What follows belongs to an exercise in optimizing a design on an open flow for small area; a production flow would make more cautious choices.
Where RTL was checked, it was by simulation tests only, not by an equivalence proof against the original.
Some runs may be left out. An edit can pass the tests and still lose a function that they never use.
Only the layout flow was run in run 9; the RTL was not checked for function there.
No activity file was given, so power comes from the tool's default toggle rates.

==> flow/design.v <==
module RegisterUnit
#(
    parameter W = 8
)(
    input                   clk, rst, en, 
    input       [W-1:0]     D,
    output reg  [W-1:0]     Q
);
always @(posedge clk or negedge rst)begin
    if (!rst) Q <= {W{1'b0}};
    else if (en) Q <= D;
    else Q <= Q;
end
endmodule
module MultiplexerUnit
#(
    parameter SEL = 2,
    parameter WORD = 8
)
(
    input   [(2**SEL)*WORD-1:0] DATAin,
    input   [SEL-1:0] Select,
    output  [WORD-1:0] DATAout
);
wire [WORD-1:0] Ddatas [2**SEL-1:0];
genvar i;
generate
    for(i = 0; i < 2**SEL; i = i + 1)begin : Dat
        assign Ddatas[i] = DATAin[(WORD-1+WORD*i):(0+WORD*i)];
    end
endgenerate
assign DATAout = Ddatas[Select];
endmodule
module DecoderUnit
#(
    parameter LEN = 2
)
(
    input   [LEN-1:0]   Dir,
    output  [2**LEN-1:0] Sal
);
localparam [2**LEN-1:0]ONE = 'b1;
assign Sal = ONE << Dir;
endmodule
module Register_File
#(
    parameter N = 32,
    parameter ADDR = 5
)
(
    input               clk,
    input               reset,
    input               Reg_Write_i,
    input   [ADDR-1:0]  Write_Register_i,
    input   [ADDR-1:0]  Read_Register_1_i,
    input   [ADDR-1:0]  Read_Register_2_i,
    input   [N-1:0]     Write_Data_i,
    output  [N-1:0]     Read_Data_1_o,
    output  [N-1:0]     Read_Data_2_o
);
wire [2**ADDR-1:0] DecEnables;
wire [(2**ADDR)*N-1:0] Words;
genvar i;
generate
    for(i = 0; i < 2**ADDR; i = i + 1) begin: REG
        if (i == 0)
            RegisterUnit #(.W(N)) R(.clk(clk), .rst(reset), .en(Reg_Write_i & DecEnables[i]), .D({N{1'b0}}), .Q(Words[(N-1+N*i):(0+N*i)]));
        else
            RegisterUnit #(.W(N)) R(.clk(clk), .rst(reset), .en(Reg_Write_i & DecEnables[i]), .D(Write_Data_i), .Q(Words[(N-1+N*i):(0+N*i)]));
    end
endgenerate
DecoderUnit #(.LEN(ADDR)) Decoder(.Dir(Write_Register_i), .Sal(DecEnables));
MultiplexerUnit #(.SEL(ADDR), .WORD(N)) Mux0(.DATAin(Words),.Select(Read_Register_1_i),.DATAout(Read_Data_1_o));
MultiplexerUnit #(.SEL(ADDR), .WORD(N)) Mux1(.DATAin(Words),.Select(Read_Register_2_i),.DATAout(Read_Data_2_o));
endmodule
==> flow/run.sh <==
#!/bin/bash
# synth_recipe.tcl (not shown) runs the flow's synth.tcl, then flattens the netlist and writes it again
# the make line also repeats each setting of config.mk as NAME=value (left out here)
make -C /OpenROAD-flow-scripts/flow DESIGN_CONFIG=/design/flow/config.mk WORK_HOME=/design/flow/orfs CLKGATE_MAP_FILE= SYNTH_SCRIPT=/design/flow/synth_recipe.tcl finish
==> flow/config.mk <==
export PLATFORM = sky130hd
export DESIGN_NAME = Register_File
export DESIGN_NICKNAME = Register_File
export VERILOG_FILES = /design/flow/design.v
export SDC_FILE = /design/flow/constraint.sdc
export NUM_CORES = 4
export LEC_CHECK = 0
export CAP_MARGIN = 20
export CORE_MARGIN = 2
export CORE_UTILIZATION = 40
export SLEW_MARGIN = 20
==> flow/constraint.sdc <==
create_clock -name core_clock -period 10.0 [get_ports {clk}]
set_input_delay 2.0000 -clock core_clock [delete_from_list [all_inputs] [get_ports {clk}]]
set_output_delay 2.0000 -clock core_clock [all_outputs]
set_load 0.01 [all_outputs]
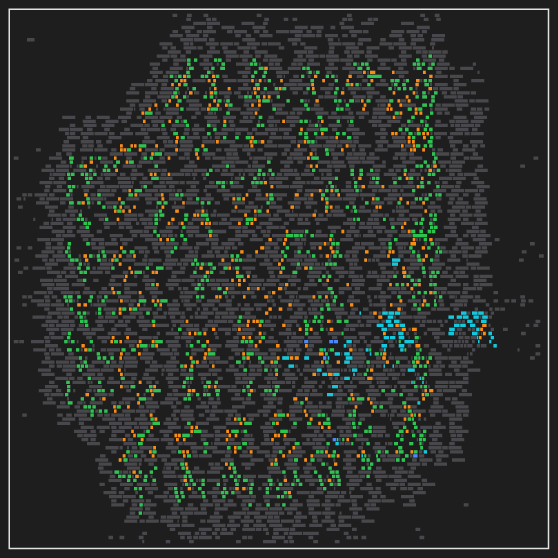
(run_1/gates.png)
Drawn at 1.5 px/um.
- green: aoi and oai cells (cells 833; most used a22oi_1; where spread over the die)
- cyan: nor cells (cells 77; most used nor2_4)
- orange: and/or cells (cells 489; most used and3_1)
- blue: non-inverting ao/oa cells (cells 6; most used a22o_1)

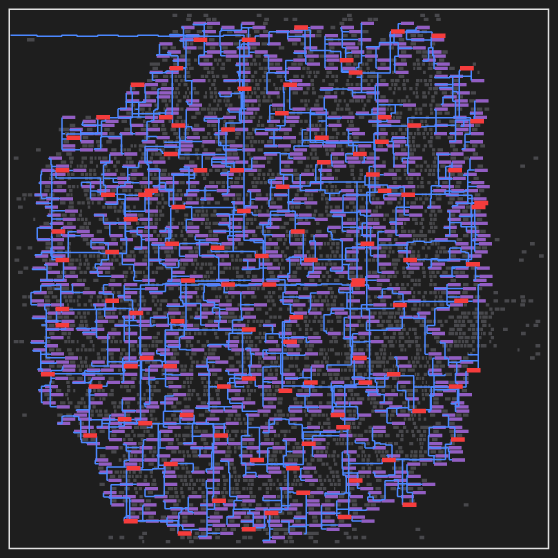
(run_1/clock_wires.png)
Drawn at 1.5 px/um.
- red: clock-net drivers (count 106)
- purple: flip-flops (count 992)
- blue: clock wires (length 13300 um)
- flops lie: spread over the die

==> out/summary.txt, run 1 <==
Hold Fails Final Rpt: 0
Total GRT Usage: 0.358
part of the cycle the worst path needs: 0.875
Worst Path Required: 8.00 ns
post-synth top area share: 0.494
reg2reg end: REG[10].genblk1.R.Q[30]$_DFFE_PN0P_
I/O pin total: 114
Final Routed Wirelength: 234000 um
final core occ: 0.453
die width: 358 um
Die Y: 358 um
CP Class: input pin to output port
setup_tns: 0 ns
Nets: 4153
post-CTS resize count: 0
number of flip-flops in the largest register: 992
Area growth, synth to finish: 12.8%
worst hold slack: 0.521 ns
drt wl/cell: 40.0 um
cell count after synthesis: 4184
TritonCTS Sinks: 992
worst r2r src: REG[10].genblk1.R.Q[30]$_DFFE_PN0P_
Min-Delay Path Depth: 1
top flop regs: REG.genblk1.R.Q (992)
maximum VDD drop: 0.000129 V
drt pass-1 iters: 10
Post-synth top flop: dfrtp_1
GPL Wtd Cong: 0.936
Die ar.: 0.129 sq mm
Synth cell types: 59
sw frac: 0.287
drt drc: 0
sequential share of power: 0.488
Reg with most FFs: REG.genblk1.R.Q
routed length on met1: 85700 um
top sig layer: met5
Max Fanout on Critical Path: 20
min-delay src: REG[4].genblk1.R.Q[15]$_DFFE_PN0P_
Finish-stage setup viols: 0
WL met2: 94400 um
H-tree depth: 3
Final min period: 8.75 ns
post-route ant nets: 0
commonest non-fill, non-tap cell in the layout: mux2_2
worst slew pin tran: 1.36 ns
most area-hungry cell type in the Yosys netlist: dfrtp_1
Max-Slew Margin vs Limit: 0.0936
clk root buf: clkbuf_16
TritonCTS Buffers: 106
max frequency: 114 MHz
Clock power frac: 0.367
vias in the first global route: 40.9k
Reg clk slew, reported paths: 0.06 ns
max-slew violations: 0
via count: 42.7k
Initial Utilization: 0.402
met3 wire length: 35300 um
most frequent cells in the layout: 997 x mux2_2, 992 x dfrtp_1, 616 x a22oi_1, 371 x and3_1, 176 x nand3_1
CP Launch Type: input pin
RSZ-0062 raised after global routing: false
status: no timing/DRC/antenna violations
Post-Syn Area per Cell: 12.0 sq um
critical path arrival: 6.75 ns
worst reg2reg setup slack: 9.15 ns
clk buf depth: 3
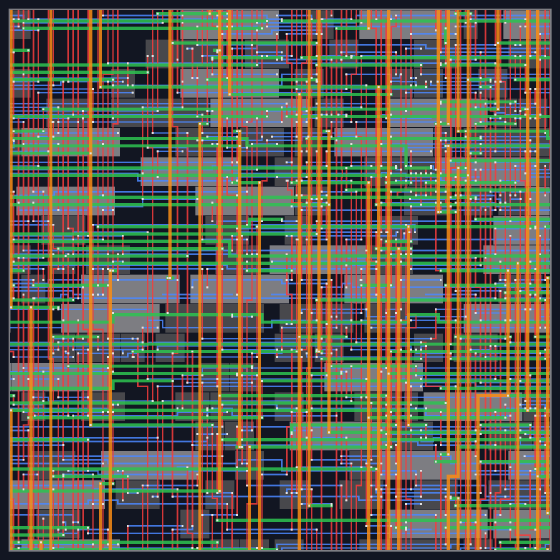
(run_1/closeup.png)
Window x 154 to 204, y 154 to 204 um. Cells in gray, sequential cells in the stronger gray; small squares are vias.
- blue: M1
- green: M3
- orange: M4
- red: M2
- cells with their middle in the window: 107
- sequential cells in the window: 28
- netlist names of flops here include: `REG.genblk1.R.Q` (28)
- most frequent: mux2_2 (29), dfrtp_1 (28), buf_4 (10)

run 1: layout make-up:
cell class | instances | area (sq um)
Clock buffer | 147 | 3040
Multi-Input combinational cell | 2739 | 23900
Sequential cell | 992 | 24800
Timing Repair Buffer | 263 | 2310
Fill cell | 11387 | 68400
Tap cell | 1650 | 2060
Antenna cell | 8 | 20.0
Inverter | 1 | 3.75
Clock inverter | 45 | 527
run 1: how the worst max path moves through the flow:
stage                         startpoint  cells past startpoint           endpoint
floorplan           Read_Register_2_i[2]                      8  Read_Data_2_o[19]
global placement    Read_Register_1_i[0]                      8  Read_Data_1_o[17]
detailed placement  Read_Register_1_i[0]                      8  Read_Data_1_o[17]
CTS                 Read_Register_1_i[0]                      8  Read_Data_1_o[17]
global route        Read_Register_1_i[0]                      8  Read_Data_1_o[17]
finish              Read_Register_1_i[0]                      8  Read_Data_1_o[17]
run 1: synthesized netlist by cell type, drive strengths merged (9+ instances only):
library cell and n:
clkbuf 313, mux2 997, nor3b 12, o21ai 9
nand3 176, or4 62, nor2 52, a222oi 49
a21oi 12, dfrtp 992, and2 38, nand3b 9
buf 139, nand2 50, a2111oi 123, nand4 74
a22oi 616, and3 375, mux2i 18
run 1: metrics by stage:
step	area [sq um]	power (mW)	cells	setup WS, ns
final	56700	11.3	5845	1.25
after global placement	53100	7.10	5643	1.68
after detailed placement	53100	7.15	5644	1.62
after CTS	56700	11.2	5836	1.65
after floorplan	50300	6.32	4184	4.32
after global routing	56700	11.6	5839	1.43
run 1: worst max-delay path: stages:
cell and delay (ns):
clkdlybuf4s50_1 1.22, and3b_2 0.95, and2_2 0.69, buf_4 0.60, a22oi_1 0.17, nand3_1 0.16, or4_1 0.29, clkdlybuf4s50_1 0.60
run 1: per-layer routing:
layer	GRT usage	vias to the layer above
li1	-	16052
met1	0.469	21656
met2	0.498	3822
met3	0.135	1126
met4	0.219	10
met5	0.00741	-
run 1: logic make-up (layout without fill, tap and decap cells):
group / after synthesis / in the layout / share of synthesized area
and+or+nand+nor: 883 / 883 / 0.104
muxes: 1017 / 1017 / 0.228
AOI/OAI and AO/OA: 839 / 839 / 0.135
buffers and inverters: 453 / 456 / 0.0394
other: 0 / 8 / 0
DFF: 992 / 992 / 0.494
run 1: power groups by stage:
| stage | Clock, mW | Sequential [mW] | Combinational [mW] |
|---|---|---|---|
| final | 4.14 | 5.51 | 1.64 |
| after floorplan | 0 | 5.27 | 1.04 |
| after CTS | 4.14 | 5.48 | 1.61 |
| after global placement | 0 | 5.53 | 1.56 |
| after global routing | 4.31 | 5.59 | 1.73 |
| after detailed placement | 0 | 5.54 | 1.61 |
==> run 1 -> run 2 <==
==> flow/design.v (replaced) <==
module RegisterUnit
#(
    parameter W = 8
)(
    input                   clk, rst, en, 
    input       [W-1:0]     D,
    output reg  [W-1:0]     Q
);
always @(posedge clk or negedge rst)begin
    if (!rst) Q <= {W{1'b0}};
    else if (en) Q <= D;
    else Q <= Q;
end
endmodule
module MultiplexerUnit
(
    input   [30:0]  D,
    input   [30:0]  S,
    output          Y
);
wire [10:0] yn;
wire [2:0]  z;
genvar g;
generate
    for (g = 0; g < 10; g = g + 1) begin : AO
        ao222n U(.a(D[3*g]), .b(S[3*g]), .c(D[3*g+1]), .d(S[3*g+1]),
                 .e(D[3*g+2]), .f(S[3*g+2]), .y(yn[g]));
    end
endgenerate
nand2g N0(.a(D[30]), .b(S[30]), .y(yn[10]));
nand4g N1(.a(yn[0]), .b(yn[1]), .c(yn[2]), .d(yn[3]), .y(z[0]));
nand4g N2(.a(yn[4]), .b(yn[5]), .c(yn[6]), .d(yn[7]), .y(z[1]));
nand3g N3(.a(yn[8]), .b(yn[9]), .c(yn[10]), .y(z[2]));
or3g   O0(.a(z[0]), .b(z[1]), .c(z[2]), .y(Y));
endmodule
module ao222n(input a, b, c, d, e, f, output y);
assign y = ~((a & b) | (c & d) | (e & f));
endmodule
module nand2g(input a, b, output y);
assign y = ~(a & b);
endmodule
module nand3g(input a, b, c, output y);
assign y = ~(a & b & c);
endmodule
module nand4g(input a, b, c, d, output y);
assign y = ~(a & b & c & d);
endmodule
module or3g(input a, b, c, output y);
assign y = a | b | c;
endmodule
module DecoderUnit
#(
    parameter LEN = 2
)
(
    input   [LEN-1:0]   Dir,
    output  [2**LEN-1:0] Sal
);
localparam [2**LEN-1:0]ONE = 'b1;
assign Sal = ONE << Dir;
endmodule
module Register_File
#(
    parameter N = 32,
    parameter ADDR = 5
)
(
    input               clk,
    input               reset,
    input               Reg_Write_i,
    input   [ADDR-1:0]  Write_Register_i,
    input   [ADDR-1:0]  Read_Register_1_i,
    input   [ADDR-1:0]  Read_Register_2_i,
    input   [N-1:0]     Write_Data_i,
    output  [N-1:0]     Read_Data_1_o,
    output  [N-1:0]     Read_Data_2_o
);
localparam R = 2**ADDR;
reg  [N-1:0] data [1:R-1];
reg  [R-1:1] valid;
wire [R-1:1] we;
wire [R-1:1] sel1, sel2;
genvar i, b;
generate
    for (i = 1; i < R; i = i + 1) begin : REG
        assign we[i]   = Reg_Write_i & (Write_Register_i == i);
        assign sel1[i] = valid[i] & (Read_Register_1_i == i);
        assign sel2[i] = valid[i] & (Read_Register_2_i == i);
        always @(posedge clk)
            if (we[i]) data[i] <= Write_Data_i;
        always @(posedge clk or negedge reset)
            if (!reset) valid[i] <= 1'b0;
            else if (we[i]) valid[i] <= 1'b1;
    end
    for (b = 0; b < N; b = b + 1) begin : BIT
        wire [R-2:0] col;
        for (i = 1; i < R; i = i + 1) begin : C
            assign col[i-1] = data[i][b];
        end
        MultiplexerUnit M1(.D(col), .S(sel1), .Y(Read_Data_1_o[b]));
        MultiplexerUnit M2(.D(col), .S(sel2), .Y(Read_Data_2_o[b]));
    end
endgenerate
endmodule
--- a/flow/config.mk
+++ b/flow/config.mk
@@ -11 +11,2 @@
 export SLEW_MARGIN = 20
+export SYNTH_HIERARCHICAL = 1
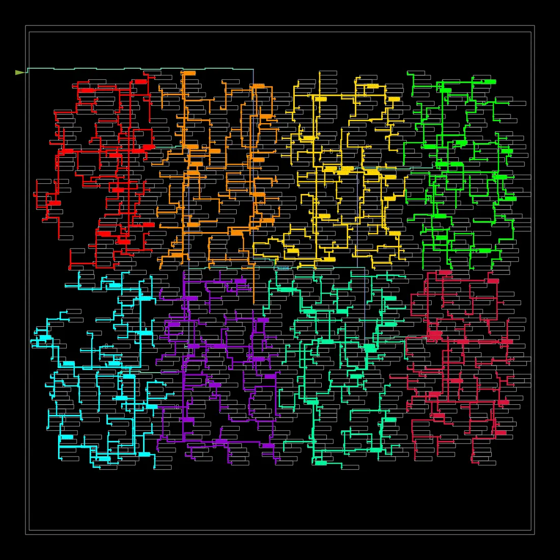
(run_2/cts.png)
FFs & Latches: 1023
H-tree depth: 3
clk root buf: clkbuf_16

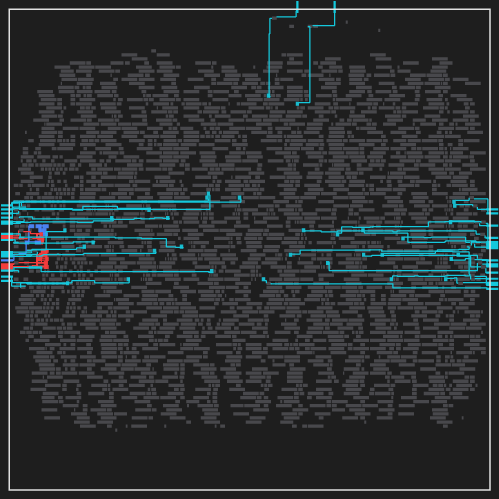
(run_2/port_trees.png)
Drawn at 1.5 px/um.
- blue: `Reg_Write_i` (direction input; end cells 8; buffers 1; wire 61.3 um)
- red: `Read_Register_2_i` (direction input; end cells 12; buffers 5; wire 205 um)
- cyan: `Read_Data_2_o` (direction output; end cells 32; buffers 32; wire 2800 um)

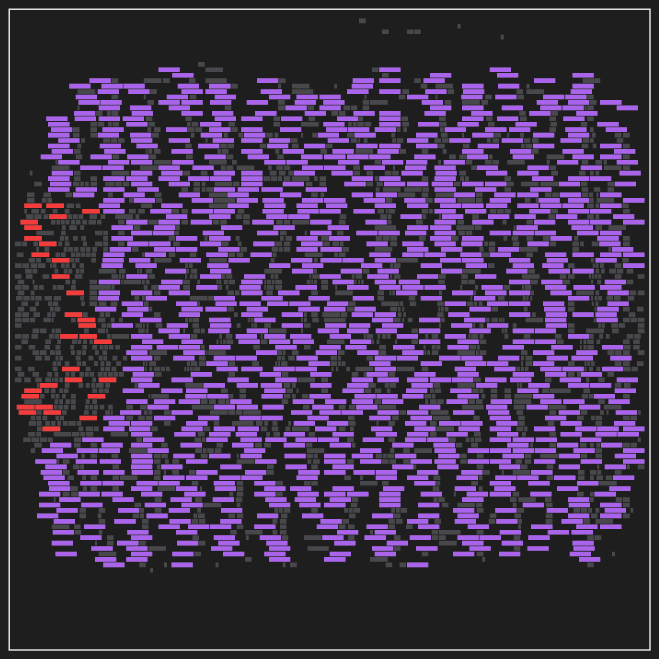
(run_2/ff_map.png)
Drawn at 2 px/um. Other cells in gray.
- purple: `data` (flops 992)
- red: `valid` (flops 31; where left middle)

==> out/summary.txt, run 2 <==
slowest cell delay on critical path: 1.05 ns (-0.17 ns)
Max Fanout on Critical Path: 18 (-10%)
I/O pin total: 114 (unchanged)
maximum VDD drop: 0.000177 V (+37%)
fin worst setup slack: 2.16 ns (+0.907 ns)
top flop regs: data (992), valid (31)
dpl hpwl: 79900 um
worst slack, placed: 2.32 ns (+0.691 ns)
Area growth, synth to finish: 17.2%
number of flip-flops in the largest register: 992 (unchanged)
min-delay src: valid[4]$_DFFE_PN0P_
Yosys warnings: 8
Reg with most FFs: data
part of the cycle the worst path needs: 0.784 (-0.0907)
syn nets: 2212
crit path cell chain: clkdlybuf4s50_1, nor3_1, and3_1, buf_4, a222oi_1, nand4_1, or3_1, clkdlybuf4s50_1
Worst Path Required: 8.00 ns (about the same)
gr ovfl total: 0
drt drc: 0 (unchanged)
Post-CTS Hold Fix Bufs: 0
die width: 320 um (-11%)
max frequency: 128 MHz (+12%)
Synth cell types: 25 (-58%)
CP Launch Type: input pin
critical path arrival: 5.84 ns (-0.91 ns)
vias in the first global route: 28.3k (-31%)
worst slew pin tran: 1.22 ns (-0.144 ns)
setup_tns: 0 ns (unchanged)
reg2reg end: valid[2]$_DFFE_PN0P_
post-route ant nets: 0 (unchanged)
post-CTS resize count: 0 (unchanged)
most frequent cells in the layout: 992 x edfxtp_1, 640 x a222oi_1, 129 x nand4_1, 101 x clkbuf_16
Die ar.: 0.102 sq mm (-21%)
Die Y: 320 um (-11%)
worst r2r src: valid[2]$_DFFE_PN0P_
Post-Syn Area per Cell: 18.4 sq um (+53%)
CP Class: input pin to output port
total power: 9.20 mW (-18%)
via count: 28.6k (-33%)
Initial Utilization: 0.404 (+0.00236)
Yosys reg bits: 1023
RSZ-0062 raised after global routing: false
TritonCTS Sinks: 1023 (+3.1%)
most area-hungry cell type in the Yosys netlist: edfxtp_1
Final min period: 7.84 ns (-0.907 ns)
max-slew violations: 0 (unchanged)
status: no timing/DRC/antenna violations
Nets: 2508 (-40%)
Final Routed Wirelength: 142000 um (-39%)
Max-Slew Margin vs Limit: 0.189 (+0.0958)
FFs w/ async S/R, synth: 0.0303
Min-Delay Path Depth: 1 (unchanged)
clk buf depth: 3 (unchanged)
commonest cells in the netlist: 992 x edfxtp_1, 640 x a222oi_1, 129 x nand4_1
Crit-path slowest cell: and3_1
TritonCTS Buffers: 99 (-6.6%)
hold-critical path endpoint: valid[4]$_DFFE_PN0P_
worst hold slack: 0.495 ns (-0.0256 ns)
Hold Fails Final Rpt: 0 (unchanged)
GPL Wtd Cong: 0.897 (-4.1%)
Reg clk slew, reported paths: 0.06 ns (about the same)
top-count cell post-synth: edfxtp_1
Finish-stage setup viols: 0 (unchanged)
Worst path most repeated cell: clkdlybuf4s50_1
post-synth top area share: 0.748 (+0.254)
Post-synth top flop: edfxtp_1
drt wl/cell: 37.0 um (-7.4%)
cell count after synthesis: 2162 (-48%)
drt pass-1 iters: 14 (+4)
commonest non-fill, non-tap cell in the layout: edfxtp_1
Total GRT Usage: 0.269 (-0.0890)
worst reg2reg setup slack: 9.27 ns (+0.12 ns)
==> run 2: cell count changes in the layout (fill, tap and decap cells not counted), moves of 62 or more <==
cell	change
and3_1	-311
a222oi_1	+591
mux2_2	-997
dfrtp_1	-961
a2111oi_0	-83
or3_1	+62
nand3_1	-112
edfxtp_1	+992
or4_1	-62
a22oi_1	-616
==> run 2: kinds of logic after synthesis <==
family	share of synthesized area
and+or+nand+nor	0.0641
buffers and inverters	0.00176
AOI/OAI and AO/OA	0.167
DFF	0.767
==> run 2: cell type report <==
class	instances	area, sq um
multi-input cells	1124	9440
flip-flops and latches	1023	30600
well taps	1287	1610
fillers	8146	51900
repair buffers	210	1780
diodes	2	5.00
clock buffers	127	2650
clock inverters	58	627
==> run 2: worst max path at each step <==
stage	from	to	slack, ns	cells past startpoint
global route	Read_Register_1_i[1]	Read_Data_1_o[31]	2.20	8
finish	Read_Register_1_i[1]	Read_Data_1_o[17]	2.16	8
detailed placement	Read_Register_2_i[1]	Read_Data_2_o[12]	2.32	8
CTS	Read_Register_2_i[1]	Read_Data_2_o[17]	2.31	8
global placement	Read_Register_2_i[1]	Read_Data_2_o[11]	2.39	8
floorplan	Read_Register_2_i[2]	Read_Data_2_o[0]	4.47	5
==> run 2: layer usage <==
layer / global-route usage / up-vias / part of all wire
met5: 0 / - / 0.000049
met4: 0.127 / 2 / 0.050
met3: 0.0705 / 347 / 0.16
met2: 0.397 / 2656 / 0.44
met1: 0.371 / 14310 / 0.36
li1: - / 11272 / -
==> run 2: worst max-delay path: cells and delay by family <==
kind            cells  cell delay, ns
buf+inv             3            1.60
compound gates      1            0.16
simple gates        4            2.06
==> run 2: per-module statistics from Yosys, one instance, submodules excluded, excerpt <==
module | copies in the design | area, sq um | cells
or3g | 64 | 6.26 | 1
nand3g | 64 | 5.00 | 1
nand2g | 64 | 3.75 | 1
nand4g | 128 | 6.26 | 1
Register_File | 1 | 31700 | 1202
ao222n | 640 | 10.0 | 1
==> run 2: power breakdown <==
part / switching [mW] / internal [mW] / total, mW
combinational: 0.376 / 0.204 / 0.580
clock: 1.60 / 2.20 / 3.80
sequential: 0.0436 / 4.78 / 4.83
==> run 2: per-stage QoR <==
stage	cell area (sq um)	util	instances
after floorplan	39800	-	2162
after global placement	43500	0.441	3644
after detailed placement	43500	0.441	3644
after CTS	46700	0.474	3829
after global routing	46700	0.473	3829
final	46700	0.474	3831
==> run 2 -> run 3 <==
--- a/flow/config.mk
+++ b/flow/config.mk
@@ -7,6 +7,7 @@
 export LEC_CHECK = 0
-export CAP_MARGIN = 20
+export CAP_MARGIN = 0
 export CORE_MARGIN = 2
-export CORE_UTILIZATION = 40
-export SLEW_MARGIN = 20
+export CORE_UTILIZATION = 60
+export CTS_BUF_LIST = sky130_fd_sc_hd__clkbuf_4
+export SLEW_MARGIN = 0
 export SYNTH_HIERARCHICAL = 1
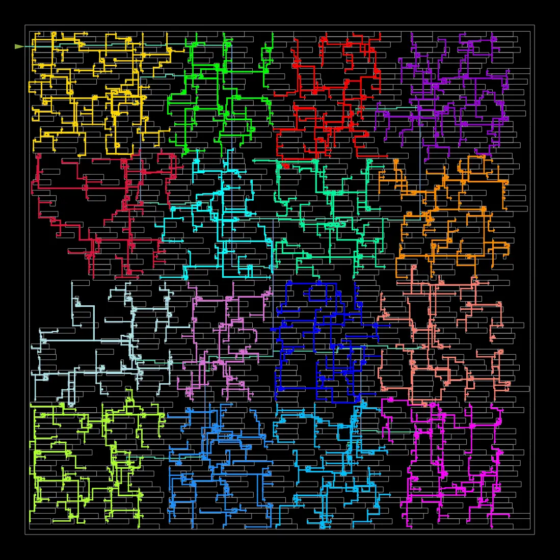
(run_3/cts.png)
TritonCTS Buffers: 275
TritonCTS Sinks: 1023

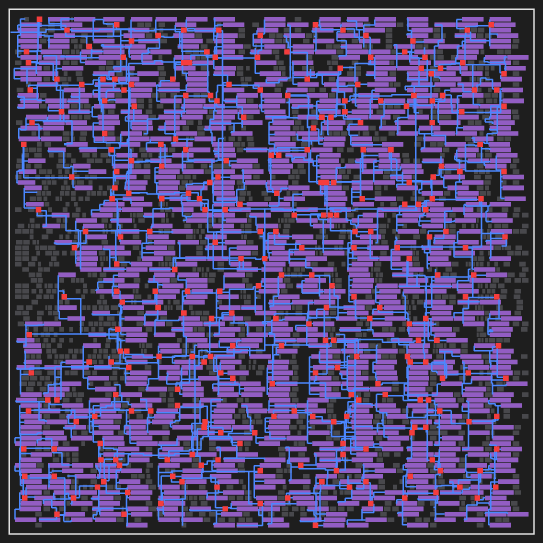
(run_3/clock_wires.png)
Drawn at 2 px/um.
- blue: clock wires (length 12400 um)
- purple: flip-flops (count 1023)
- red: clock-net drivers (count 275)
- routed clock nets: 276
- flops lie: spread over the die

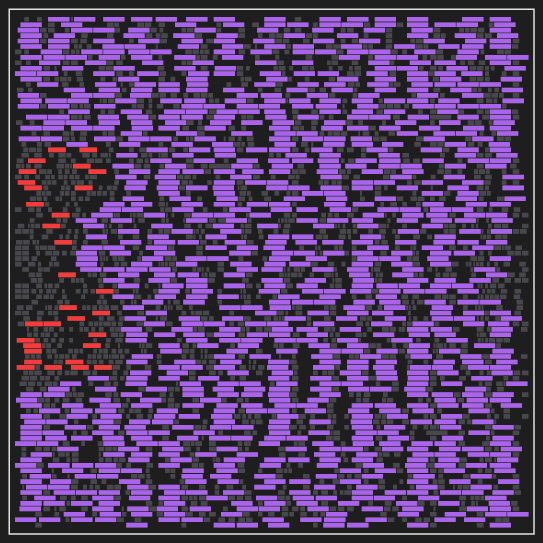
(run_3/ff_map.png)
Drawn at 2 px/um. Other cells in gray.
- red: `valid` (flops 31)
- purple: `data` (flops 992; where spread over the die)

==> out/summary.txt, run 3 <==
hold crit path type: flip-flop to flip-flop
clk buf depth: 4 (+1)
CP Launch Type: input pin
drt wl/cell: 38.0 um (+2.7%)
GPL Wtd Cong: 0.974 (+8.5%)
Post-CTS Hold Fix Bufs: 0 (unchanged)
most frequent cells in the layout: 992 x edfxtp_1, 640 x a222oi_1, 382 x clkbuf_4, 129 x nand4_1, 113 x clkdlybuf4s50_1
worst slew pin tran: 1.38 ns (+0.168 ns)
max frequency: 129 MHz (+1.4%)
setup_tns: 0 ns (unchanged)
initial antenna violation count: 5
Min-Delay Path Depth: 1 (unchanged)
post-route ant nets: 0 (unchanged)
commonest cells in the netlist: 992 x edfxtp_1, 640 x a222oi_1, 129 x nand4_1
maximum VDD drop: 0.000113 V (-36%)
via count: 29.6k (+3.5%)
Post-Syn Area per Cell: 18.4 sq um (unchanged)
top-count cell post-synth: edfxtp_1
number of max-cap violations: 0
die width: 262 um (-18%)
Final Routed Wirelength: 138000 um (-2.5%)
syn nets: 2212 (unchanged)
Yosys warnings: 8 (unchanged)
Worst Path Required: 8.00 ns (about the same)
number of flip-flops in the largest register: 992 (unchanged)
top flop regs: data (992), valid (31)
Yosys reg bits: 1023 (unchanged)
core area: 0.0657 sq mm
post-CTS resize count: 0 (unchanged)
Reg clk slew, reported paths: 0.07 ns (about the same)
hold-critical path endpoint: valid[13]$_DFFE_PN0P_
fin worst setup slack: 2.27 ns (+0.110 ns)
dpl hpwl: 74400 um (-6.9%)
Post-synth top flop: edfxtp_1
worst reg2reg setup slack: 9.28 ns (about the same)
RSZ-0062 raised after global routing: false
reg2reg end: valid[25]$_DFFE_PN0P_
max-slew violations: 0 (unchanged)
Hold Fails Final Rpt: 0 (unchanged)
worst r2r src: valid[25]$_DFFE_PN0P_
part of the cycle the worst path needs: 0.773 (-0.0110)
FFs w/ async S/R, synth: 0.0303 (unchanged)
clk root buf: clkbuf_4
Max-Slew Margin vs Limit: 0.0744 (-0.115)
cell count after synthesis: 2162 (unchanged)
Nets: 2662 (+6.1%)
post-synth top area share: 0.748 (unchanged)
Die Y: 262 um (-18%)
Reg with most FFs: data
Max Fanout on Critical Path: 32 (+14)
Area growth, synth to finish: 15.4%
Finish-stage setup viols: 0 (unchanged)
most area-hungry cell type in the Yosys netlist: edfxtp_1
worst slack, placed: 2.36 ns (+0.0415 ns)
Synth cell types: 25 (unchanged)
drt pass-1 iters: 14 (unchanged)
number of DRC markers in iteration 0: 7487
Die ar.: 0.0685 sq mm (-33%)
H-tree depth: 5 (+2)
drt drc: 0 (unchanged)
min-delay src: valid[13]$_DFFE_PN0P_
commonest non-fill, non-tap cell in the layout: edfxtp_1
gr ovfl total: 0 (unchanged)
CP Class: input pin to output port
Initial Utilization: 0.606 (+0.202)
I/O pin total: 114 (unchanged)
critical path arrival: 5.73 ns (-0.11 ns)
Synth area leaders: edfxtp_1 75%, a222oi_1 16%, nand4_1 2.0%, dfrtp_1 1.9%, and3_1 1.0%
Final min period: 7.73 ns (-0.110 ns)
status: no timing/DRC/antenna violations
vias in the first global route: 29.4k (+4.1%)
fill cell count: 4327 (-47%)
worst r2r path cells: 1
Total GRT Usage: 0.400 (+0.132)
run 3: worst max-delay path by stage:
stage	start	to	cells after the start
3_3_place_gp	Read_Register_2_i[1]	Read_Data_2_o[30]	8
6_report	Read_Register_1_i[1]	Read_Data_1_o[28]	7
5_1_grt	Read_Register_2_i[1]	Read_Data_2_o[30]	8
2_1_floorplan	Read_Register_2_i[2]	Read_Data_2_o[0]	5
3_5_place_dp	Read_Register_2_i[1]	Read_Data_2_o[10]	8
4_1_cts	Read_Register_2_i[1]	Read_Data_2_o[10]	8
run 3: final cells by class:
class,count,area (sq um),area share
multi-input combinational,1124,9470,0.206
tap,864,1080,0.0235
antenna,4,10.0,0.000218
clock inverter,54,292,0.00634
clock buffer,382,2870,0.0624
timing repair buffer,188,1690,0.0368
sequential,1023,30600,0.665
run 3: per-module statistics from Yosys, one instance, submodules excluded, excerpt:
module,cell area (sq um),times used,cells inside,flops+latches
ao222n,10.0,640,1,0
nand2g,3.75,64,1,0
nand4g,6.26,128,1,0
Register_File,31700,1,1202,1023
nand3g,5.00,64,1,0
or3g,6.26,64,1,0
run 3: power by group:
| group | internal, mW | switching (mW) |
|---|---|---|
| clock | 1.82 | 1.64 |
| combinational | 0.206 | 0.370 |
| sequential | 4.78 | 0.0414 |
run 3: through the flow:
step                area (sq um)  hold slack (ns)  total power [mW]  cells  utilization
finish                     46000            0.485              8.86   3639        0.699
global route               46000            0.499              9.13   3637        0.699
CTS                        46000            0.485              8.86   3635        0.699
detailed placement         42800            0.468              5.47   3199        0.651
global placement           42800            0.465              5.46   3199        0.651
floorplan                  39800            0.448              5.11   2162            -
run 3: kinds of logic after synthesis:
| kind of cell | count (synthesis) | share of synthesized area |
|---|---|---|
| and+or+nand+nor | 453 | 0.0641 |
| buffers and inverters | 15 | 0.00176 |
| DFF | 1023 | 0.767 |
| AOI/OAI and AO/OA | 671 | 0.167 |
run 3: critical path: stages:
cell and delay [ns]:
clkdlybuf4s50_1 0.59, nor3b_1 0.70, and3_2 1.06, a222oi_1 0.18, nand4_1 0.34, or3_1 0.27, clkdlybuf4s50_1 0.58
run 3: per-layer routing:
| metal | vias up | track usage | share of wire |
|---|---|---|---|
| met5 | - | 0 | 0.00043 |
| met4 | 4 | 0.243 | 0.061 |
| met3 | 453 | 0.131 | 0.16 |
| met2 | 2950 | 0.590 | 0.45 |
| met1 | 14476 | 0.523 | 0.33 |
| li1 | 11706 | - | - |
==> run 3 -> run 4 <==
==> flow/flow/run.sh (new file) <==
#!/bin/bash
# Standard layout (standard.sh) with two changes: the port buffers
# are buf_1 cells, and clock tree synthesis uses no dummy loads and the
# leaf cluster size below.
export BUFFER_PORTS_ARGS="-buffer_cell sky130_fd_sc_hd__buf_1"
export CTS_ARGS="-sink_clustering_enable -repair_clock_nets -dont_use_dummy_load -buf_list sky130_fd_sc_hd__clkbuf_16 -sink_clustering_size 24 -sink_clustering_max_diameter 80"
bash standard.sh > flow.log 2>&1
==> flow/standard.sh (new file) <==
#!/bin/bash
# synth_recipe.tcl (not shown) runs the flow's synth.tcl, then flattens the netlist and writes it again
# the make line also repeats each setting of config.mk as NAME=value (left out here)
make -C /OpenROAD-flow-scripts/flow DESIGN_CONFIG=/design/flow/config.mk WORK_HOME=/design/flow/orfs CLKGATE_MAP_FILE= SYNTH_SCRIPT=/design/flow/synth_recipe.tcl "${@:-finish}"
--- a/flow/config.mk
+++ b/flow/config.mk
@@ -10,3 +10,3 @@
 export CORE_UTILIZATION = 60
-export CTS_BUF_LIST = sky130_fd_sc_hd__clkbuf_4
+export CTS_BUF_LIST = sky130_fd_sc_hd__clkbuf_16
 export SLEW_MARGIN = 0
removed: flow/run.sh
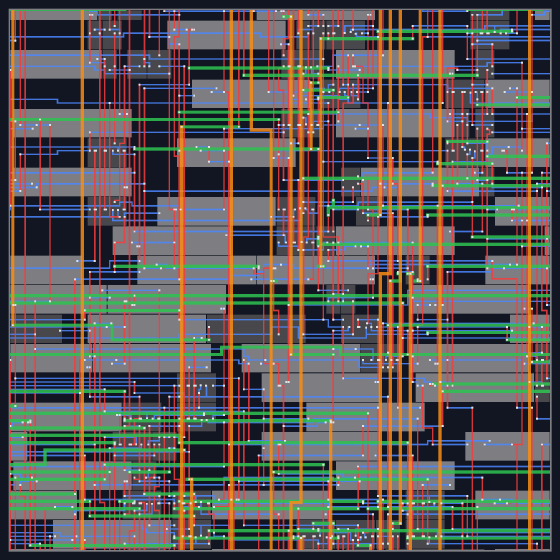
(run_4/closeup.png)
Window x 106 to 156, y 106 to 156 um. Cells in gray, sequential cells in the stronger gray; small squares are vias.
- red: M2
- orange: M4
- green: M3
- blue: M1
- sequential cells in the window: 38
- cells with their middle in the window: 84
- most frequent: edfxtp_1 (38), a222oi_1 (24), nand2_1 (8)
- netlist names of flops here include: `data` (38)

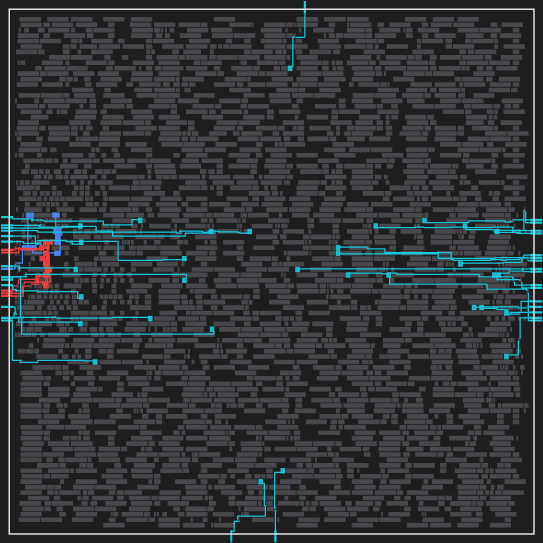
(run_4/port_trees.png)
Drawn at 2 px/um.
- red: `Read_Register_2_i` (direction input; end cells 12; buffers 5; wire 204 um)
- blue: `Reg_Write_i` (direction input; end cells 8; buffers 1; wire 83.5 um)
- cyan: `Read_Data_2_o` (direction output; end cells 32; buffers 32; wire 1980 um)

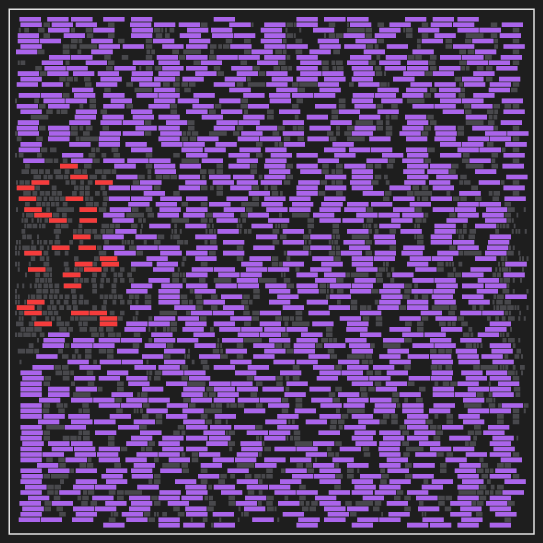
(run_4/ff_map.png)
Drawn at 2 px/um. Other cells in gray.
- purple: `data` (flops 992; where spread over the die)
- red: `valid` (flops 31; where left middle)

==> out/summary.txt, run 4 <==
CP bufs+invs: 3 (+1)
Post-synth top flop: edfxtp_1
status: no timing/DRC/antenna violations
Post-CTS Hold Fix Bufs: 0 (unchanged)
top flop regs: data (992), valid (31)
post-CTS resize count: 0 (unchanged)
cell count after synthesis: 2162 (unchanged)
total power: 7.47 mW (-16%)
Reg clk slew, reported paths: 0.08 ns (about the same)
core area: 0.0657 sq mm (unchanged)
top-count cell post-synth: edfxtp_1
Min-Delay Path Depth: 1 (unchanged)
hold crit path type: flip-flop to flip-flop
post-synthesis compound-gate area fraction: 0.167 (unchanged)
area of the multi-input gates: 0.00947 sq mm (about the same)
I/O pin total: 114 (unchanged)
Synth Area in XOR/XNOR: 0 (unchanged)
Total GRT Usage: 0.401 (about the same)
CP Launch Type: input pin
syn nets: 2212 (unchanged)
Reg with most FFs: data
Area growth, synth to finish: 9.06%
combinational power share: 0.068 (+0.003)
drt wl/cell: 42.4 um (+12%)
Hold Fails Final Rpt: 0 (unchanged)
commonest non-fill, non-tap cell in the layout: edfxtp_1
dpl hpwl: 75500 um (+1.6%)
maximum VDD drop: 0.000152 V (+35%)
largest family of logic cells by synthesized area: compound AO/OA/AOI/OAI gates
via count: 28.2k (-4.8%)
drt pass-1 iters: 13 (-1)
Clock power frac: 0.287 (-0.104)
most frequent cells in the layout: 992 x edfxtp_1, 640 x a222oi_1, 129 x nand4_1, 113 x buf_1, 89 x buf_4
worst r2r path cells: 1 (unchanged)
worst slew pin tran: 1.47 ns (+0.0890 ns)
commonest cells in the netlist: 992 x edfxtp_1, 640 x a222oi_1, 129 x nand4_1
slowest cell delay on critical path: 1.21 ns (+0.15 ns)
post-route ant nets: 0 (unchanged)
die width: 262 um (unchanged)
Post-Synth Simple-Gate Area: 0.0641 (unchanged)
CP delay by family, top: simple AND/OR/NAND/NOR gates
reported net switching power: 1.68 mW (-18%)
Synth area leaders: edfxtp_1 75%, a222oi_1 16%, nand4_1 2.0%, dfrtp_1 1.9%, and3_1 1.0%
initial antenna violation count: 4 (-1)
mux cell area share after synthesis: 0 (unchanged)
H-tree depth: 2 (-3)
Synth cell types: 25 (unchanged)
clk root buf: clkbuf_16
Nets: 2450 (-8.0%)
Max-Slew Margin vs Limit: 0.0180 (-0.0564)
TritonCTS Sinks: 1023 (unchanged)
Layout Cell Area excl Fill: 0.0434 sq mm (-5.5%)
Worst Path Required: 8.00 ns (about the same)
Sequential Area: 0.0306 sq mm (unchanged)
Final min period: 7.21 ns (-0.520 ns)
number of max-cap violations: 0 (unchanged)
max frequency: 139 MHz (+7.2%)
vias in the first global route: 27.4k (-6.8%)
Final Routed Wirelength: 139000 um (about the same)
CP Class: input pin to output port
critical path arrival: 5.21 ns (-0.52 ns)
clk buf depth: 3 (-1)
TritonCTS Buffers: 49 (-82%)
part of the cycle the worst path needs: 0.721 (-0.0520)
GPL Wtd Cong: 0.941 (-3.4%)
Finish-stage setup viols: 0 (unchanged)
Worst path most repeated cell: buf_1
-- run 4: cell counts after synthesis --
No cell type changed its count.
-- run 4: layout make-up --
type	instances	share of cell area
Multi-Input combinational cell	1124	0.218
Sequential cell	1023	0.704
Antenna cell	3	0.000173
Tap cell	864	0.0249
Timing Repair Buffer	202	0.0251
Clock buffer	49	0.0282
-- run 4: power by group through the flow --
stage          Clock, mW  Sequential, mW  Combinational [mW]
3_3_place_gp           0            4.91               0.479
5_1_grt             2.26            4.82               0.522
6_report            2.14            4.82               0.507
3_5_place_dp           0            4.91               0.487
4_1_cts             2.13            4.81               0.489
2_1_floorplan          0            4.90               0.207
-- run 4: per-stage QoR --
stage / hold WS, ns / worst slack, ns / cells
floorplan: 0.448 / 4.47 / 2162
global placement: 0.465 / 3.17 / 3213
detailed placement: 0.470 / 3.09 / 3213
CTS: 0.492 / 3.09 / 3262
global route: 0.511 / 2.79 / 3262
finish: 0.494 / 2.79 / 3265
-- run 4: routing by layer --
| metal | global-route usage | up-vias | wire (um) |
|---|---|---|---|
| met4 | 0.237 | 4 | 9670 |
| met5 | 0.00347 | - | 30 |
| met1 | 0.540 | 13988 | 46600 |
| met3 | 0.111 | 423 | 21500 |
| met2 | 0.590 | 2717 | 60700 |
| li1 | - | 11047 | - |
-- run 4: modules after synthesis, one instance, submodules excluded, excerpt --
module | flops+latches | cells | times used | cell area [sq um]
Register_File | 1023 | 1202 | 1 | 31700
ao222n | 0 | 1 | 640 | 10.0
nand4g | 0 | 1 | 128 | 6.26
or3g | 0 | 1 | 64 | 6.26
nand3g | 0 | 1 | 64 | 5.00
nand2g | 0 | 1 | 64 | 3.75
-- run 4: kinds of logic (layout without fill, tap and decap cells) --
| logic type | Yosys count | after routing |
|---|---|---|
| AOI/OAI and AO/OA | 671 | 671 |
| buffers and inverters | 15 | 251 |
| DFF | 1023 | 1023 |
| other | 0 | 3 |
| and+or+nand+nor | 453 | 453 |
-- run 4: worst paths after layout --
path,slack [ns],endpoint,from
setup / recovery,2.79,Read_Data_1_o[20],Read_Register_1_i[4]
setup reg to reg,9.28,valid[2]$_DFFE_PN0P_,valid[2]$_DFFE_PN0P_
hold / removal,0.49,valid[5]$_DFFE_PN0P_,valid[5]$_DFFE_PN0P_
max in group asynchronous,8.31,valid[20]$_DFFE_PN0P_,reset
hold reg to reg,0.49,valid[5]$_DFFE_PN0P_,valid[5]$_DFFE_PN0P_
min in group asynchronous,1.37,valid[6]$_DFFE_PN0P_,reset
==> run 4 -> run 5 <==
==> flow/flow/run.sh (replaced) <==
#!/bin/bash
# Standard layout (standard.sh) with two changes: the port buffers
# are buf_1 cells, and clock tree synthesis uses no dummy loads and the
# leaf cluster size below.
export BUFFER_PORTS_ARGS="-buffer_cell sky130_fd_sc_hd__buf_1"
export CTS_ARGS="-sink_clustering_enable -repair_clock_nets -dont_use_dummy_load -buf_list sky130_fd_sc_hd__clkbuf_8 -sink_clustering_size 18 -sink_clustering_max_diameter 70"
bash standard.sh > flow.log 2>&1
--- a/flow/config.mk
+++ b/flow/config.mk
@@ -10,3 +10,3 @@
 export CORE_UTILIZATION = 60
-export CTS_BUF_LIST = sky130_fd_sc_hd__clkbuf_16
+export CTS_BUF_LIST = sky130_fd_sc_hd__clkbuf_8
 export SLEW_MARGIN = 0
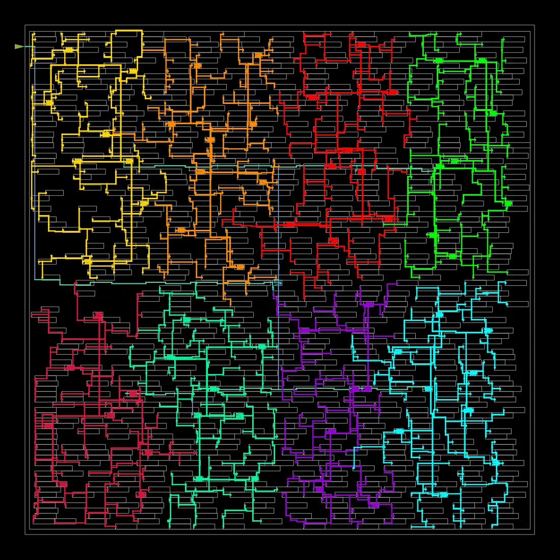
(run_5/cts.png)
clk root buf: clkbuf_8
TritonCTS Buffers: 67

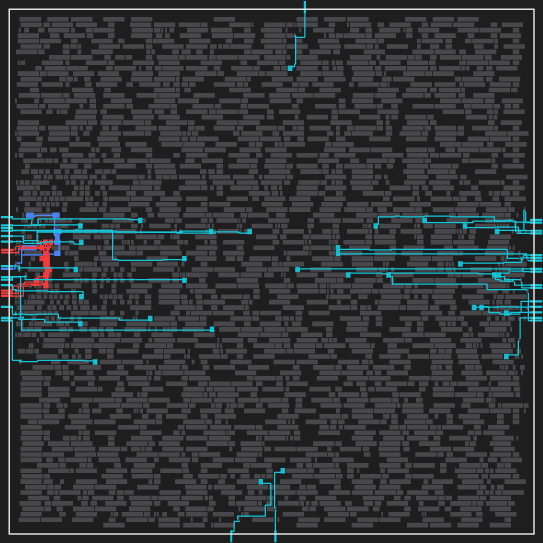
(run_5/port_trees.png)
Drawn at 2 px/um.
- red: `Read_Register_2_i` (direction input; end cells 12; buffers 5; wire 203 um)
- blue: `Reg_Write_i` (direction input; end cells 8; buffers 1; wire 79.9 um)
- cyan: `Read_Data_2_o` (direction output; end cells 32; buffers 32; wire 1990 um)

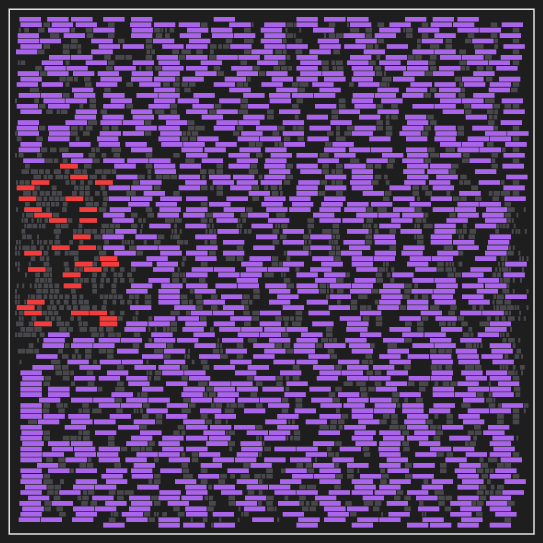
(run_5/ff_map.png)
Drawn at 2 px/um. Other cells in gray.
- purple: `data` (flops 992; where spread over the die)
- red: `valid` (flops 31; where left middle)

==> out/summary.txt, run 5 <==
Final min period: 7.18 ns (-0.0327 ns)
cell count after synthesis: 2162 (unchanged)
Total GRT Usage: 0.403 (+0.00261)
Area growth, synth to finish: 8.30%
commonest non-fill, non-tap cell in the layout: edfxtp_1
commonest cells in the netlist: 992 x edfxtp_1, 640 x a222oi_1, 129 x nand4_1
number of max-cap violations: 0 (unchanged)
drt pass-1 iters: 13 (unchanged)
post-CTS resize count: 0 (unchanged)
Worst path most repeated cell: buf_1
CP delay by family, top: simple AND/OR/NAND/NOR gates
TritonCTS Sinks: 1023 (unchanged)
post-route ant nets: 0 (unchanged)
worst hold slack: 0.496 ns (+0.00209 ns)
Post-CTS Hold Fix Bufs: 0 (unchanged)
Synth area leaders: edfxtp_1 75%, a222oi_1 16%, nand4_1 2.0%, dfrtp_1 1.9%, and3_1 1.0%
total power: 7.18 mW (-3.8%)
met2 Use GR: 0.601 (+0.0108)
most frequent cells in the layout: 992 x edfxtp_1, 640 x a222oi_1, 129 x nand4_1, 113 x buf_1, 89 x buf_4
CP bufs+invs: 3 (unchanged)
via count: 28.4k (+0.90%)
Most Used Layer, Global Route: met2
top flop regs: data (992), valid (31)
worst slack, placed: 3.09 ns (unchanged)
Finish-stage setup viols: 0 (unchanged)
vias in the first global route: 27.5k (+0.29%)
CP Launch Type: input pin
status: no timing/DRC/antenna violations
slowest cell delay on critical path: 1.20 ns (about the same)
Reg clk slew, reported paths: 0.08 ns (about the same)
max frequency: 139 MHz (+0.45%)
Post-synth top flop: edfxtp_1
GPL Wtd Cong: 0.941 (unchanged)
H-tree depth: 3 (+1)
Worst Path Required: 8.00 ns (about the same)
M3 GR Usage: 0.113 (+0.00231)
Layout Cell Area excl Fill: 0.0431 sq mm (-0.69%)
Hold Fails Final Rpt: 0 (unchanged)
Max-Slew Margin vs Limit: 0.0345 (+0.0165)
core area: 0.0657 sq mm (unchanged)
Final Routed Wirelength: 139000 um (+0.59%)
Nets: 2468 (+0.73%)
critical path arrival: 5.18 ns (-0.03 ns)
CP Class: input pin to output port
dpl hpwl: 75500 um (unchanged)
clk buf depth: 3 (unchanged)
die width: 262 um (unchanged)
hold crit path type: flip-flop to flip-flop
top-count cell post-synth: edfxtp_1
## run 5: changes by cell type in the layout (fill, tap and decap cells not counted)
cell / previous run / this run
clkbuf_8: 0 / 67
clkbuf_16: 49 / 0
diode_2: 3 / 4
## run 5: kinds of logic after synthesis
kind of cell / after synthesis / share of synthesized area
compound gates: 671 / 0.167
buf+inv: 15 / 0.00176
flops: 1023 / 0.767
simple gates: 453 / 0.0641
## run 5: report_power, final
| part | internal (mW) | switching [mW] | total (mW) |
|---|---|---|---|
| sequential | 4.77 | 0.0425 | 4.82 |
| clock | 0.608 | 1.25 | 1.86 |
| combinational | 0.137 | 0.372 | 0.509 |
| total | 5.52 | 1.67 | 7.18 |
## run 5: final timing paths
kind / from / to / slack (ns) / cells after the start
worst max-delay path: Read_Register_1_i[4] / Read_Data_1_o[20] / 2.82 / 8
worst min-delay path: valid[8]$_DFFE_PN0P_ / valid[8]$_DFFE_PN0P_ / 0.50 / 1
worst max register to register: valid[2]$_DFFE_PN0P_ / valid[2]$_DFFE_PN0P_ / 9.27 / 1
worst min register to register: valid[8]$_DFFE_PN0P_ / valid[8]$_DFFE_PN0P_ / 0.50 / 1
max in group asynchronous: reset / valid[9]$_DFFE_PN0P_ / 8.38 / 2
min in group asynchronous: reset / valid[7]$_DFFE_PN0P_ / 1.28 / 2
## run 5: Yosys stat by module, one instance, submodules excluded, excerpt
module         area (sq um)  cells inside  flip-flops and latches  times used
Register_File         31700          1202                    1023           1
ao222n                 10.0             1                       0         640
nand2g                 3.75             1                       0          64
nand3g                 5.00             1                       0          64
nand4g                 6.26             1                       0         128
or3g                   6.26             1                       0          64
## run 5: final cells by class
class / instances / area [sq um]
clock buffer: 67 / 922
timing repair buffer: 202 / 1090
tap: 864 / 1080
sequential: 1023 / 30600
fill: 4580 / 22600
antenna: 4 / 10.0
multi-input combinational: 1124 / 9470
## run 5: layer usage
layer  routed length, um  vias up
met5                  45        -
met4                8880        6
met3               22100      445
met2               61800     2770
met1               46500    14148
li1                    -    11064
==> run 5 -> run 6 <==
==> flow/flow/run.sh (replaced) <==
#!/bin/bash
# Standard layout (standard.sh) with two changes: the port buffers
# are buf_1 cells, and clock tree synthesis uses no dummy loads and the
# leaf cluster size below.
export BUFFER_PORTS_ARGS="-buffer_cell sky130_fd_sc_hd__buf_1"
export CTS_ARGS="-sink_clustering_enable -repair_clock_nets -dont_use_dummy_load -buf_list sky130_fd_sc_hd__clkbuf_8 -sink_clustering_size 16 -sink_clustering_max_diameter 60"
bash standard.sh > flow.log 2>&1
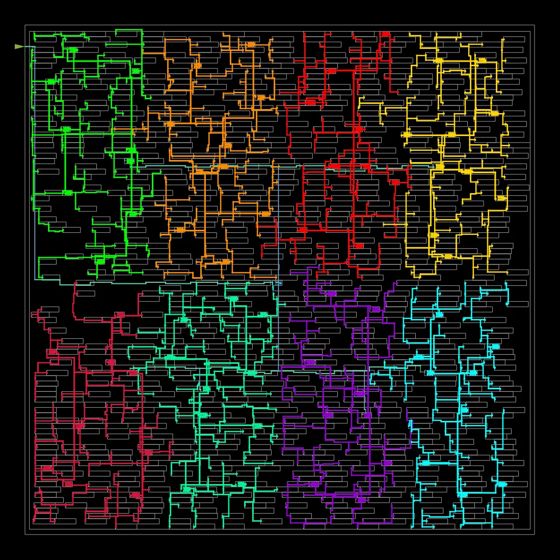
(run_6/cts.png)
TritonCTS Buffers: 76

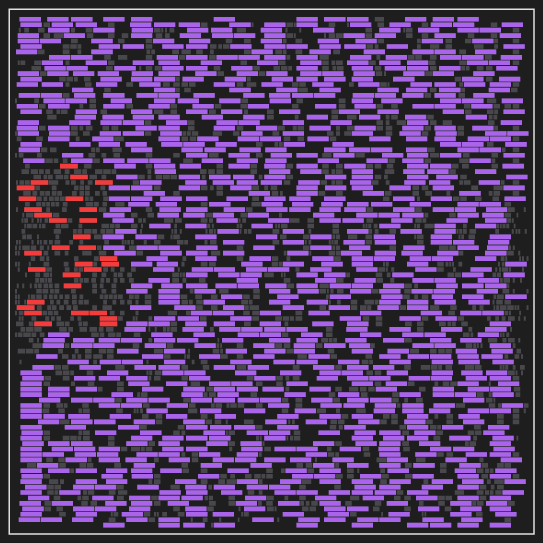
(run_6/ff_map.png)
Drawn at 2 px/um. Other cells in gray.
- red: `valid` (flops 31; where left middle)
- purple: `data` (flops 992; where spread over the die)

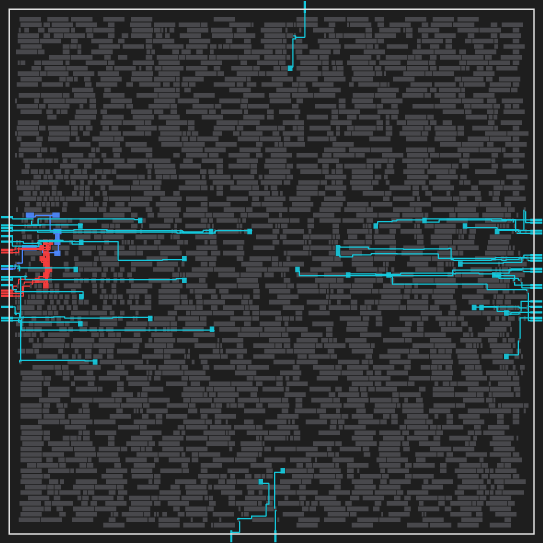
(run_6/port_trees.png)
Drawn at 2 px/um.
- blue: `Reg_Write_i` (direction input; end cells 8; buffers 1; wire 77.0 um)
- red: `Read_Register_2_i` (direction input; end cells 12; buffers 5; wire 202 um)
- cyan: `Read_Data_2_o` (direction output; end cells 32; buffers 32; wire 2000 um)

==> out/summary.txt, run 6 <==
Finish-stage setup viols: 0 (unchanged)
met1 GRT Util: 0.547
maximum VDD drop: 0.000127 V
Synth area leaders: edfxtp_1 75%, a222oi_1 16%, nand4_1 2.0%, dfrtp_1 1.9%, and3_1 1.0%
number of flip-flops in the largest register: 992
via density per instance: 8.66
FFs w/ async S/R, synth: 0.0303
Post-synth top flop: edfxtp_1
commonest cells in the netlist: 992 x edfxtp_1, 640 x a222oi_1, 129 x nand4_1
max frequency: 138 MHz (-0.76%)
number of max-cap violations: 0 (unchanged)
hold crit path type: flip-flop to flip-flop
synthesized cell area: 0.0398 sq mm
CP Class: input pin to output port
worst hold slack: 0.497 ns (+0.00160 ns)
Seq/Total Area, Yosys: 0.767
Final min period: 7.23 ns (+0.0550 ns)
Leak: 13.5 nW
TritonCTS Sinks: 1023 (unchanged)
Synth cell types: 25
post-synth top area share: 0.748
M3 GR Usage: 0.110 (-0.00347)
first-pass GRT wire length: 194000 um
status: no timing/DRC/antenna violations
part of the cycle the worst path needs: 0.723
drt wl/cell: 42.4 um
Cell Rows: 94
clk buf depth: 3 (unchanged)
Reg clk slew, reported paths: 0.09 ns (about the same)
most area-hungry cell type in the Yosys netlist: edfxtp_1
I/O pin total: 114
Max Fanout on Critical Path: 17
max-slew violations: 0
Initial Utilization: 0.606
drt pass-1 iters: 14 (+1)
RSZ-0062 raised after global routing: false
worst slew pin tran: 1.48 ns
Most Used Layer, Global Route: met2
Final Routed Wirelength: 140000 um (+0.32%)
syn nets: 2212
drt drc: 0
Post-Syn Area per Cell: 18.4 sq um
Post-CTS Setup Inserts: 0
PortBufs: 113
dpl hpwl: 75500 um (unchanged)
Hold Fails Final Rpt: 0 (unchanged)
critical path arrival: 5.23 ns (+0.05 ns)
final setup skew: 0 ns
critical path endpoint category: output port
worst skew pair latency: 0.70 ns
Die Y: 262 um
die width: 262 um (unchanged)
gr ovfl total: 0
top-count cell post-synth: edfxtp_1
Yosys warnings: 8
commonest non-fill, non-tap cell in the layout: edfxtp_1
PwrDens: 169 mW/mm^2
EDFF count, synth: 992
TritonCTS clock tree: yes
cell count after synthesis: 2162 (unchanged)
initial antenna violation count: 3
largest net degree at the start of global routing: 33
Die ar.: 0.0685 sq mm
post-CTS resize count: 0 (unchanged)
Total GRT Usage: 0.404 (+0.000928)
vias in the first global route: 27.6k (+0.33%)
Post-CTS Hold Fix Bufs: 0 (unchanged)
layout cells sized above 1: 0.0948
Worst Path Required: 8.00 ns (about the same)
H-tree depth: 3 (unchanged)
CP Launch Type: input pin
Max-Slew Margin vs Limit: 0.0137 (-0.0208)
Yosys reg bits: 1023
most frequent cells in the layout: 992 x edfxtp_1, 640 x a222oi_1, 129 x nand4_1, 113 x buf_1, 89 x buf_4
GPL Wtd Cong: 0.941 (unchanged)
number of DRC markers in iteration 0: 7359
top flop regs: data (992), valid (31)
clk root buf: clkbuf_8
Nets: 2477 (+0.36%)
Area growth, synth to finish: 8.61%
core area: 0.0657 sq mm (unchanged)
setup_tns: 0 ns
post-route ant nets: 0 (unchanged)
via count: 28.5k (+0.25%)
met2 Use GR: 0.597 (-0.00410)
Reg with most FFs: data
run 6: cell counts after synthesis:
Identical to the previous run, type by type.
run 6: layout make-up:
type / count / area (sq um)
fill: 4574 / 22500
timing repair buffer: 202 / 1090
tap: 864 / 1080
clock buffer: 76 / 1050
sequential: 1023 / 30600
multi-input combinational: 1124 / 9470
antenna: 4 / 10.0
run 6: modules after synthesis (local to each module, per instance), a selection:
module / cells inside / copies in the design
or3g: 1 / 64
nand2g: 1 / 64
nand4g: 1 / 128
nand3g: 1 / 64
ao222n: 1 / 640
Register_File: 1202 / 1
run 6: kinds of logic after synthesis:
kind of cell / share of synthesized area
buffers and inverters: 0.00176
AOI/OAI and AO/OA: 0.167
DFF: 0.767
and+or+nand+nor: 0.0641
run 6: critical path, stage by stage:
cell and delay, ns:
buf_1 0.22, nor3b_1 0.40, and3_1 1.22, buf_4 0.49
a222oi_1 0.16, nand4_1 0.25, or3_1 0.27, buf_1 0.20
run 6: path summary, 6_finish.rpt:
path	depth (start not counted)	slack (ns)	end	startpoint
setup / recovery	8	2.77	Read_Data_1_o[20]	Read_Register_1_i[4]
hold / removal	1	0.50	valid[5]$_DFFE_PN0P_	valid[5]$_DFFE_PN0P_
setup reg to reg	1	9.28	valid[2]$_DFFE_PN0P_	valid[2]$_DFFE_PN0P_
hold reg to reg	1	0.50	valid[5]$_DFFE_PN0P_	valid[5]$_DFFE_PN0P_
max in group asynchronous	2	8.38	valid[26]$_DFFE_PN0P_	reset
min in group asynchronous	2	1.30	valid[7]$_DFFE_PN0P_	reset
run 6: layer usage:
metal / up-vias / wire (um)
li1: 11085 / -
met1: 14145 / 46900
met2: 2848 / 61700
met3: 424 / 21900
met4: 2 / 9190
met5: - / 16
run 6: through the flow:
step	setup WS, ns	cell area, sq um	power [mW]	instances	util
global placement	3.17	42200	5.39	3213	0.642
CTS	3.09	43300	7.26	3289	0.658
global route	2.78	43300	7.44	3290	0.658
floorplan	4.47	39800	5.11	2162	-
finish	2.77	43300	7.29	3293	0.658
detailed placement	3.09	42200	5.40	3213	0.642
run 6: power by group:
part	switching, mW	internal (mW)	total, mW	leakage (nW)
Sequential	0.0422	4.77	4.82	9.29
Combinational	0.373	0.137	0.510	3.62
Clock	1.28	0.684	1.97	0.546
==> run 6 -> run 7 <==
==> flow/flow/run.sh (replaced) <==
#!/bin/bash
# Standard layout (standard.sh) with two changes: the port buffers
# are buf_1 cells, and clock tree synthesis uses no dummy loads and the
# leaf cluster size below.
export BUFFER_PORTS_ARGS="-buffer_cell sky130_fd_sc_hd__buf_1"
export CTS_ARGS="-sink_clustering_enable -repair_clock_nets -dont_use_dummy_load -buf_list sky130_fd_sc_hd__clkbuf_4 -sink_clustering_size 9 -sink_clustering_max_diameter 45"
bash standard.sh > flow.log 2>&1
--- a/flow/config.mk
+++ b/flow/config.mk
@@ -10,3 +10,3 @@
 export CORE_UTILIZATION = 60
-export CTS_BUF_LIST = sky130_fd_sc_hd__clkbuf_8
+export CTS_BUF_LIST = sky130_fd_sc_hd__clkbuf_4
 export SLEW_MARGIN = 0
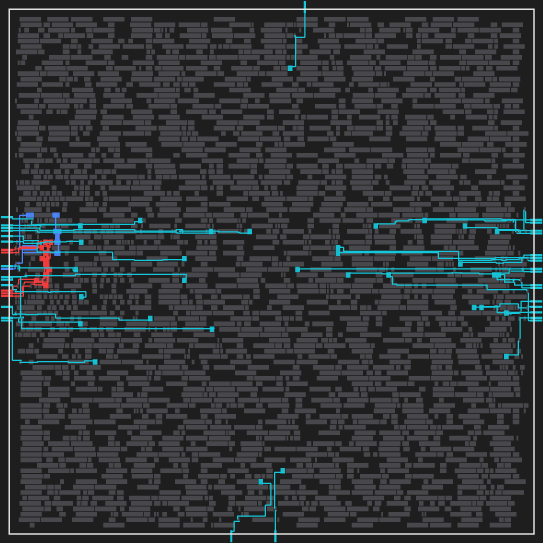
(run_7/port_trees.png)
Drawn at 2 px/um.
- red: `Read_Register_2_i` (direction input; end cells 12; buffers 5; wire 203 um)
- cyan: `Read_Data_2_o` (direction output; end cells 32; buffers 32; wire 1990 um)
- blue: `Reg_Write_i` (direction input; end cells 8; buffers 1; wire 84.1 um)

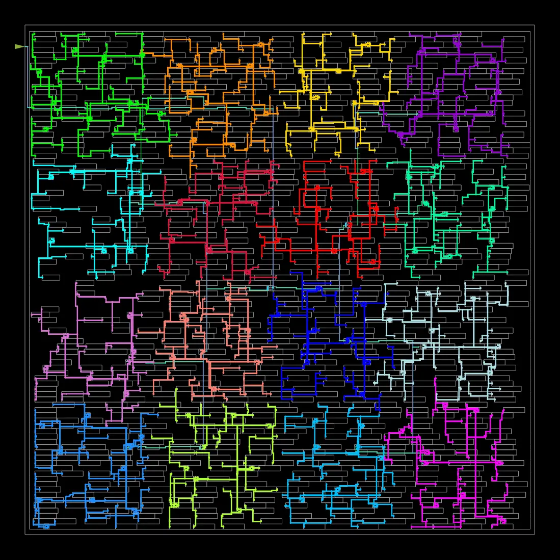
(run_7/cts.png)
clk root buf: clkbuf_4
TritonCTS Buffers: 138
H-tree depth: 4

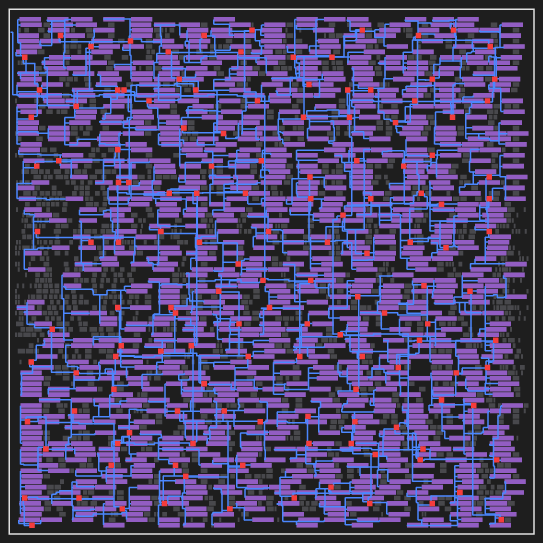
(run_7/clock_wires.png)
Drawn at 2 px/um.
- blue: clock wires (length 11200 um)
- red: clock-net drivers (count 138)
- purple: flip-flops (count 1023)
- flops lie: spread over the die
- routed clock nets: 139

==> out/summary.txt, run 7 <==
status: no timing/DRC/antenna violations
Post-synth top flop: edfxtp_1
CP delay by family, top: simple AND/OR/NAND/NOR gates
maximum VDD drop: 0.000113 V (-11%)
die width: 262 um (unchanged)
CP Launch Type: input pin
core area: 0.0657 sq mm (unchanged)
PwrDens: 169 mW/mm^2 (about the same)
most area-hungry cell type in the Yosys netlist: edfxtp_1
max frequency: 140 MHz (+0.95%)
reported net switching power: 1.74 mW (+2.7%)
number of max-cap violations: 0 (unchanged)
commonest non-fill, non-tap cell in the layout: edfxtp_1
Sequential Area: 0.0306 sq mm (unchanged)
combinational power share: 0.070 (about the same)
reg2reg end: valid[2]$_DFFE_PN0P_
synthesized cell area: 0.0398 sq mm (unchanged)
sequential share of power: 0.661 (about the same)
area of the multi-input gates: 0.00947 sq mm (unchanged)
Synth area leaders: edfxtp_1 75%, a222oi_1 16%, nand4_1 2.0%, dfrtp_1 1.9%, and3_1 1.0%
Worst path most repeated cell: buf_1
Clock power frac: 0.269 (about the same)
via density per instance: 8.64 (-0.15%)
number of DRC markers in iteration 0: 7424 (+0.88%)
CP Class: input pin to output port
fill cell count: 4607 (+0.72%)
Post-Syn Area per Cell: 18.4 sq um (unchanged)
Synth cell types: 25 (unchanged)
Post-CTS Hold Fix Bufs: 0 (unchanged)
post-CTS resize count: 0 (unchanged)
min-delay src: valid[8]$_DFFE_PN0P_
syn nets: 2212 (unchanged)
worst slew pin tran: 1.43 ns (-0.0480 ns)
Min-Delay Path Depth: 1 (unchanged)
PortBufs: 113 (unchanged)
slowest cell delay on critical path: 1.18 ns (-0.04 ns)
Seq/Total Area, Yosys: 0.767 (unchanged)
Reg with most FFs: data
Cell Count Post-Placement: 3213 (unchanged)
hold crit path type: flip-flop to flip-flop
post-route ant nets: 0 (unchanged)
EDFF count, synth: 992 (unchanged)
CP bufs+invs: 3 (unchanged)
Post-CTS Setup Inserts: 0 (unchanged)
Hold Fails Final Rpt: 0 (unchanged)
Nets: 2539 (+2.5%)
Max Fanout on Critical Path: 17 (unchanged)
post-route insts no fill: 3354 (+1.9%)
part of the cycle the worst path needs: 0.716 (-0.00681)
Worst Path Required: 8.00 ns (about the same)
drt pass-1 iters: 14 (unchanged)
Reg clk slew, reported paths: 0.07 ns (-0.02 ns)
final setup skew: 0 ns (unchanged)
number of flip-flops in the largest register: 992 (unchanged)
total power: 7.29 mW (about the same)
setup_tns: 0 ns (unchanged)
largest net degree at the start of global routing: 33 (unchanged)
via count: 29.0k (+1.7%)
Cell Rows: 94 (unchanged)
Initial Utilization: 0.606 (unchanged)
dpl hpwl: 75500 um (unchanged)
hold-critical path endpoint: valid[8]$_DFFE_PN0P_
first-pass GRT wire length: 195000 um (+0.93%)
GPL Wtd Cong: 0.941 (unchanged)
Max-Slew Margin vs Limit: 0.0457 (+0.0320)
internal power: 5.55 mW (-0.86%)
top flop regs: data (992), valid (31)
drt drc: 0 (unchanged)
critical path arrival: 5.16 ns (-0.07 ns)
Leak: 13.5 nW (+0.66%)
drt wl/cell: 42.0 um (-1.1%)
cell count after synthesis: 2162 (unchanged)
Final min period: 7.16 ns (-0.0681 ns)
commonest cells in the netlist: 992 x edfxtp_1, 640 x a222oi_1, 129 x nand4_1
clk buf depth: 3 (unchanged)
Yosys warnings: 8 (unchanged)
Layout Cell Area excl Fill: 0.0433 sq mm (about the same)
worst r2r src: valid[2]$_DFFE_PN0P_
Die ar.: 0.0685 sq mm (unchanged)
Finish-stage setup viols: 0 (unchanged)
TritonCTS Sinks: 1023 (unchanged)
Total GRT Usage: 0.410 (+0.00586)
TritonCTS clock tree: yes
most frequent cells in the layout: 992 x edfxtp_1, 640 x a222oi_1, 138 x clkbuf_4, 129 x nand4_1, 113 x buf_1
top-count cell post-synth: edfxtp_1
crit path cell chain: buf_1, nor3b_1, and3_1, buf_4, a222oi_1, nand4_1, or3_1, buf_1
max-slew violations: 0 (unchanged)
gr ovfl total: 0 (unchanged)
Yosys reg bits: 1023 (unchanged)
vias in the first global route: 28.3k (+2.3%)
worst skew pair latency: 0.95 ns (+0.25 ns)
I/O pin total: 114 (unchanged)
initial antenna violation count: 8 (+5)
Final Routed Wirelength: 141000 um (+0.76%)
Crit-path slowest cell: and3_1
post-synth top area share: 0.748 (unchanged)
placed cell area: 0.0422 sq mm (unchanged)
layout cells sized above 1: 0.117 (+0.0226)
worst reg2reg setup slack: 9.27 ns (about the same)
FFs w/ async S/R, synth: 0.0303 (unchanged)
-- run 7: cell counts after synthesis --
No cell type changed its count.
-- run 7: metal layers --
layer	GRT usage	vias to the layer above	share of wire
li1	-	11266	-
met1	0.544	14346	0.34
met2	0.594	2887	0.44
met3	0.134	483	0.16
met4	0.252	6	0.067
met5	0.00347	-	0.00032
-- run 7: Yosys stat by module (local to each module, per instance), excerpt --
module | times used | flip-flops and latches | cells inside
or3g | 64 | 0 | 1
nand4g | 128 | 0 | 1
nand3g | 64 | 0 | 1
Register_File | 1 | 1023 | 1202
nand2g | 64 | 0 | 1
ao222n | 640 | 0 | 1
-- run 7: power by group through the flow --
stage / Clock [mW] / Sequential, mW / Combinational (mW)
floorplan: 0 / 4.90 / 0.207
global placement: 0 / 4.91 / 0.479
detailed placement: 0 / 4.91 / 0.487
CTS: 1.95 / 4.81 / 0.489
global route: 2.11 / 4.82 / 0.524
finish: 1.96 / 4.82 / 0.511
-- run 7: cell type report --
cell class                      instances  area share
Antenna cell                            3    0.000174
Clock buffer                          138      0.0240
Timing Repair Buffer                  202      0.0253
Multi-Input combinational cell       1124       0.219
Sequential cell                      1023       0.707
Tap cell                              864      0.0250
-- run 7: worst max-delay path by stage --
| stage | startpoint | to | slack (ns) | cells after the start |
|---|---|---|---|---|
| after floorplan | Read_Register_2_i[2] | Read_Data_2_o[0] | 4.47 | 5 |
| after global placement | Read_Register_1_i[0] | Read_Data_1_o[0] | 3.17 | 7 |
| after detailed placement | Read_Register_1_i[0] | Read_Data_1_o[0] | 3.09 | 7 |
| after CTS | Read_Register_1_i[0] | Read_Data_1_o[0] | 3.09 | 7 |
| after global routing | Read_Register_1_i[4] | Read_Data_1_o[20] | 2.77 | 8 |
| final | Read_Register_1_i[4] | Read_Data_1_o[20] | 2.84 | 8 |
-- run 7: through the flow --
step,util,worst slack [ns]
2_1_floorplan,-,4.47
3_3_place_gp,0.642,3.17
3_5_place_dp,0.642,3.09
4_1_cts,0.658,3.09
5_1_grt,0.658,2.77
6_report,0.658,2.84
-- run 7: logic make-up after synthesis --
logic type	after synthesis	synth area share
flip-flops	1023	0.767
AND/OR/NAND/NOR	453	0.0641
AO/OA/AOI/OAI	671	0.167
buffers and inverters	15	0.00176
==> run 7 -> run 8 <==
==> flow/flow/run.sh (replaced) <==
#!/bin/bash
# Standard layout (standard.sh) with two changes: the port buffers
# are buf_1 cells, and clock tree synthesis uses no dummy loads and the
# leaf cluster size below.
export BUFFER_PORTS_ARGS="-buffer_cell sky130_fd_sc_hd__buf_1"
export CTS_ARGS="-sink_clustering_enable -repair_clock_nets -dont_use_dummy_load -buf_list sky130_fd_sc_hd__clkbuf_4 -sink_clustering_size 10 -sink_clustering_max_diameter 50"
bash standard.sh > flow.log 2>&1
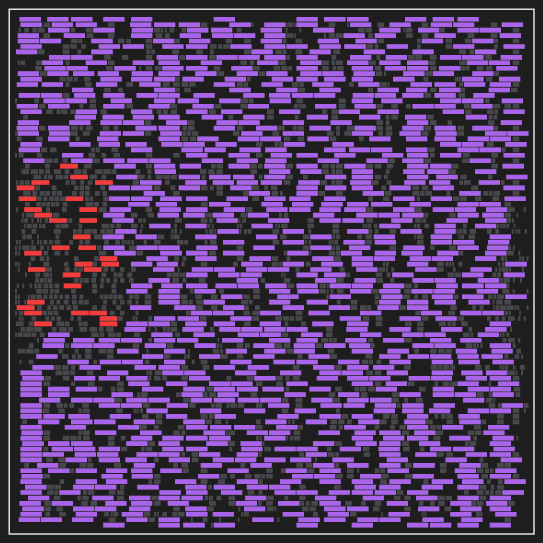
(run_8/ff_map.png)
Drawn at 2 px/um. Other cells in gray.
- red: `valid` (flops 31; where left middle)
- purple: `data` (flops 992; where spread over the die)

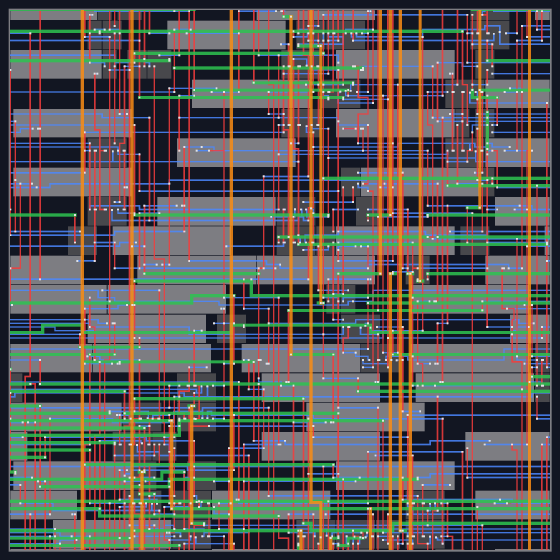
(run_8/closeup.png)
Window x 106 to 156, y 106 to 156 um. Cells in gray, sequential cells in the stronger gray; small squares are vias.
- orange: M4
- green: M3
- blue: M1
- red: M2
- sequential cells in the window: 38
- most frequent: edfxtp_1 (38), a222oi_1 (24), nand2_1 (8)
- cells with their middle in the window: 86
- netlist names of flops here include: `data` (38)

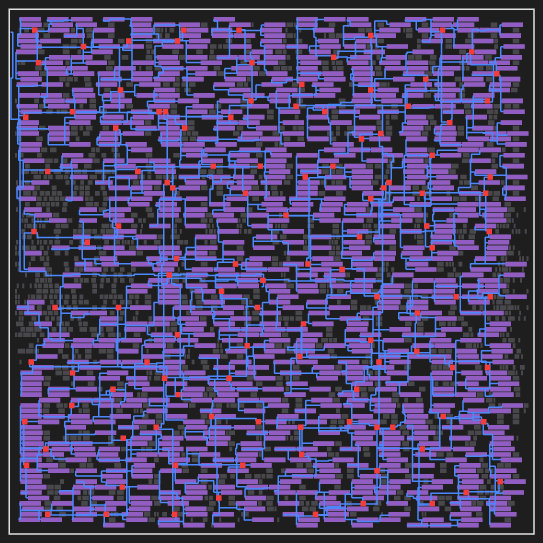
(run_8/clock_wires.png)
Drawn at 2 px/um.
- red: clock-net drivers (count 116)
- purple: flip-flops (count 1023)
- blue: clock wires (length 10700 um)
- flops lie: spread over the die

==> out/summary.txt, run 8 <==
status: no timing/DRC/antenna violations
Yosys warnings: 8 (unchanged)
via density per instance: 8.62 (-0.21%)
first-pass GRT wire length: 194000 um (-0.48%)
Post-CTS Hold Fix Bufs: 0 (unchanged)
Die ar.: 0.0685 sq mm (unchanged)
Final min period: 7.18 ns (+0.0157 ns)
PortBufs: 113 (unchanged)
Max-Slew Margin vs Limit: 0.00778 (-0.0379)
final setup skew: 0 ns (unchanged)
fin worst setup slack: 2.82 ns (-0.0157 ns)
I/O pin total: 114 (unchanged)
worst slew pin tran: 1.49 ns (+0.0568 ns)
H-tree depth: 3 (-1)
most frequent cells in the layout: 992 x edfxtp_1, 640 x a222oi_1, 129 x nand4_1, 116 x clkbuf_4, 113 x buf_1
initial antenna violation count: 5 (-3)
drt wl/cell: 42.1 um (+0.15%)
Seq/Total Area, Yosys: 0.767 (unchanged)
Initial Utilization: 0.606 (unchanged)
max-slew violations: 0 (unchanged)
top-count cell post-synth: edfxtp_1
dpl hpwl: 75500 um (unchanged)
setup_tns: 0 ns (unchanged)
post-synth top area share: 0.748 (unchanged)
post-route ant nets: 0 (unchanged)
die width: 262 um (unchanged)
FFs w/ async S/R, synth: 0.0303 (unchanged)
commonest non-fill, non-tap cell in the layout: edfxtp_1
Yosys reg bits: 1023 (unchanged)
CP Class: input pin to output port
via count: 28.8k (-0.81%)
TritonCTS Sinks: 1023 (unchanged)
Synth cell types: 25 (unchanged)
Min-Delay Path Depth: 1 (unchanged)
Worst Path Required: 8.00 ns (about the same)
cell count after synthesis: 2162 (unchanged)
Reg with most FFs: data
number of DRC markers in iteration 0: 7546 (+1.6%)
maximum VDD drop: 0.000101 V (-11%)
hold-critical path endpoint: valid[9]$_DFFE_PN0P_
Cell Rows: 94 (unchanged)
crit path cell chain: buf_1, nor3b_1, and3_1, buf_4, a222oi_1, nand4_1, or3_1, buf_1
TritonCTS Buffers: 116 (-16%)
syn nets: 2212 (unchanged)
largest net degree at the start of global routing: 33 (unchanged)
worst slack, placed: 3.09 ns (unchanged)
Worst path most repeated cell: buf_1
-- run 8: changes by cell type in the layout (fill, tap and decap cells not counted), sizes merged --
cell / change
diode: +2
clkbuf: -22
-- run 8: metrics by stage --
| step | instances | total power [mW] | area (sq um) | util |
|---|---|---|---|---|
| 6_report | 3334 | 7.14 | 43100 | 0.655 |
| 5_1_grt | 3331 | 7.30 | 43100 | 0.655 |
| 4_1_cts | 3329 | 7.11 | 43100 | 0.655 |
| 3_5_place_dp | 3213 | 5.40 | 42200 | 0.642 |
| 3_3_place_gp | 3213 | 5.39 | 42200 | 0.642 |
| 2_1_floorplan | 2162 | 5.11 | 39800 | - |
-- run 8: cells by family (layout without fill, tap and decap cells) --
group                  Yosys count  after routing  share of synthesized area
AO/OA/AOI/OAI                  671            671                      0.167
buffers and inverters           15            318                    0.00176
flip-flops                    1023           1023                      0.767
other                            0              5                          0
AND/OR/NAND/NOR                453            453                     0.0641
-- run 8: report_power, final --
part / leakage, nW / internal [mW] / total [mW] / switching [mW]
Clock: 0.534 / 0.528 / 1.81 / 1.28
Combinational: 3.62 / 0.137 / 0.508 / 0.372
Sequential: 9.29 / 4.77 / 4.82 / 0.0423
-- run 8: area by class of cell --
cell class / count / area, sq um / area share
diodes: 5 / 12.5 / 0.000290
clock buffers: 116 / 871 / 0.0202
multi-input cells: 1124 / 9470 / 0.220
flip-flops and latches: 1023 / 30600 / 0.709
well taps: 864 / 1080 / 0.0251
repair buffers: 202 / 1090 / 0.0253
-- run 8: per-module statistics from Yosys (local to each module, per instance), a selection --
module         cells  copies in the design  cell area [sq um]  flip-flops and latches
or3g               1                    64               6.26                       0
nand2g             1                    64               3.75                       0
nand4g             1                   128               6.26                       0
Register_File   1202                     1              31700                    1023
nand3g             1                    64               5.00                       0
ao222n             1                   640               10.0                       0
-- run 8: routing by layer --
layer	vias to the layer above	global-route usage	wire length [um]
li1	11212	-	-
met1	14180	0.546	47000
met2	2911	0.595	61500
met3	451	0.120	22400
met4	0	0.240	9330
met5	-	0.00347	0
-- run 8: how the worst max path moves through the flow --
stage	from	endpoint	slack, ns	depth (start not counted)
detailed placement	Read_Register_1_i[0]	Read_Data_1_o[0]	3.09	7
global route	Read_Register_1_i[4]	Read_Data_1_o[20]	2.77	8
floorplan	Read_Register_2_i[2]	Read_Data_2_o[0]	4.47	5
finish	Read_Register_1_i[4]	Read_Data_1_o[29]	2.82	8
global placement	Read_Register_1_i[0]	Read_Data_1_o[0]	3.17	7
CTS	Read_Register_1_i[0]	Read_Data_1_o[0]	3.09	7
==> run 8 -> run 9 <==
--- a/flow/design.v
+++ b/flow/design.v
@@ -51,11 +51,8 @@
 module DecoderUnit
-#(
-    parameter LEN = 2
-)
 (
-    input   [LEN-1:0]   Dir,
-    output  [2**LEN-1:0] Sal
+    input   an,
+    input   bn,
+    output  y
 );
-localparam [2**LEN-1:0]ONE = 'b1;
-assign Sal = ONE << Dir;
+assign y = ~(an | bn);
 endmodule
@@ -78,10 +75,20 @@
 localparam R = 2**ADDR;
+localparam H = N / 2;
 reg  [N-1:0] data [1:R-1];
 reg  [R-1:1] valid;
-wire [R-1:1] we;
+wire [R-1:1] weL, weH;
 wire [R-1:1] sel1, sel2;
+wire [3:0] wln;
+wire [7:0] whn;
 genvar i, b;
 generate
+    for (i = 0; i < 4; i = i + 1) begin : WL
+        assign wln[i] = ~(Reg_Write_i & (Write_Register_i[1:0] == i));
+    end
+    for (i = 0; i < 8; i = i + 1) begin : WH
+        assign whn[i] = ~(Write_Register_i[ADDR-1:2] == i);
+    end
     for (i = 1; i < R; i = i + 1) begin : REG
-        assign we[i]   = Reg_Write_i & (Write_Register_i == i);
+        DecoderUnit DL(.an(wln[i % 4]), .bn(whn[i / 4]), .y(weL[i]));
+        DecoderUnit DH(.an(wln[i % 4]), .bn(whn[i / 4]), .y(weH[i]));
         assign sel1[i] = valid[i] & (Read_Register_1_i == i);
@@ -89,6 +96,8 @@
         always @(posedge clk)
-            if (we[i]) data[i] <= Write_Data_i;
+            if (weL[i]) data[i][H-1:0] <= Write_Data_i[H-1:0];
+        always @(posedge clk)
+            if (weH[i]) data[i][N-1:H] <= Write_Data_i[N-1:H];
         always @(posedge clk or negedge reset)
             if (!reset) valid[i] <= 1'b0;
-            else if (we[i]) valid[i] <= 1'b1;
+            else if (weL[i]) valid[i] <= 1'b1;
     end
==> flow/flow/run.sh (replaced) <==
#!/bin/bash
# Standard layout (standard.sh) with two changes: the port buffers
# are buf_1 cells, and clock tree synthesis uses no dummy loads and the
# leaf cluster size below.
export BUFFER_PORTS_ARGS="-buffer_cell sky130_fd_sc_hd__buf_1"
export CTS_ARGS="-sink_clustering_enable -repair_clock_nets -dont_use_dummy_load -buf_list sky130_fd_sc_hd__clkbuf_8 -sink_clustering_size 16 -sink_clustering_max_diameter 60"
bash standard.sh > flow.log 2>&1
--- a/flow/config.mk
+++ b/flow/config.mk
@@ -10,3 +10,3 @@
 export CORE_UTILIZATION = 60
-export CTS_BUF_LIST = sky130_fd_sc_hd__clkbuf_4
+export CTS_BUF_LIST = sky130_fd_sc_hd__clkbuf_8
 export SLEW_MARGIN = 0
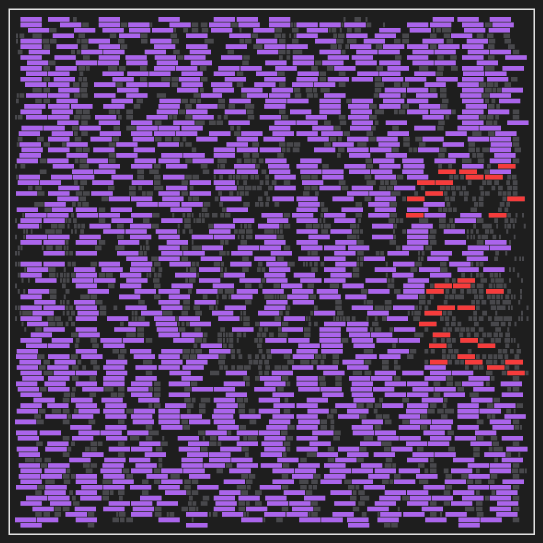
(run_9/ff_map.png)
Drawn at 2 px/um. Other cells in gray.
- purple: `data` (flops 992; where spread over the die)
- red: `valid` (flops 31; where right middle)

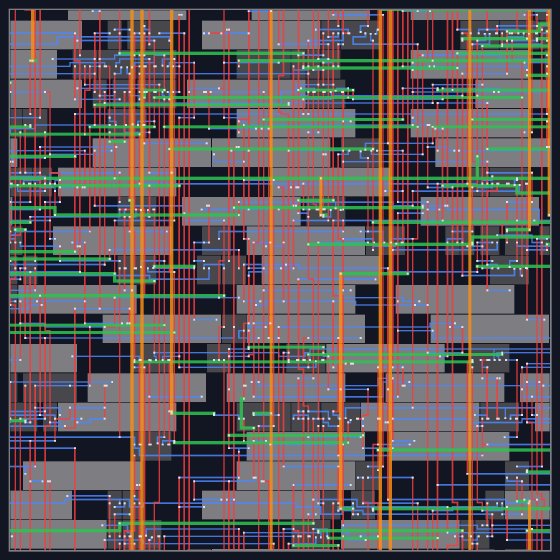
(run_9/closeup.png)
Window x 106 to 156, y 106 to 156 um. Cells in gray, sequential cells in the stronger gray; small squares are vias.
- red: M2
- blue: M1
- green: M3
- orange: M4
- cells with their middle in the window: 107
- most frequent: edfxtp_1 (39), a222oi_1 (24), nand2_1 (14)
- netlist names of flops here include: `data` (39)
- sequential cells in the window: 39

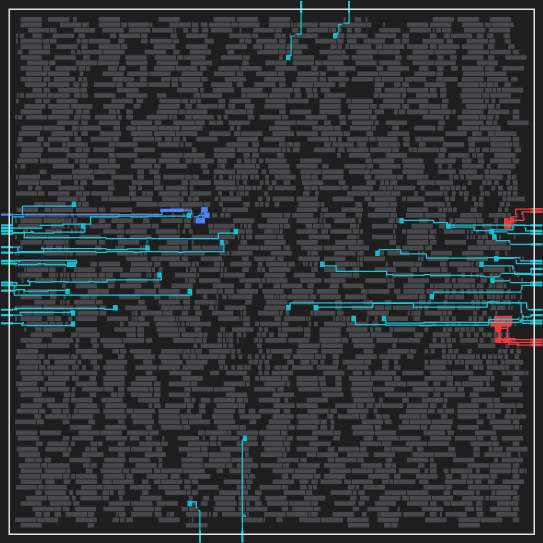
(run_9/port_trees.png)
Drawn at 2 px/um.
- cyan: `Read_Data_2_o` (direction output; end cells 32; buffers 32; wire 1890 um)
- red: `Read_Register_2_i` (direction input; end cells 12; buffers 5; wire 181 um)
- blue: `Reg_Write_i` (direction input; end cells 4; buffers 1; wire 111 um)

==> out/summary.txt, run 9 <==
Yosys reg bits: 1023 (unchanged)
CP Class: input pin to output port
worst reg2reg setup slack: 9.18 ns
post-synth top area share: 0.747 (about the same)
Cell Rows: 94 (unchanged)
first-pass GRT wire length: 190000 um (-2.3%)
PortBufs: 113 (unchanged)
Min-Delay Path Depth: 1 (unchanged)
fin worst setup slack: 2.89 ns (+0.0729 ns)
layout cells sized above 1: 0.114
Reg with most FFs: data
Post-Syn Area per Cell: 18.3 sq um
gr ovfl total: 0
post-CTS resize count: 0
syn nets: 2229 (+0.77%)
top-count cell post-synth: edfxtp_1
Die ar.: 0.0685 sq mm (about the same)
Final Routed Wirelength: 136000 um
drt wl/cell: 40.7 um (-3.2%)
critical path arrival: 5.11 ns
Worst Path Required: 8.00 ns (about the same)
largest net degree at the start of global routing: 33 (unchanged)
Hold Fails Final Rpt: 0
core area: 0.0657 sq mm
via density per instance: 8.49 (-1.6%)
maximum VDD drop: 0.000131 V (+30%)
cell count after synthesis: 2179 (+0.79%)
Reg clk slew, reported paths: 0.08 ns
Die Y: 262 um
I/O pin total: 114 (unchanged)
TritonCTS Buffers: 75 (-35%)
TritonCTS Sinks: 1023 (unchanged)
Post-CTS Hold Fix Bufs: 0 (unchanged)
max frequency: 141 MHz
drt drc: 0
commonest non-fill, non-tap cell in the layout: edfxtp_1
final setup skew: 0 ns (unchanged)
H-tree depth: 3 (unchanged)
initial antenna violation count: 8 (+3)
reg2reg end: valid[8]$_DFFE_PN0P_
Initial Utilization: 0.606 (about the same)
number of flip-flops in the largest register: 992
hold crit path type: flip-flop to flip-flop
status: no timing/DRC/antenna violations
part of the cycle the worst path needs: 0.711
Worst path most repeated cell: buf_1
die width: 262 um (about the same)
Synth cell types: 21 (-16%)
Synth area leaders: edfxtp_1 75%, a222oi_1 16%, nand4_1 2.0%, dfrtp_1 1.9%, or3_1 1.0%
number of max-cap violations: 0
critical path endpoint category: output port
crit path cell chain: buf_1, nor2b_1, and3_1, buf_4, a222oi_1, nand4_1, or3_1, buf_1
via count: 28.5k (-1.0%)
Final min period: 7.11 ns (-0.0729 ns)
worst hold slack: 0.489 ns
Post-synth top flop: edfxtp_1
setup_tns: 0 ns (unchanged)
Total GRT Usage: 0.394
RSZ-0062 raised after global routing: false
dpl hpwl: 77900 um (+3.2%)
post-route ant nets: 0 (unchanged)
FFs w/ async S/R, synth: 0.0303 (unchanged)
number of DRC markers in iteration 0: 7667 (+1.6%)
Max-Slew Margin vs Limit: 0.101 (+0.0937)
worst slew pin tran: 1.35 ns (-0.141 ns)
PwrDens: 168 mW/mm^2
max-slew violations: 0 (unchanged)
GPL Wtd Cong: 1.03
worst slack, placed: 3.04 ns (-0.0505 ns)
most frequent cells in the layout: 992 x edfxtp_1, 640 x a222oi_1, 128 x nand4_1, 116 x buf_4, 111 x buf_1
vias in the first global route: 27.2k
Post-CTS Setup Inserts: 0
worst r2r src: valid[8]$_DFFE_PN0P_
Nets: 2535
CP bufs+invs: 3
drt pass-1 iters: 15
hold-critical path endpoint: valid[4]$_DFFE_PN0P_
Seq/Total Area, Yosys: 0.767 (about the same)
Yosys warnings: 8 (unchanged)
==> run 9: changes by cell type after synthesis, moves of 5 or more <==
| cell | before | now |
|---|---|---|
| nor2_1 | 34 | 66 |
| or2_2 | 1 | 31 |
| o21bai_1 | 28 | 0 |
| clkbuf_1 | 9 | 0 |
| nor3b_1 | 6 | 0 |
| nor3b_2 | 0 | 6 |
| buf_2 | 5 | 0 |
| nand3b_1 | 0 | 5 |
==> run 9: per-module statistics from Yosys (local to each module, per instance), a selection <==
module,times used,area [sq um],flip-flops and latches,cells inside
Register_File,1,31500,1023,1157
ao222n,640,10.0,0,1
nand4g,128,6.26,0,1
or3g,64,6.26,0,1
nand3g,64,5.00,0,1
nand2g,64,3.75,0,1
==> run 9: logic make-up after synthesis <==
kind of cell     count (synthesis)  share of synthesized area
flip-flops                    1023                      0.767
AND/OR/NAND/NOR                516                     0.0724
AO/OA/AOI/OAI                  640                      0.161
==> run 9: area by class of cell <==
class	instances	area (sq um)
Clock buffer	75	1030
Tap cell	864	1080
Sequential cell	1023	30600
Multi-Input combinational cell	1156	9420
Fill cell	4519	22300
Timing Repair Buffer	229	1300
Antenna cell	6	15.0
==> run 9: worst max-delay path by stage <==
stage | start | end | cells past startpoint
2_1_floorplan | Read_Register_2_i[2] | Read_Data_2_o[0] | 5
6_report | Read_Register_2_i[0] | Read_Data_2_o[21] | 8
3_3_place_gp | Read_Register_2_i[0] | Read_Data_2_o[21] | 8
4_1_cts | Read_Register_2_i[0] | Read_Data_2_o[21] | 8
3_5_place_dp | Read_Register_2_i[0] | Read_Data_2_o[21] | 8
5_1_grt | Read_Register_2_i[0] | Read_Data_2_o[20] | 8
==> run 9: routing by layer <==
metal  part of all wire  track usage
met2               0.45        0.593
met3               0.15       0.0914
met5            0.00034            0
met1               0.33        0.538
met4              0.062        0.220
==> run 9: through the flow <==
step,std cells,util,area [sq um],total power [mW]
4_1_cts,3347,0.660,43400,7.25
2_1_floorplan,2179,-,39900,5.10
6_report,3353,0.660,43400,7.27
3_3_place_gp,3272,0.644,42400,5.38
5_1_grt,3348,0.660,43400,7.43
3_5_place_dp,3272,0.644,42400,5.40
==> run 9: where the power goes <==
group          total (mW)  internal, mW  switching, mW  leakage, nW
logic               0.504         0.139          0.364         3.86
registers            4.82          4.77         0.0419         9.29
clock network        1.95         0.675           1.28        0.539
total                7.27          5.59           1.68         13.7

==> layout pictures side by side <==
I/O nets highlighted.
(a)
Drawn at 2 px/um.
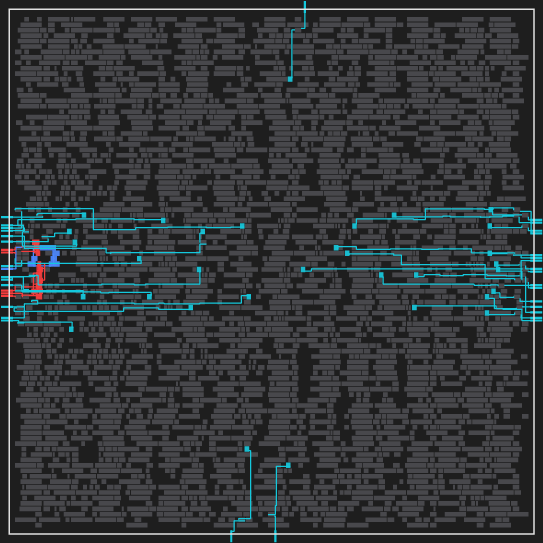
(b)
Drawn at 1.5 px/um.
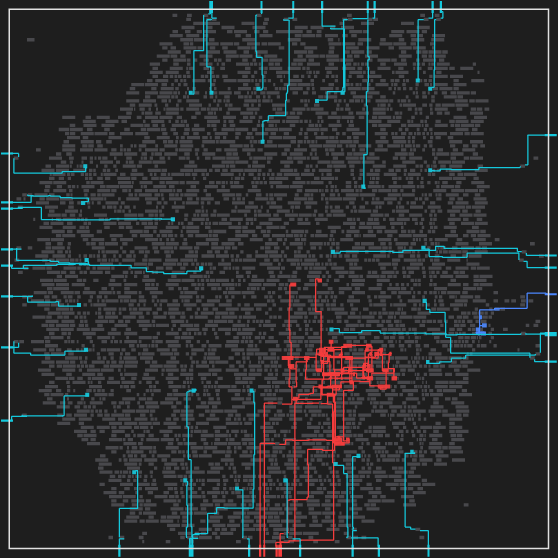
(a) comes from run 3.
(b) comes from run 1.

==> static timing again, ports no longer ideal <==
The flow's constraints put no driver on any port. The routed layouts listed below were extracted and timed again, unchanged, in two steps. Step 1 (the two cells are an assumption about what drives the block):
set clk [get_ports {clk}]
set_driving_cell -lib_cell sky130_fd_sc_hd__clkbuf_16 $clk
set_driving_cell -lib_cell sky130_fd_sc_hd__buf_2 [delete_from_list [all_inputs] $clk]
Step 2 adds t to the input delays and takes it off the output delays; t is the mean of the earliest and latest rising clock arrival at the registers after step 1. Input paths then give back, and output paths get back, about the clock's delay inside the block. a / b / c = ideal / step 1 / step 2; a / b = the first two.
| run | t, ns | setup WS [ns] | slew at the worst register clock pin (ns) |
|---|---|---|---|
| run 1 | 0.776 | 1.253 / 1.216 / 1.216 | 0.07 / 0.07 |
| run 2 | 0.736 | 2.160 / 2.132 / 2.132 | 0.07 / 0.07 |
| run 3 | 1.128 | 2.269 / 2.244 / 2.244 | 0.08 / 0.08 |
| run 4 | 0.694 | 2.790 / 2.755 / 2.755 | 0.10 / 0.10 |
| run 5 | 0.762 | 2.822 / 2.787 / 2.787 | 0.12 / 0.12 |
| run 6 | 0.768 | 2.767 / 2.733 / 2.733 | 0.11 / 0.11 |
| run 7 | 1.035 | 2.835 / 2.801 / 2.801 | 0.11 / 0.11 |
| run 8 | 0.993 | 2.820 / 2.785 / 2.785 | 0.12 / 0.12 |
| run 9 | 0.779 | 2.893 / 2.865 / 2.865 | 0.10 / 0.10 |
After both steps every run listed still meets setup and hold. For run 1, which loses most, drivers alone change the setup slack by -0.037 ns; drivers and shift together by -0.037 ns.
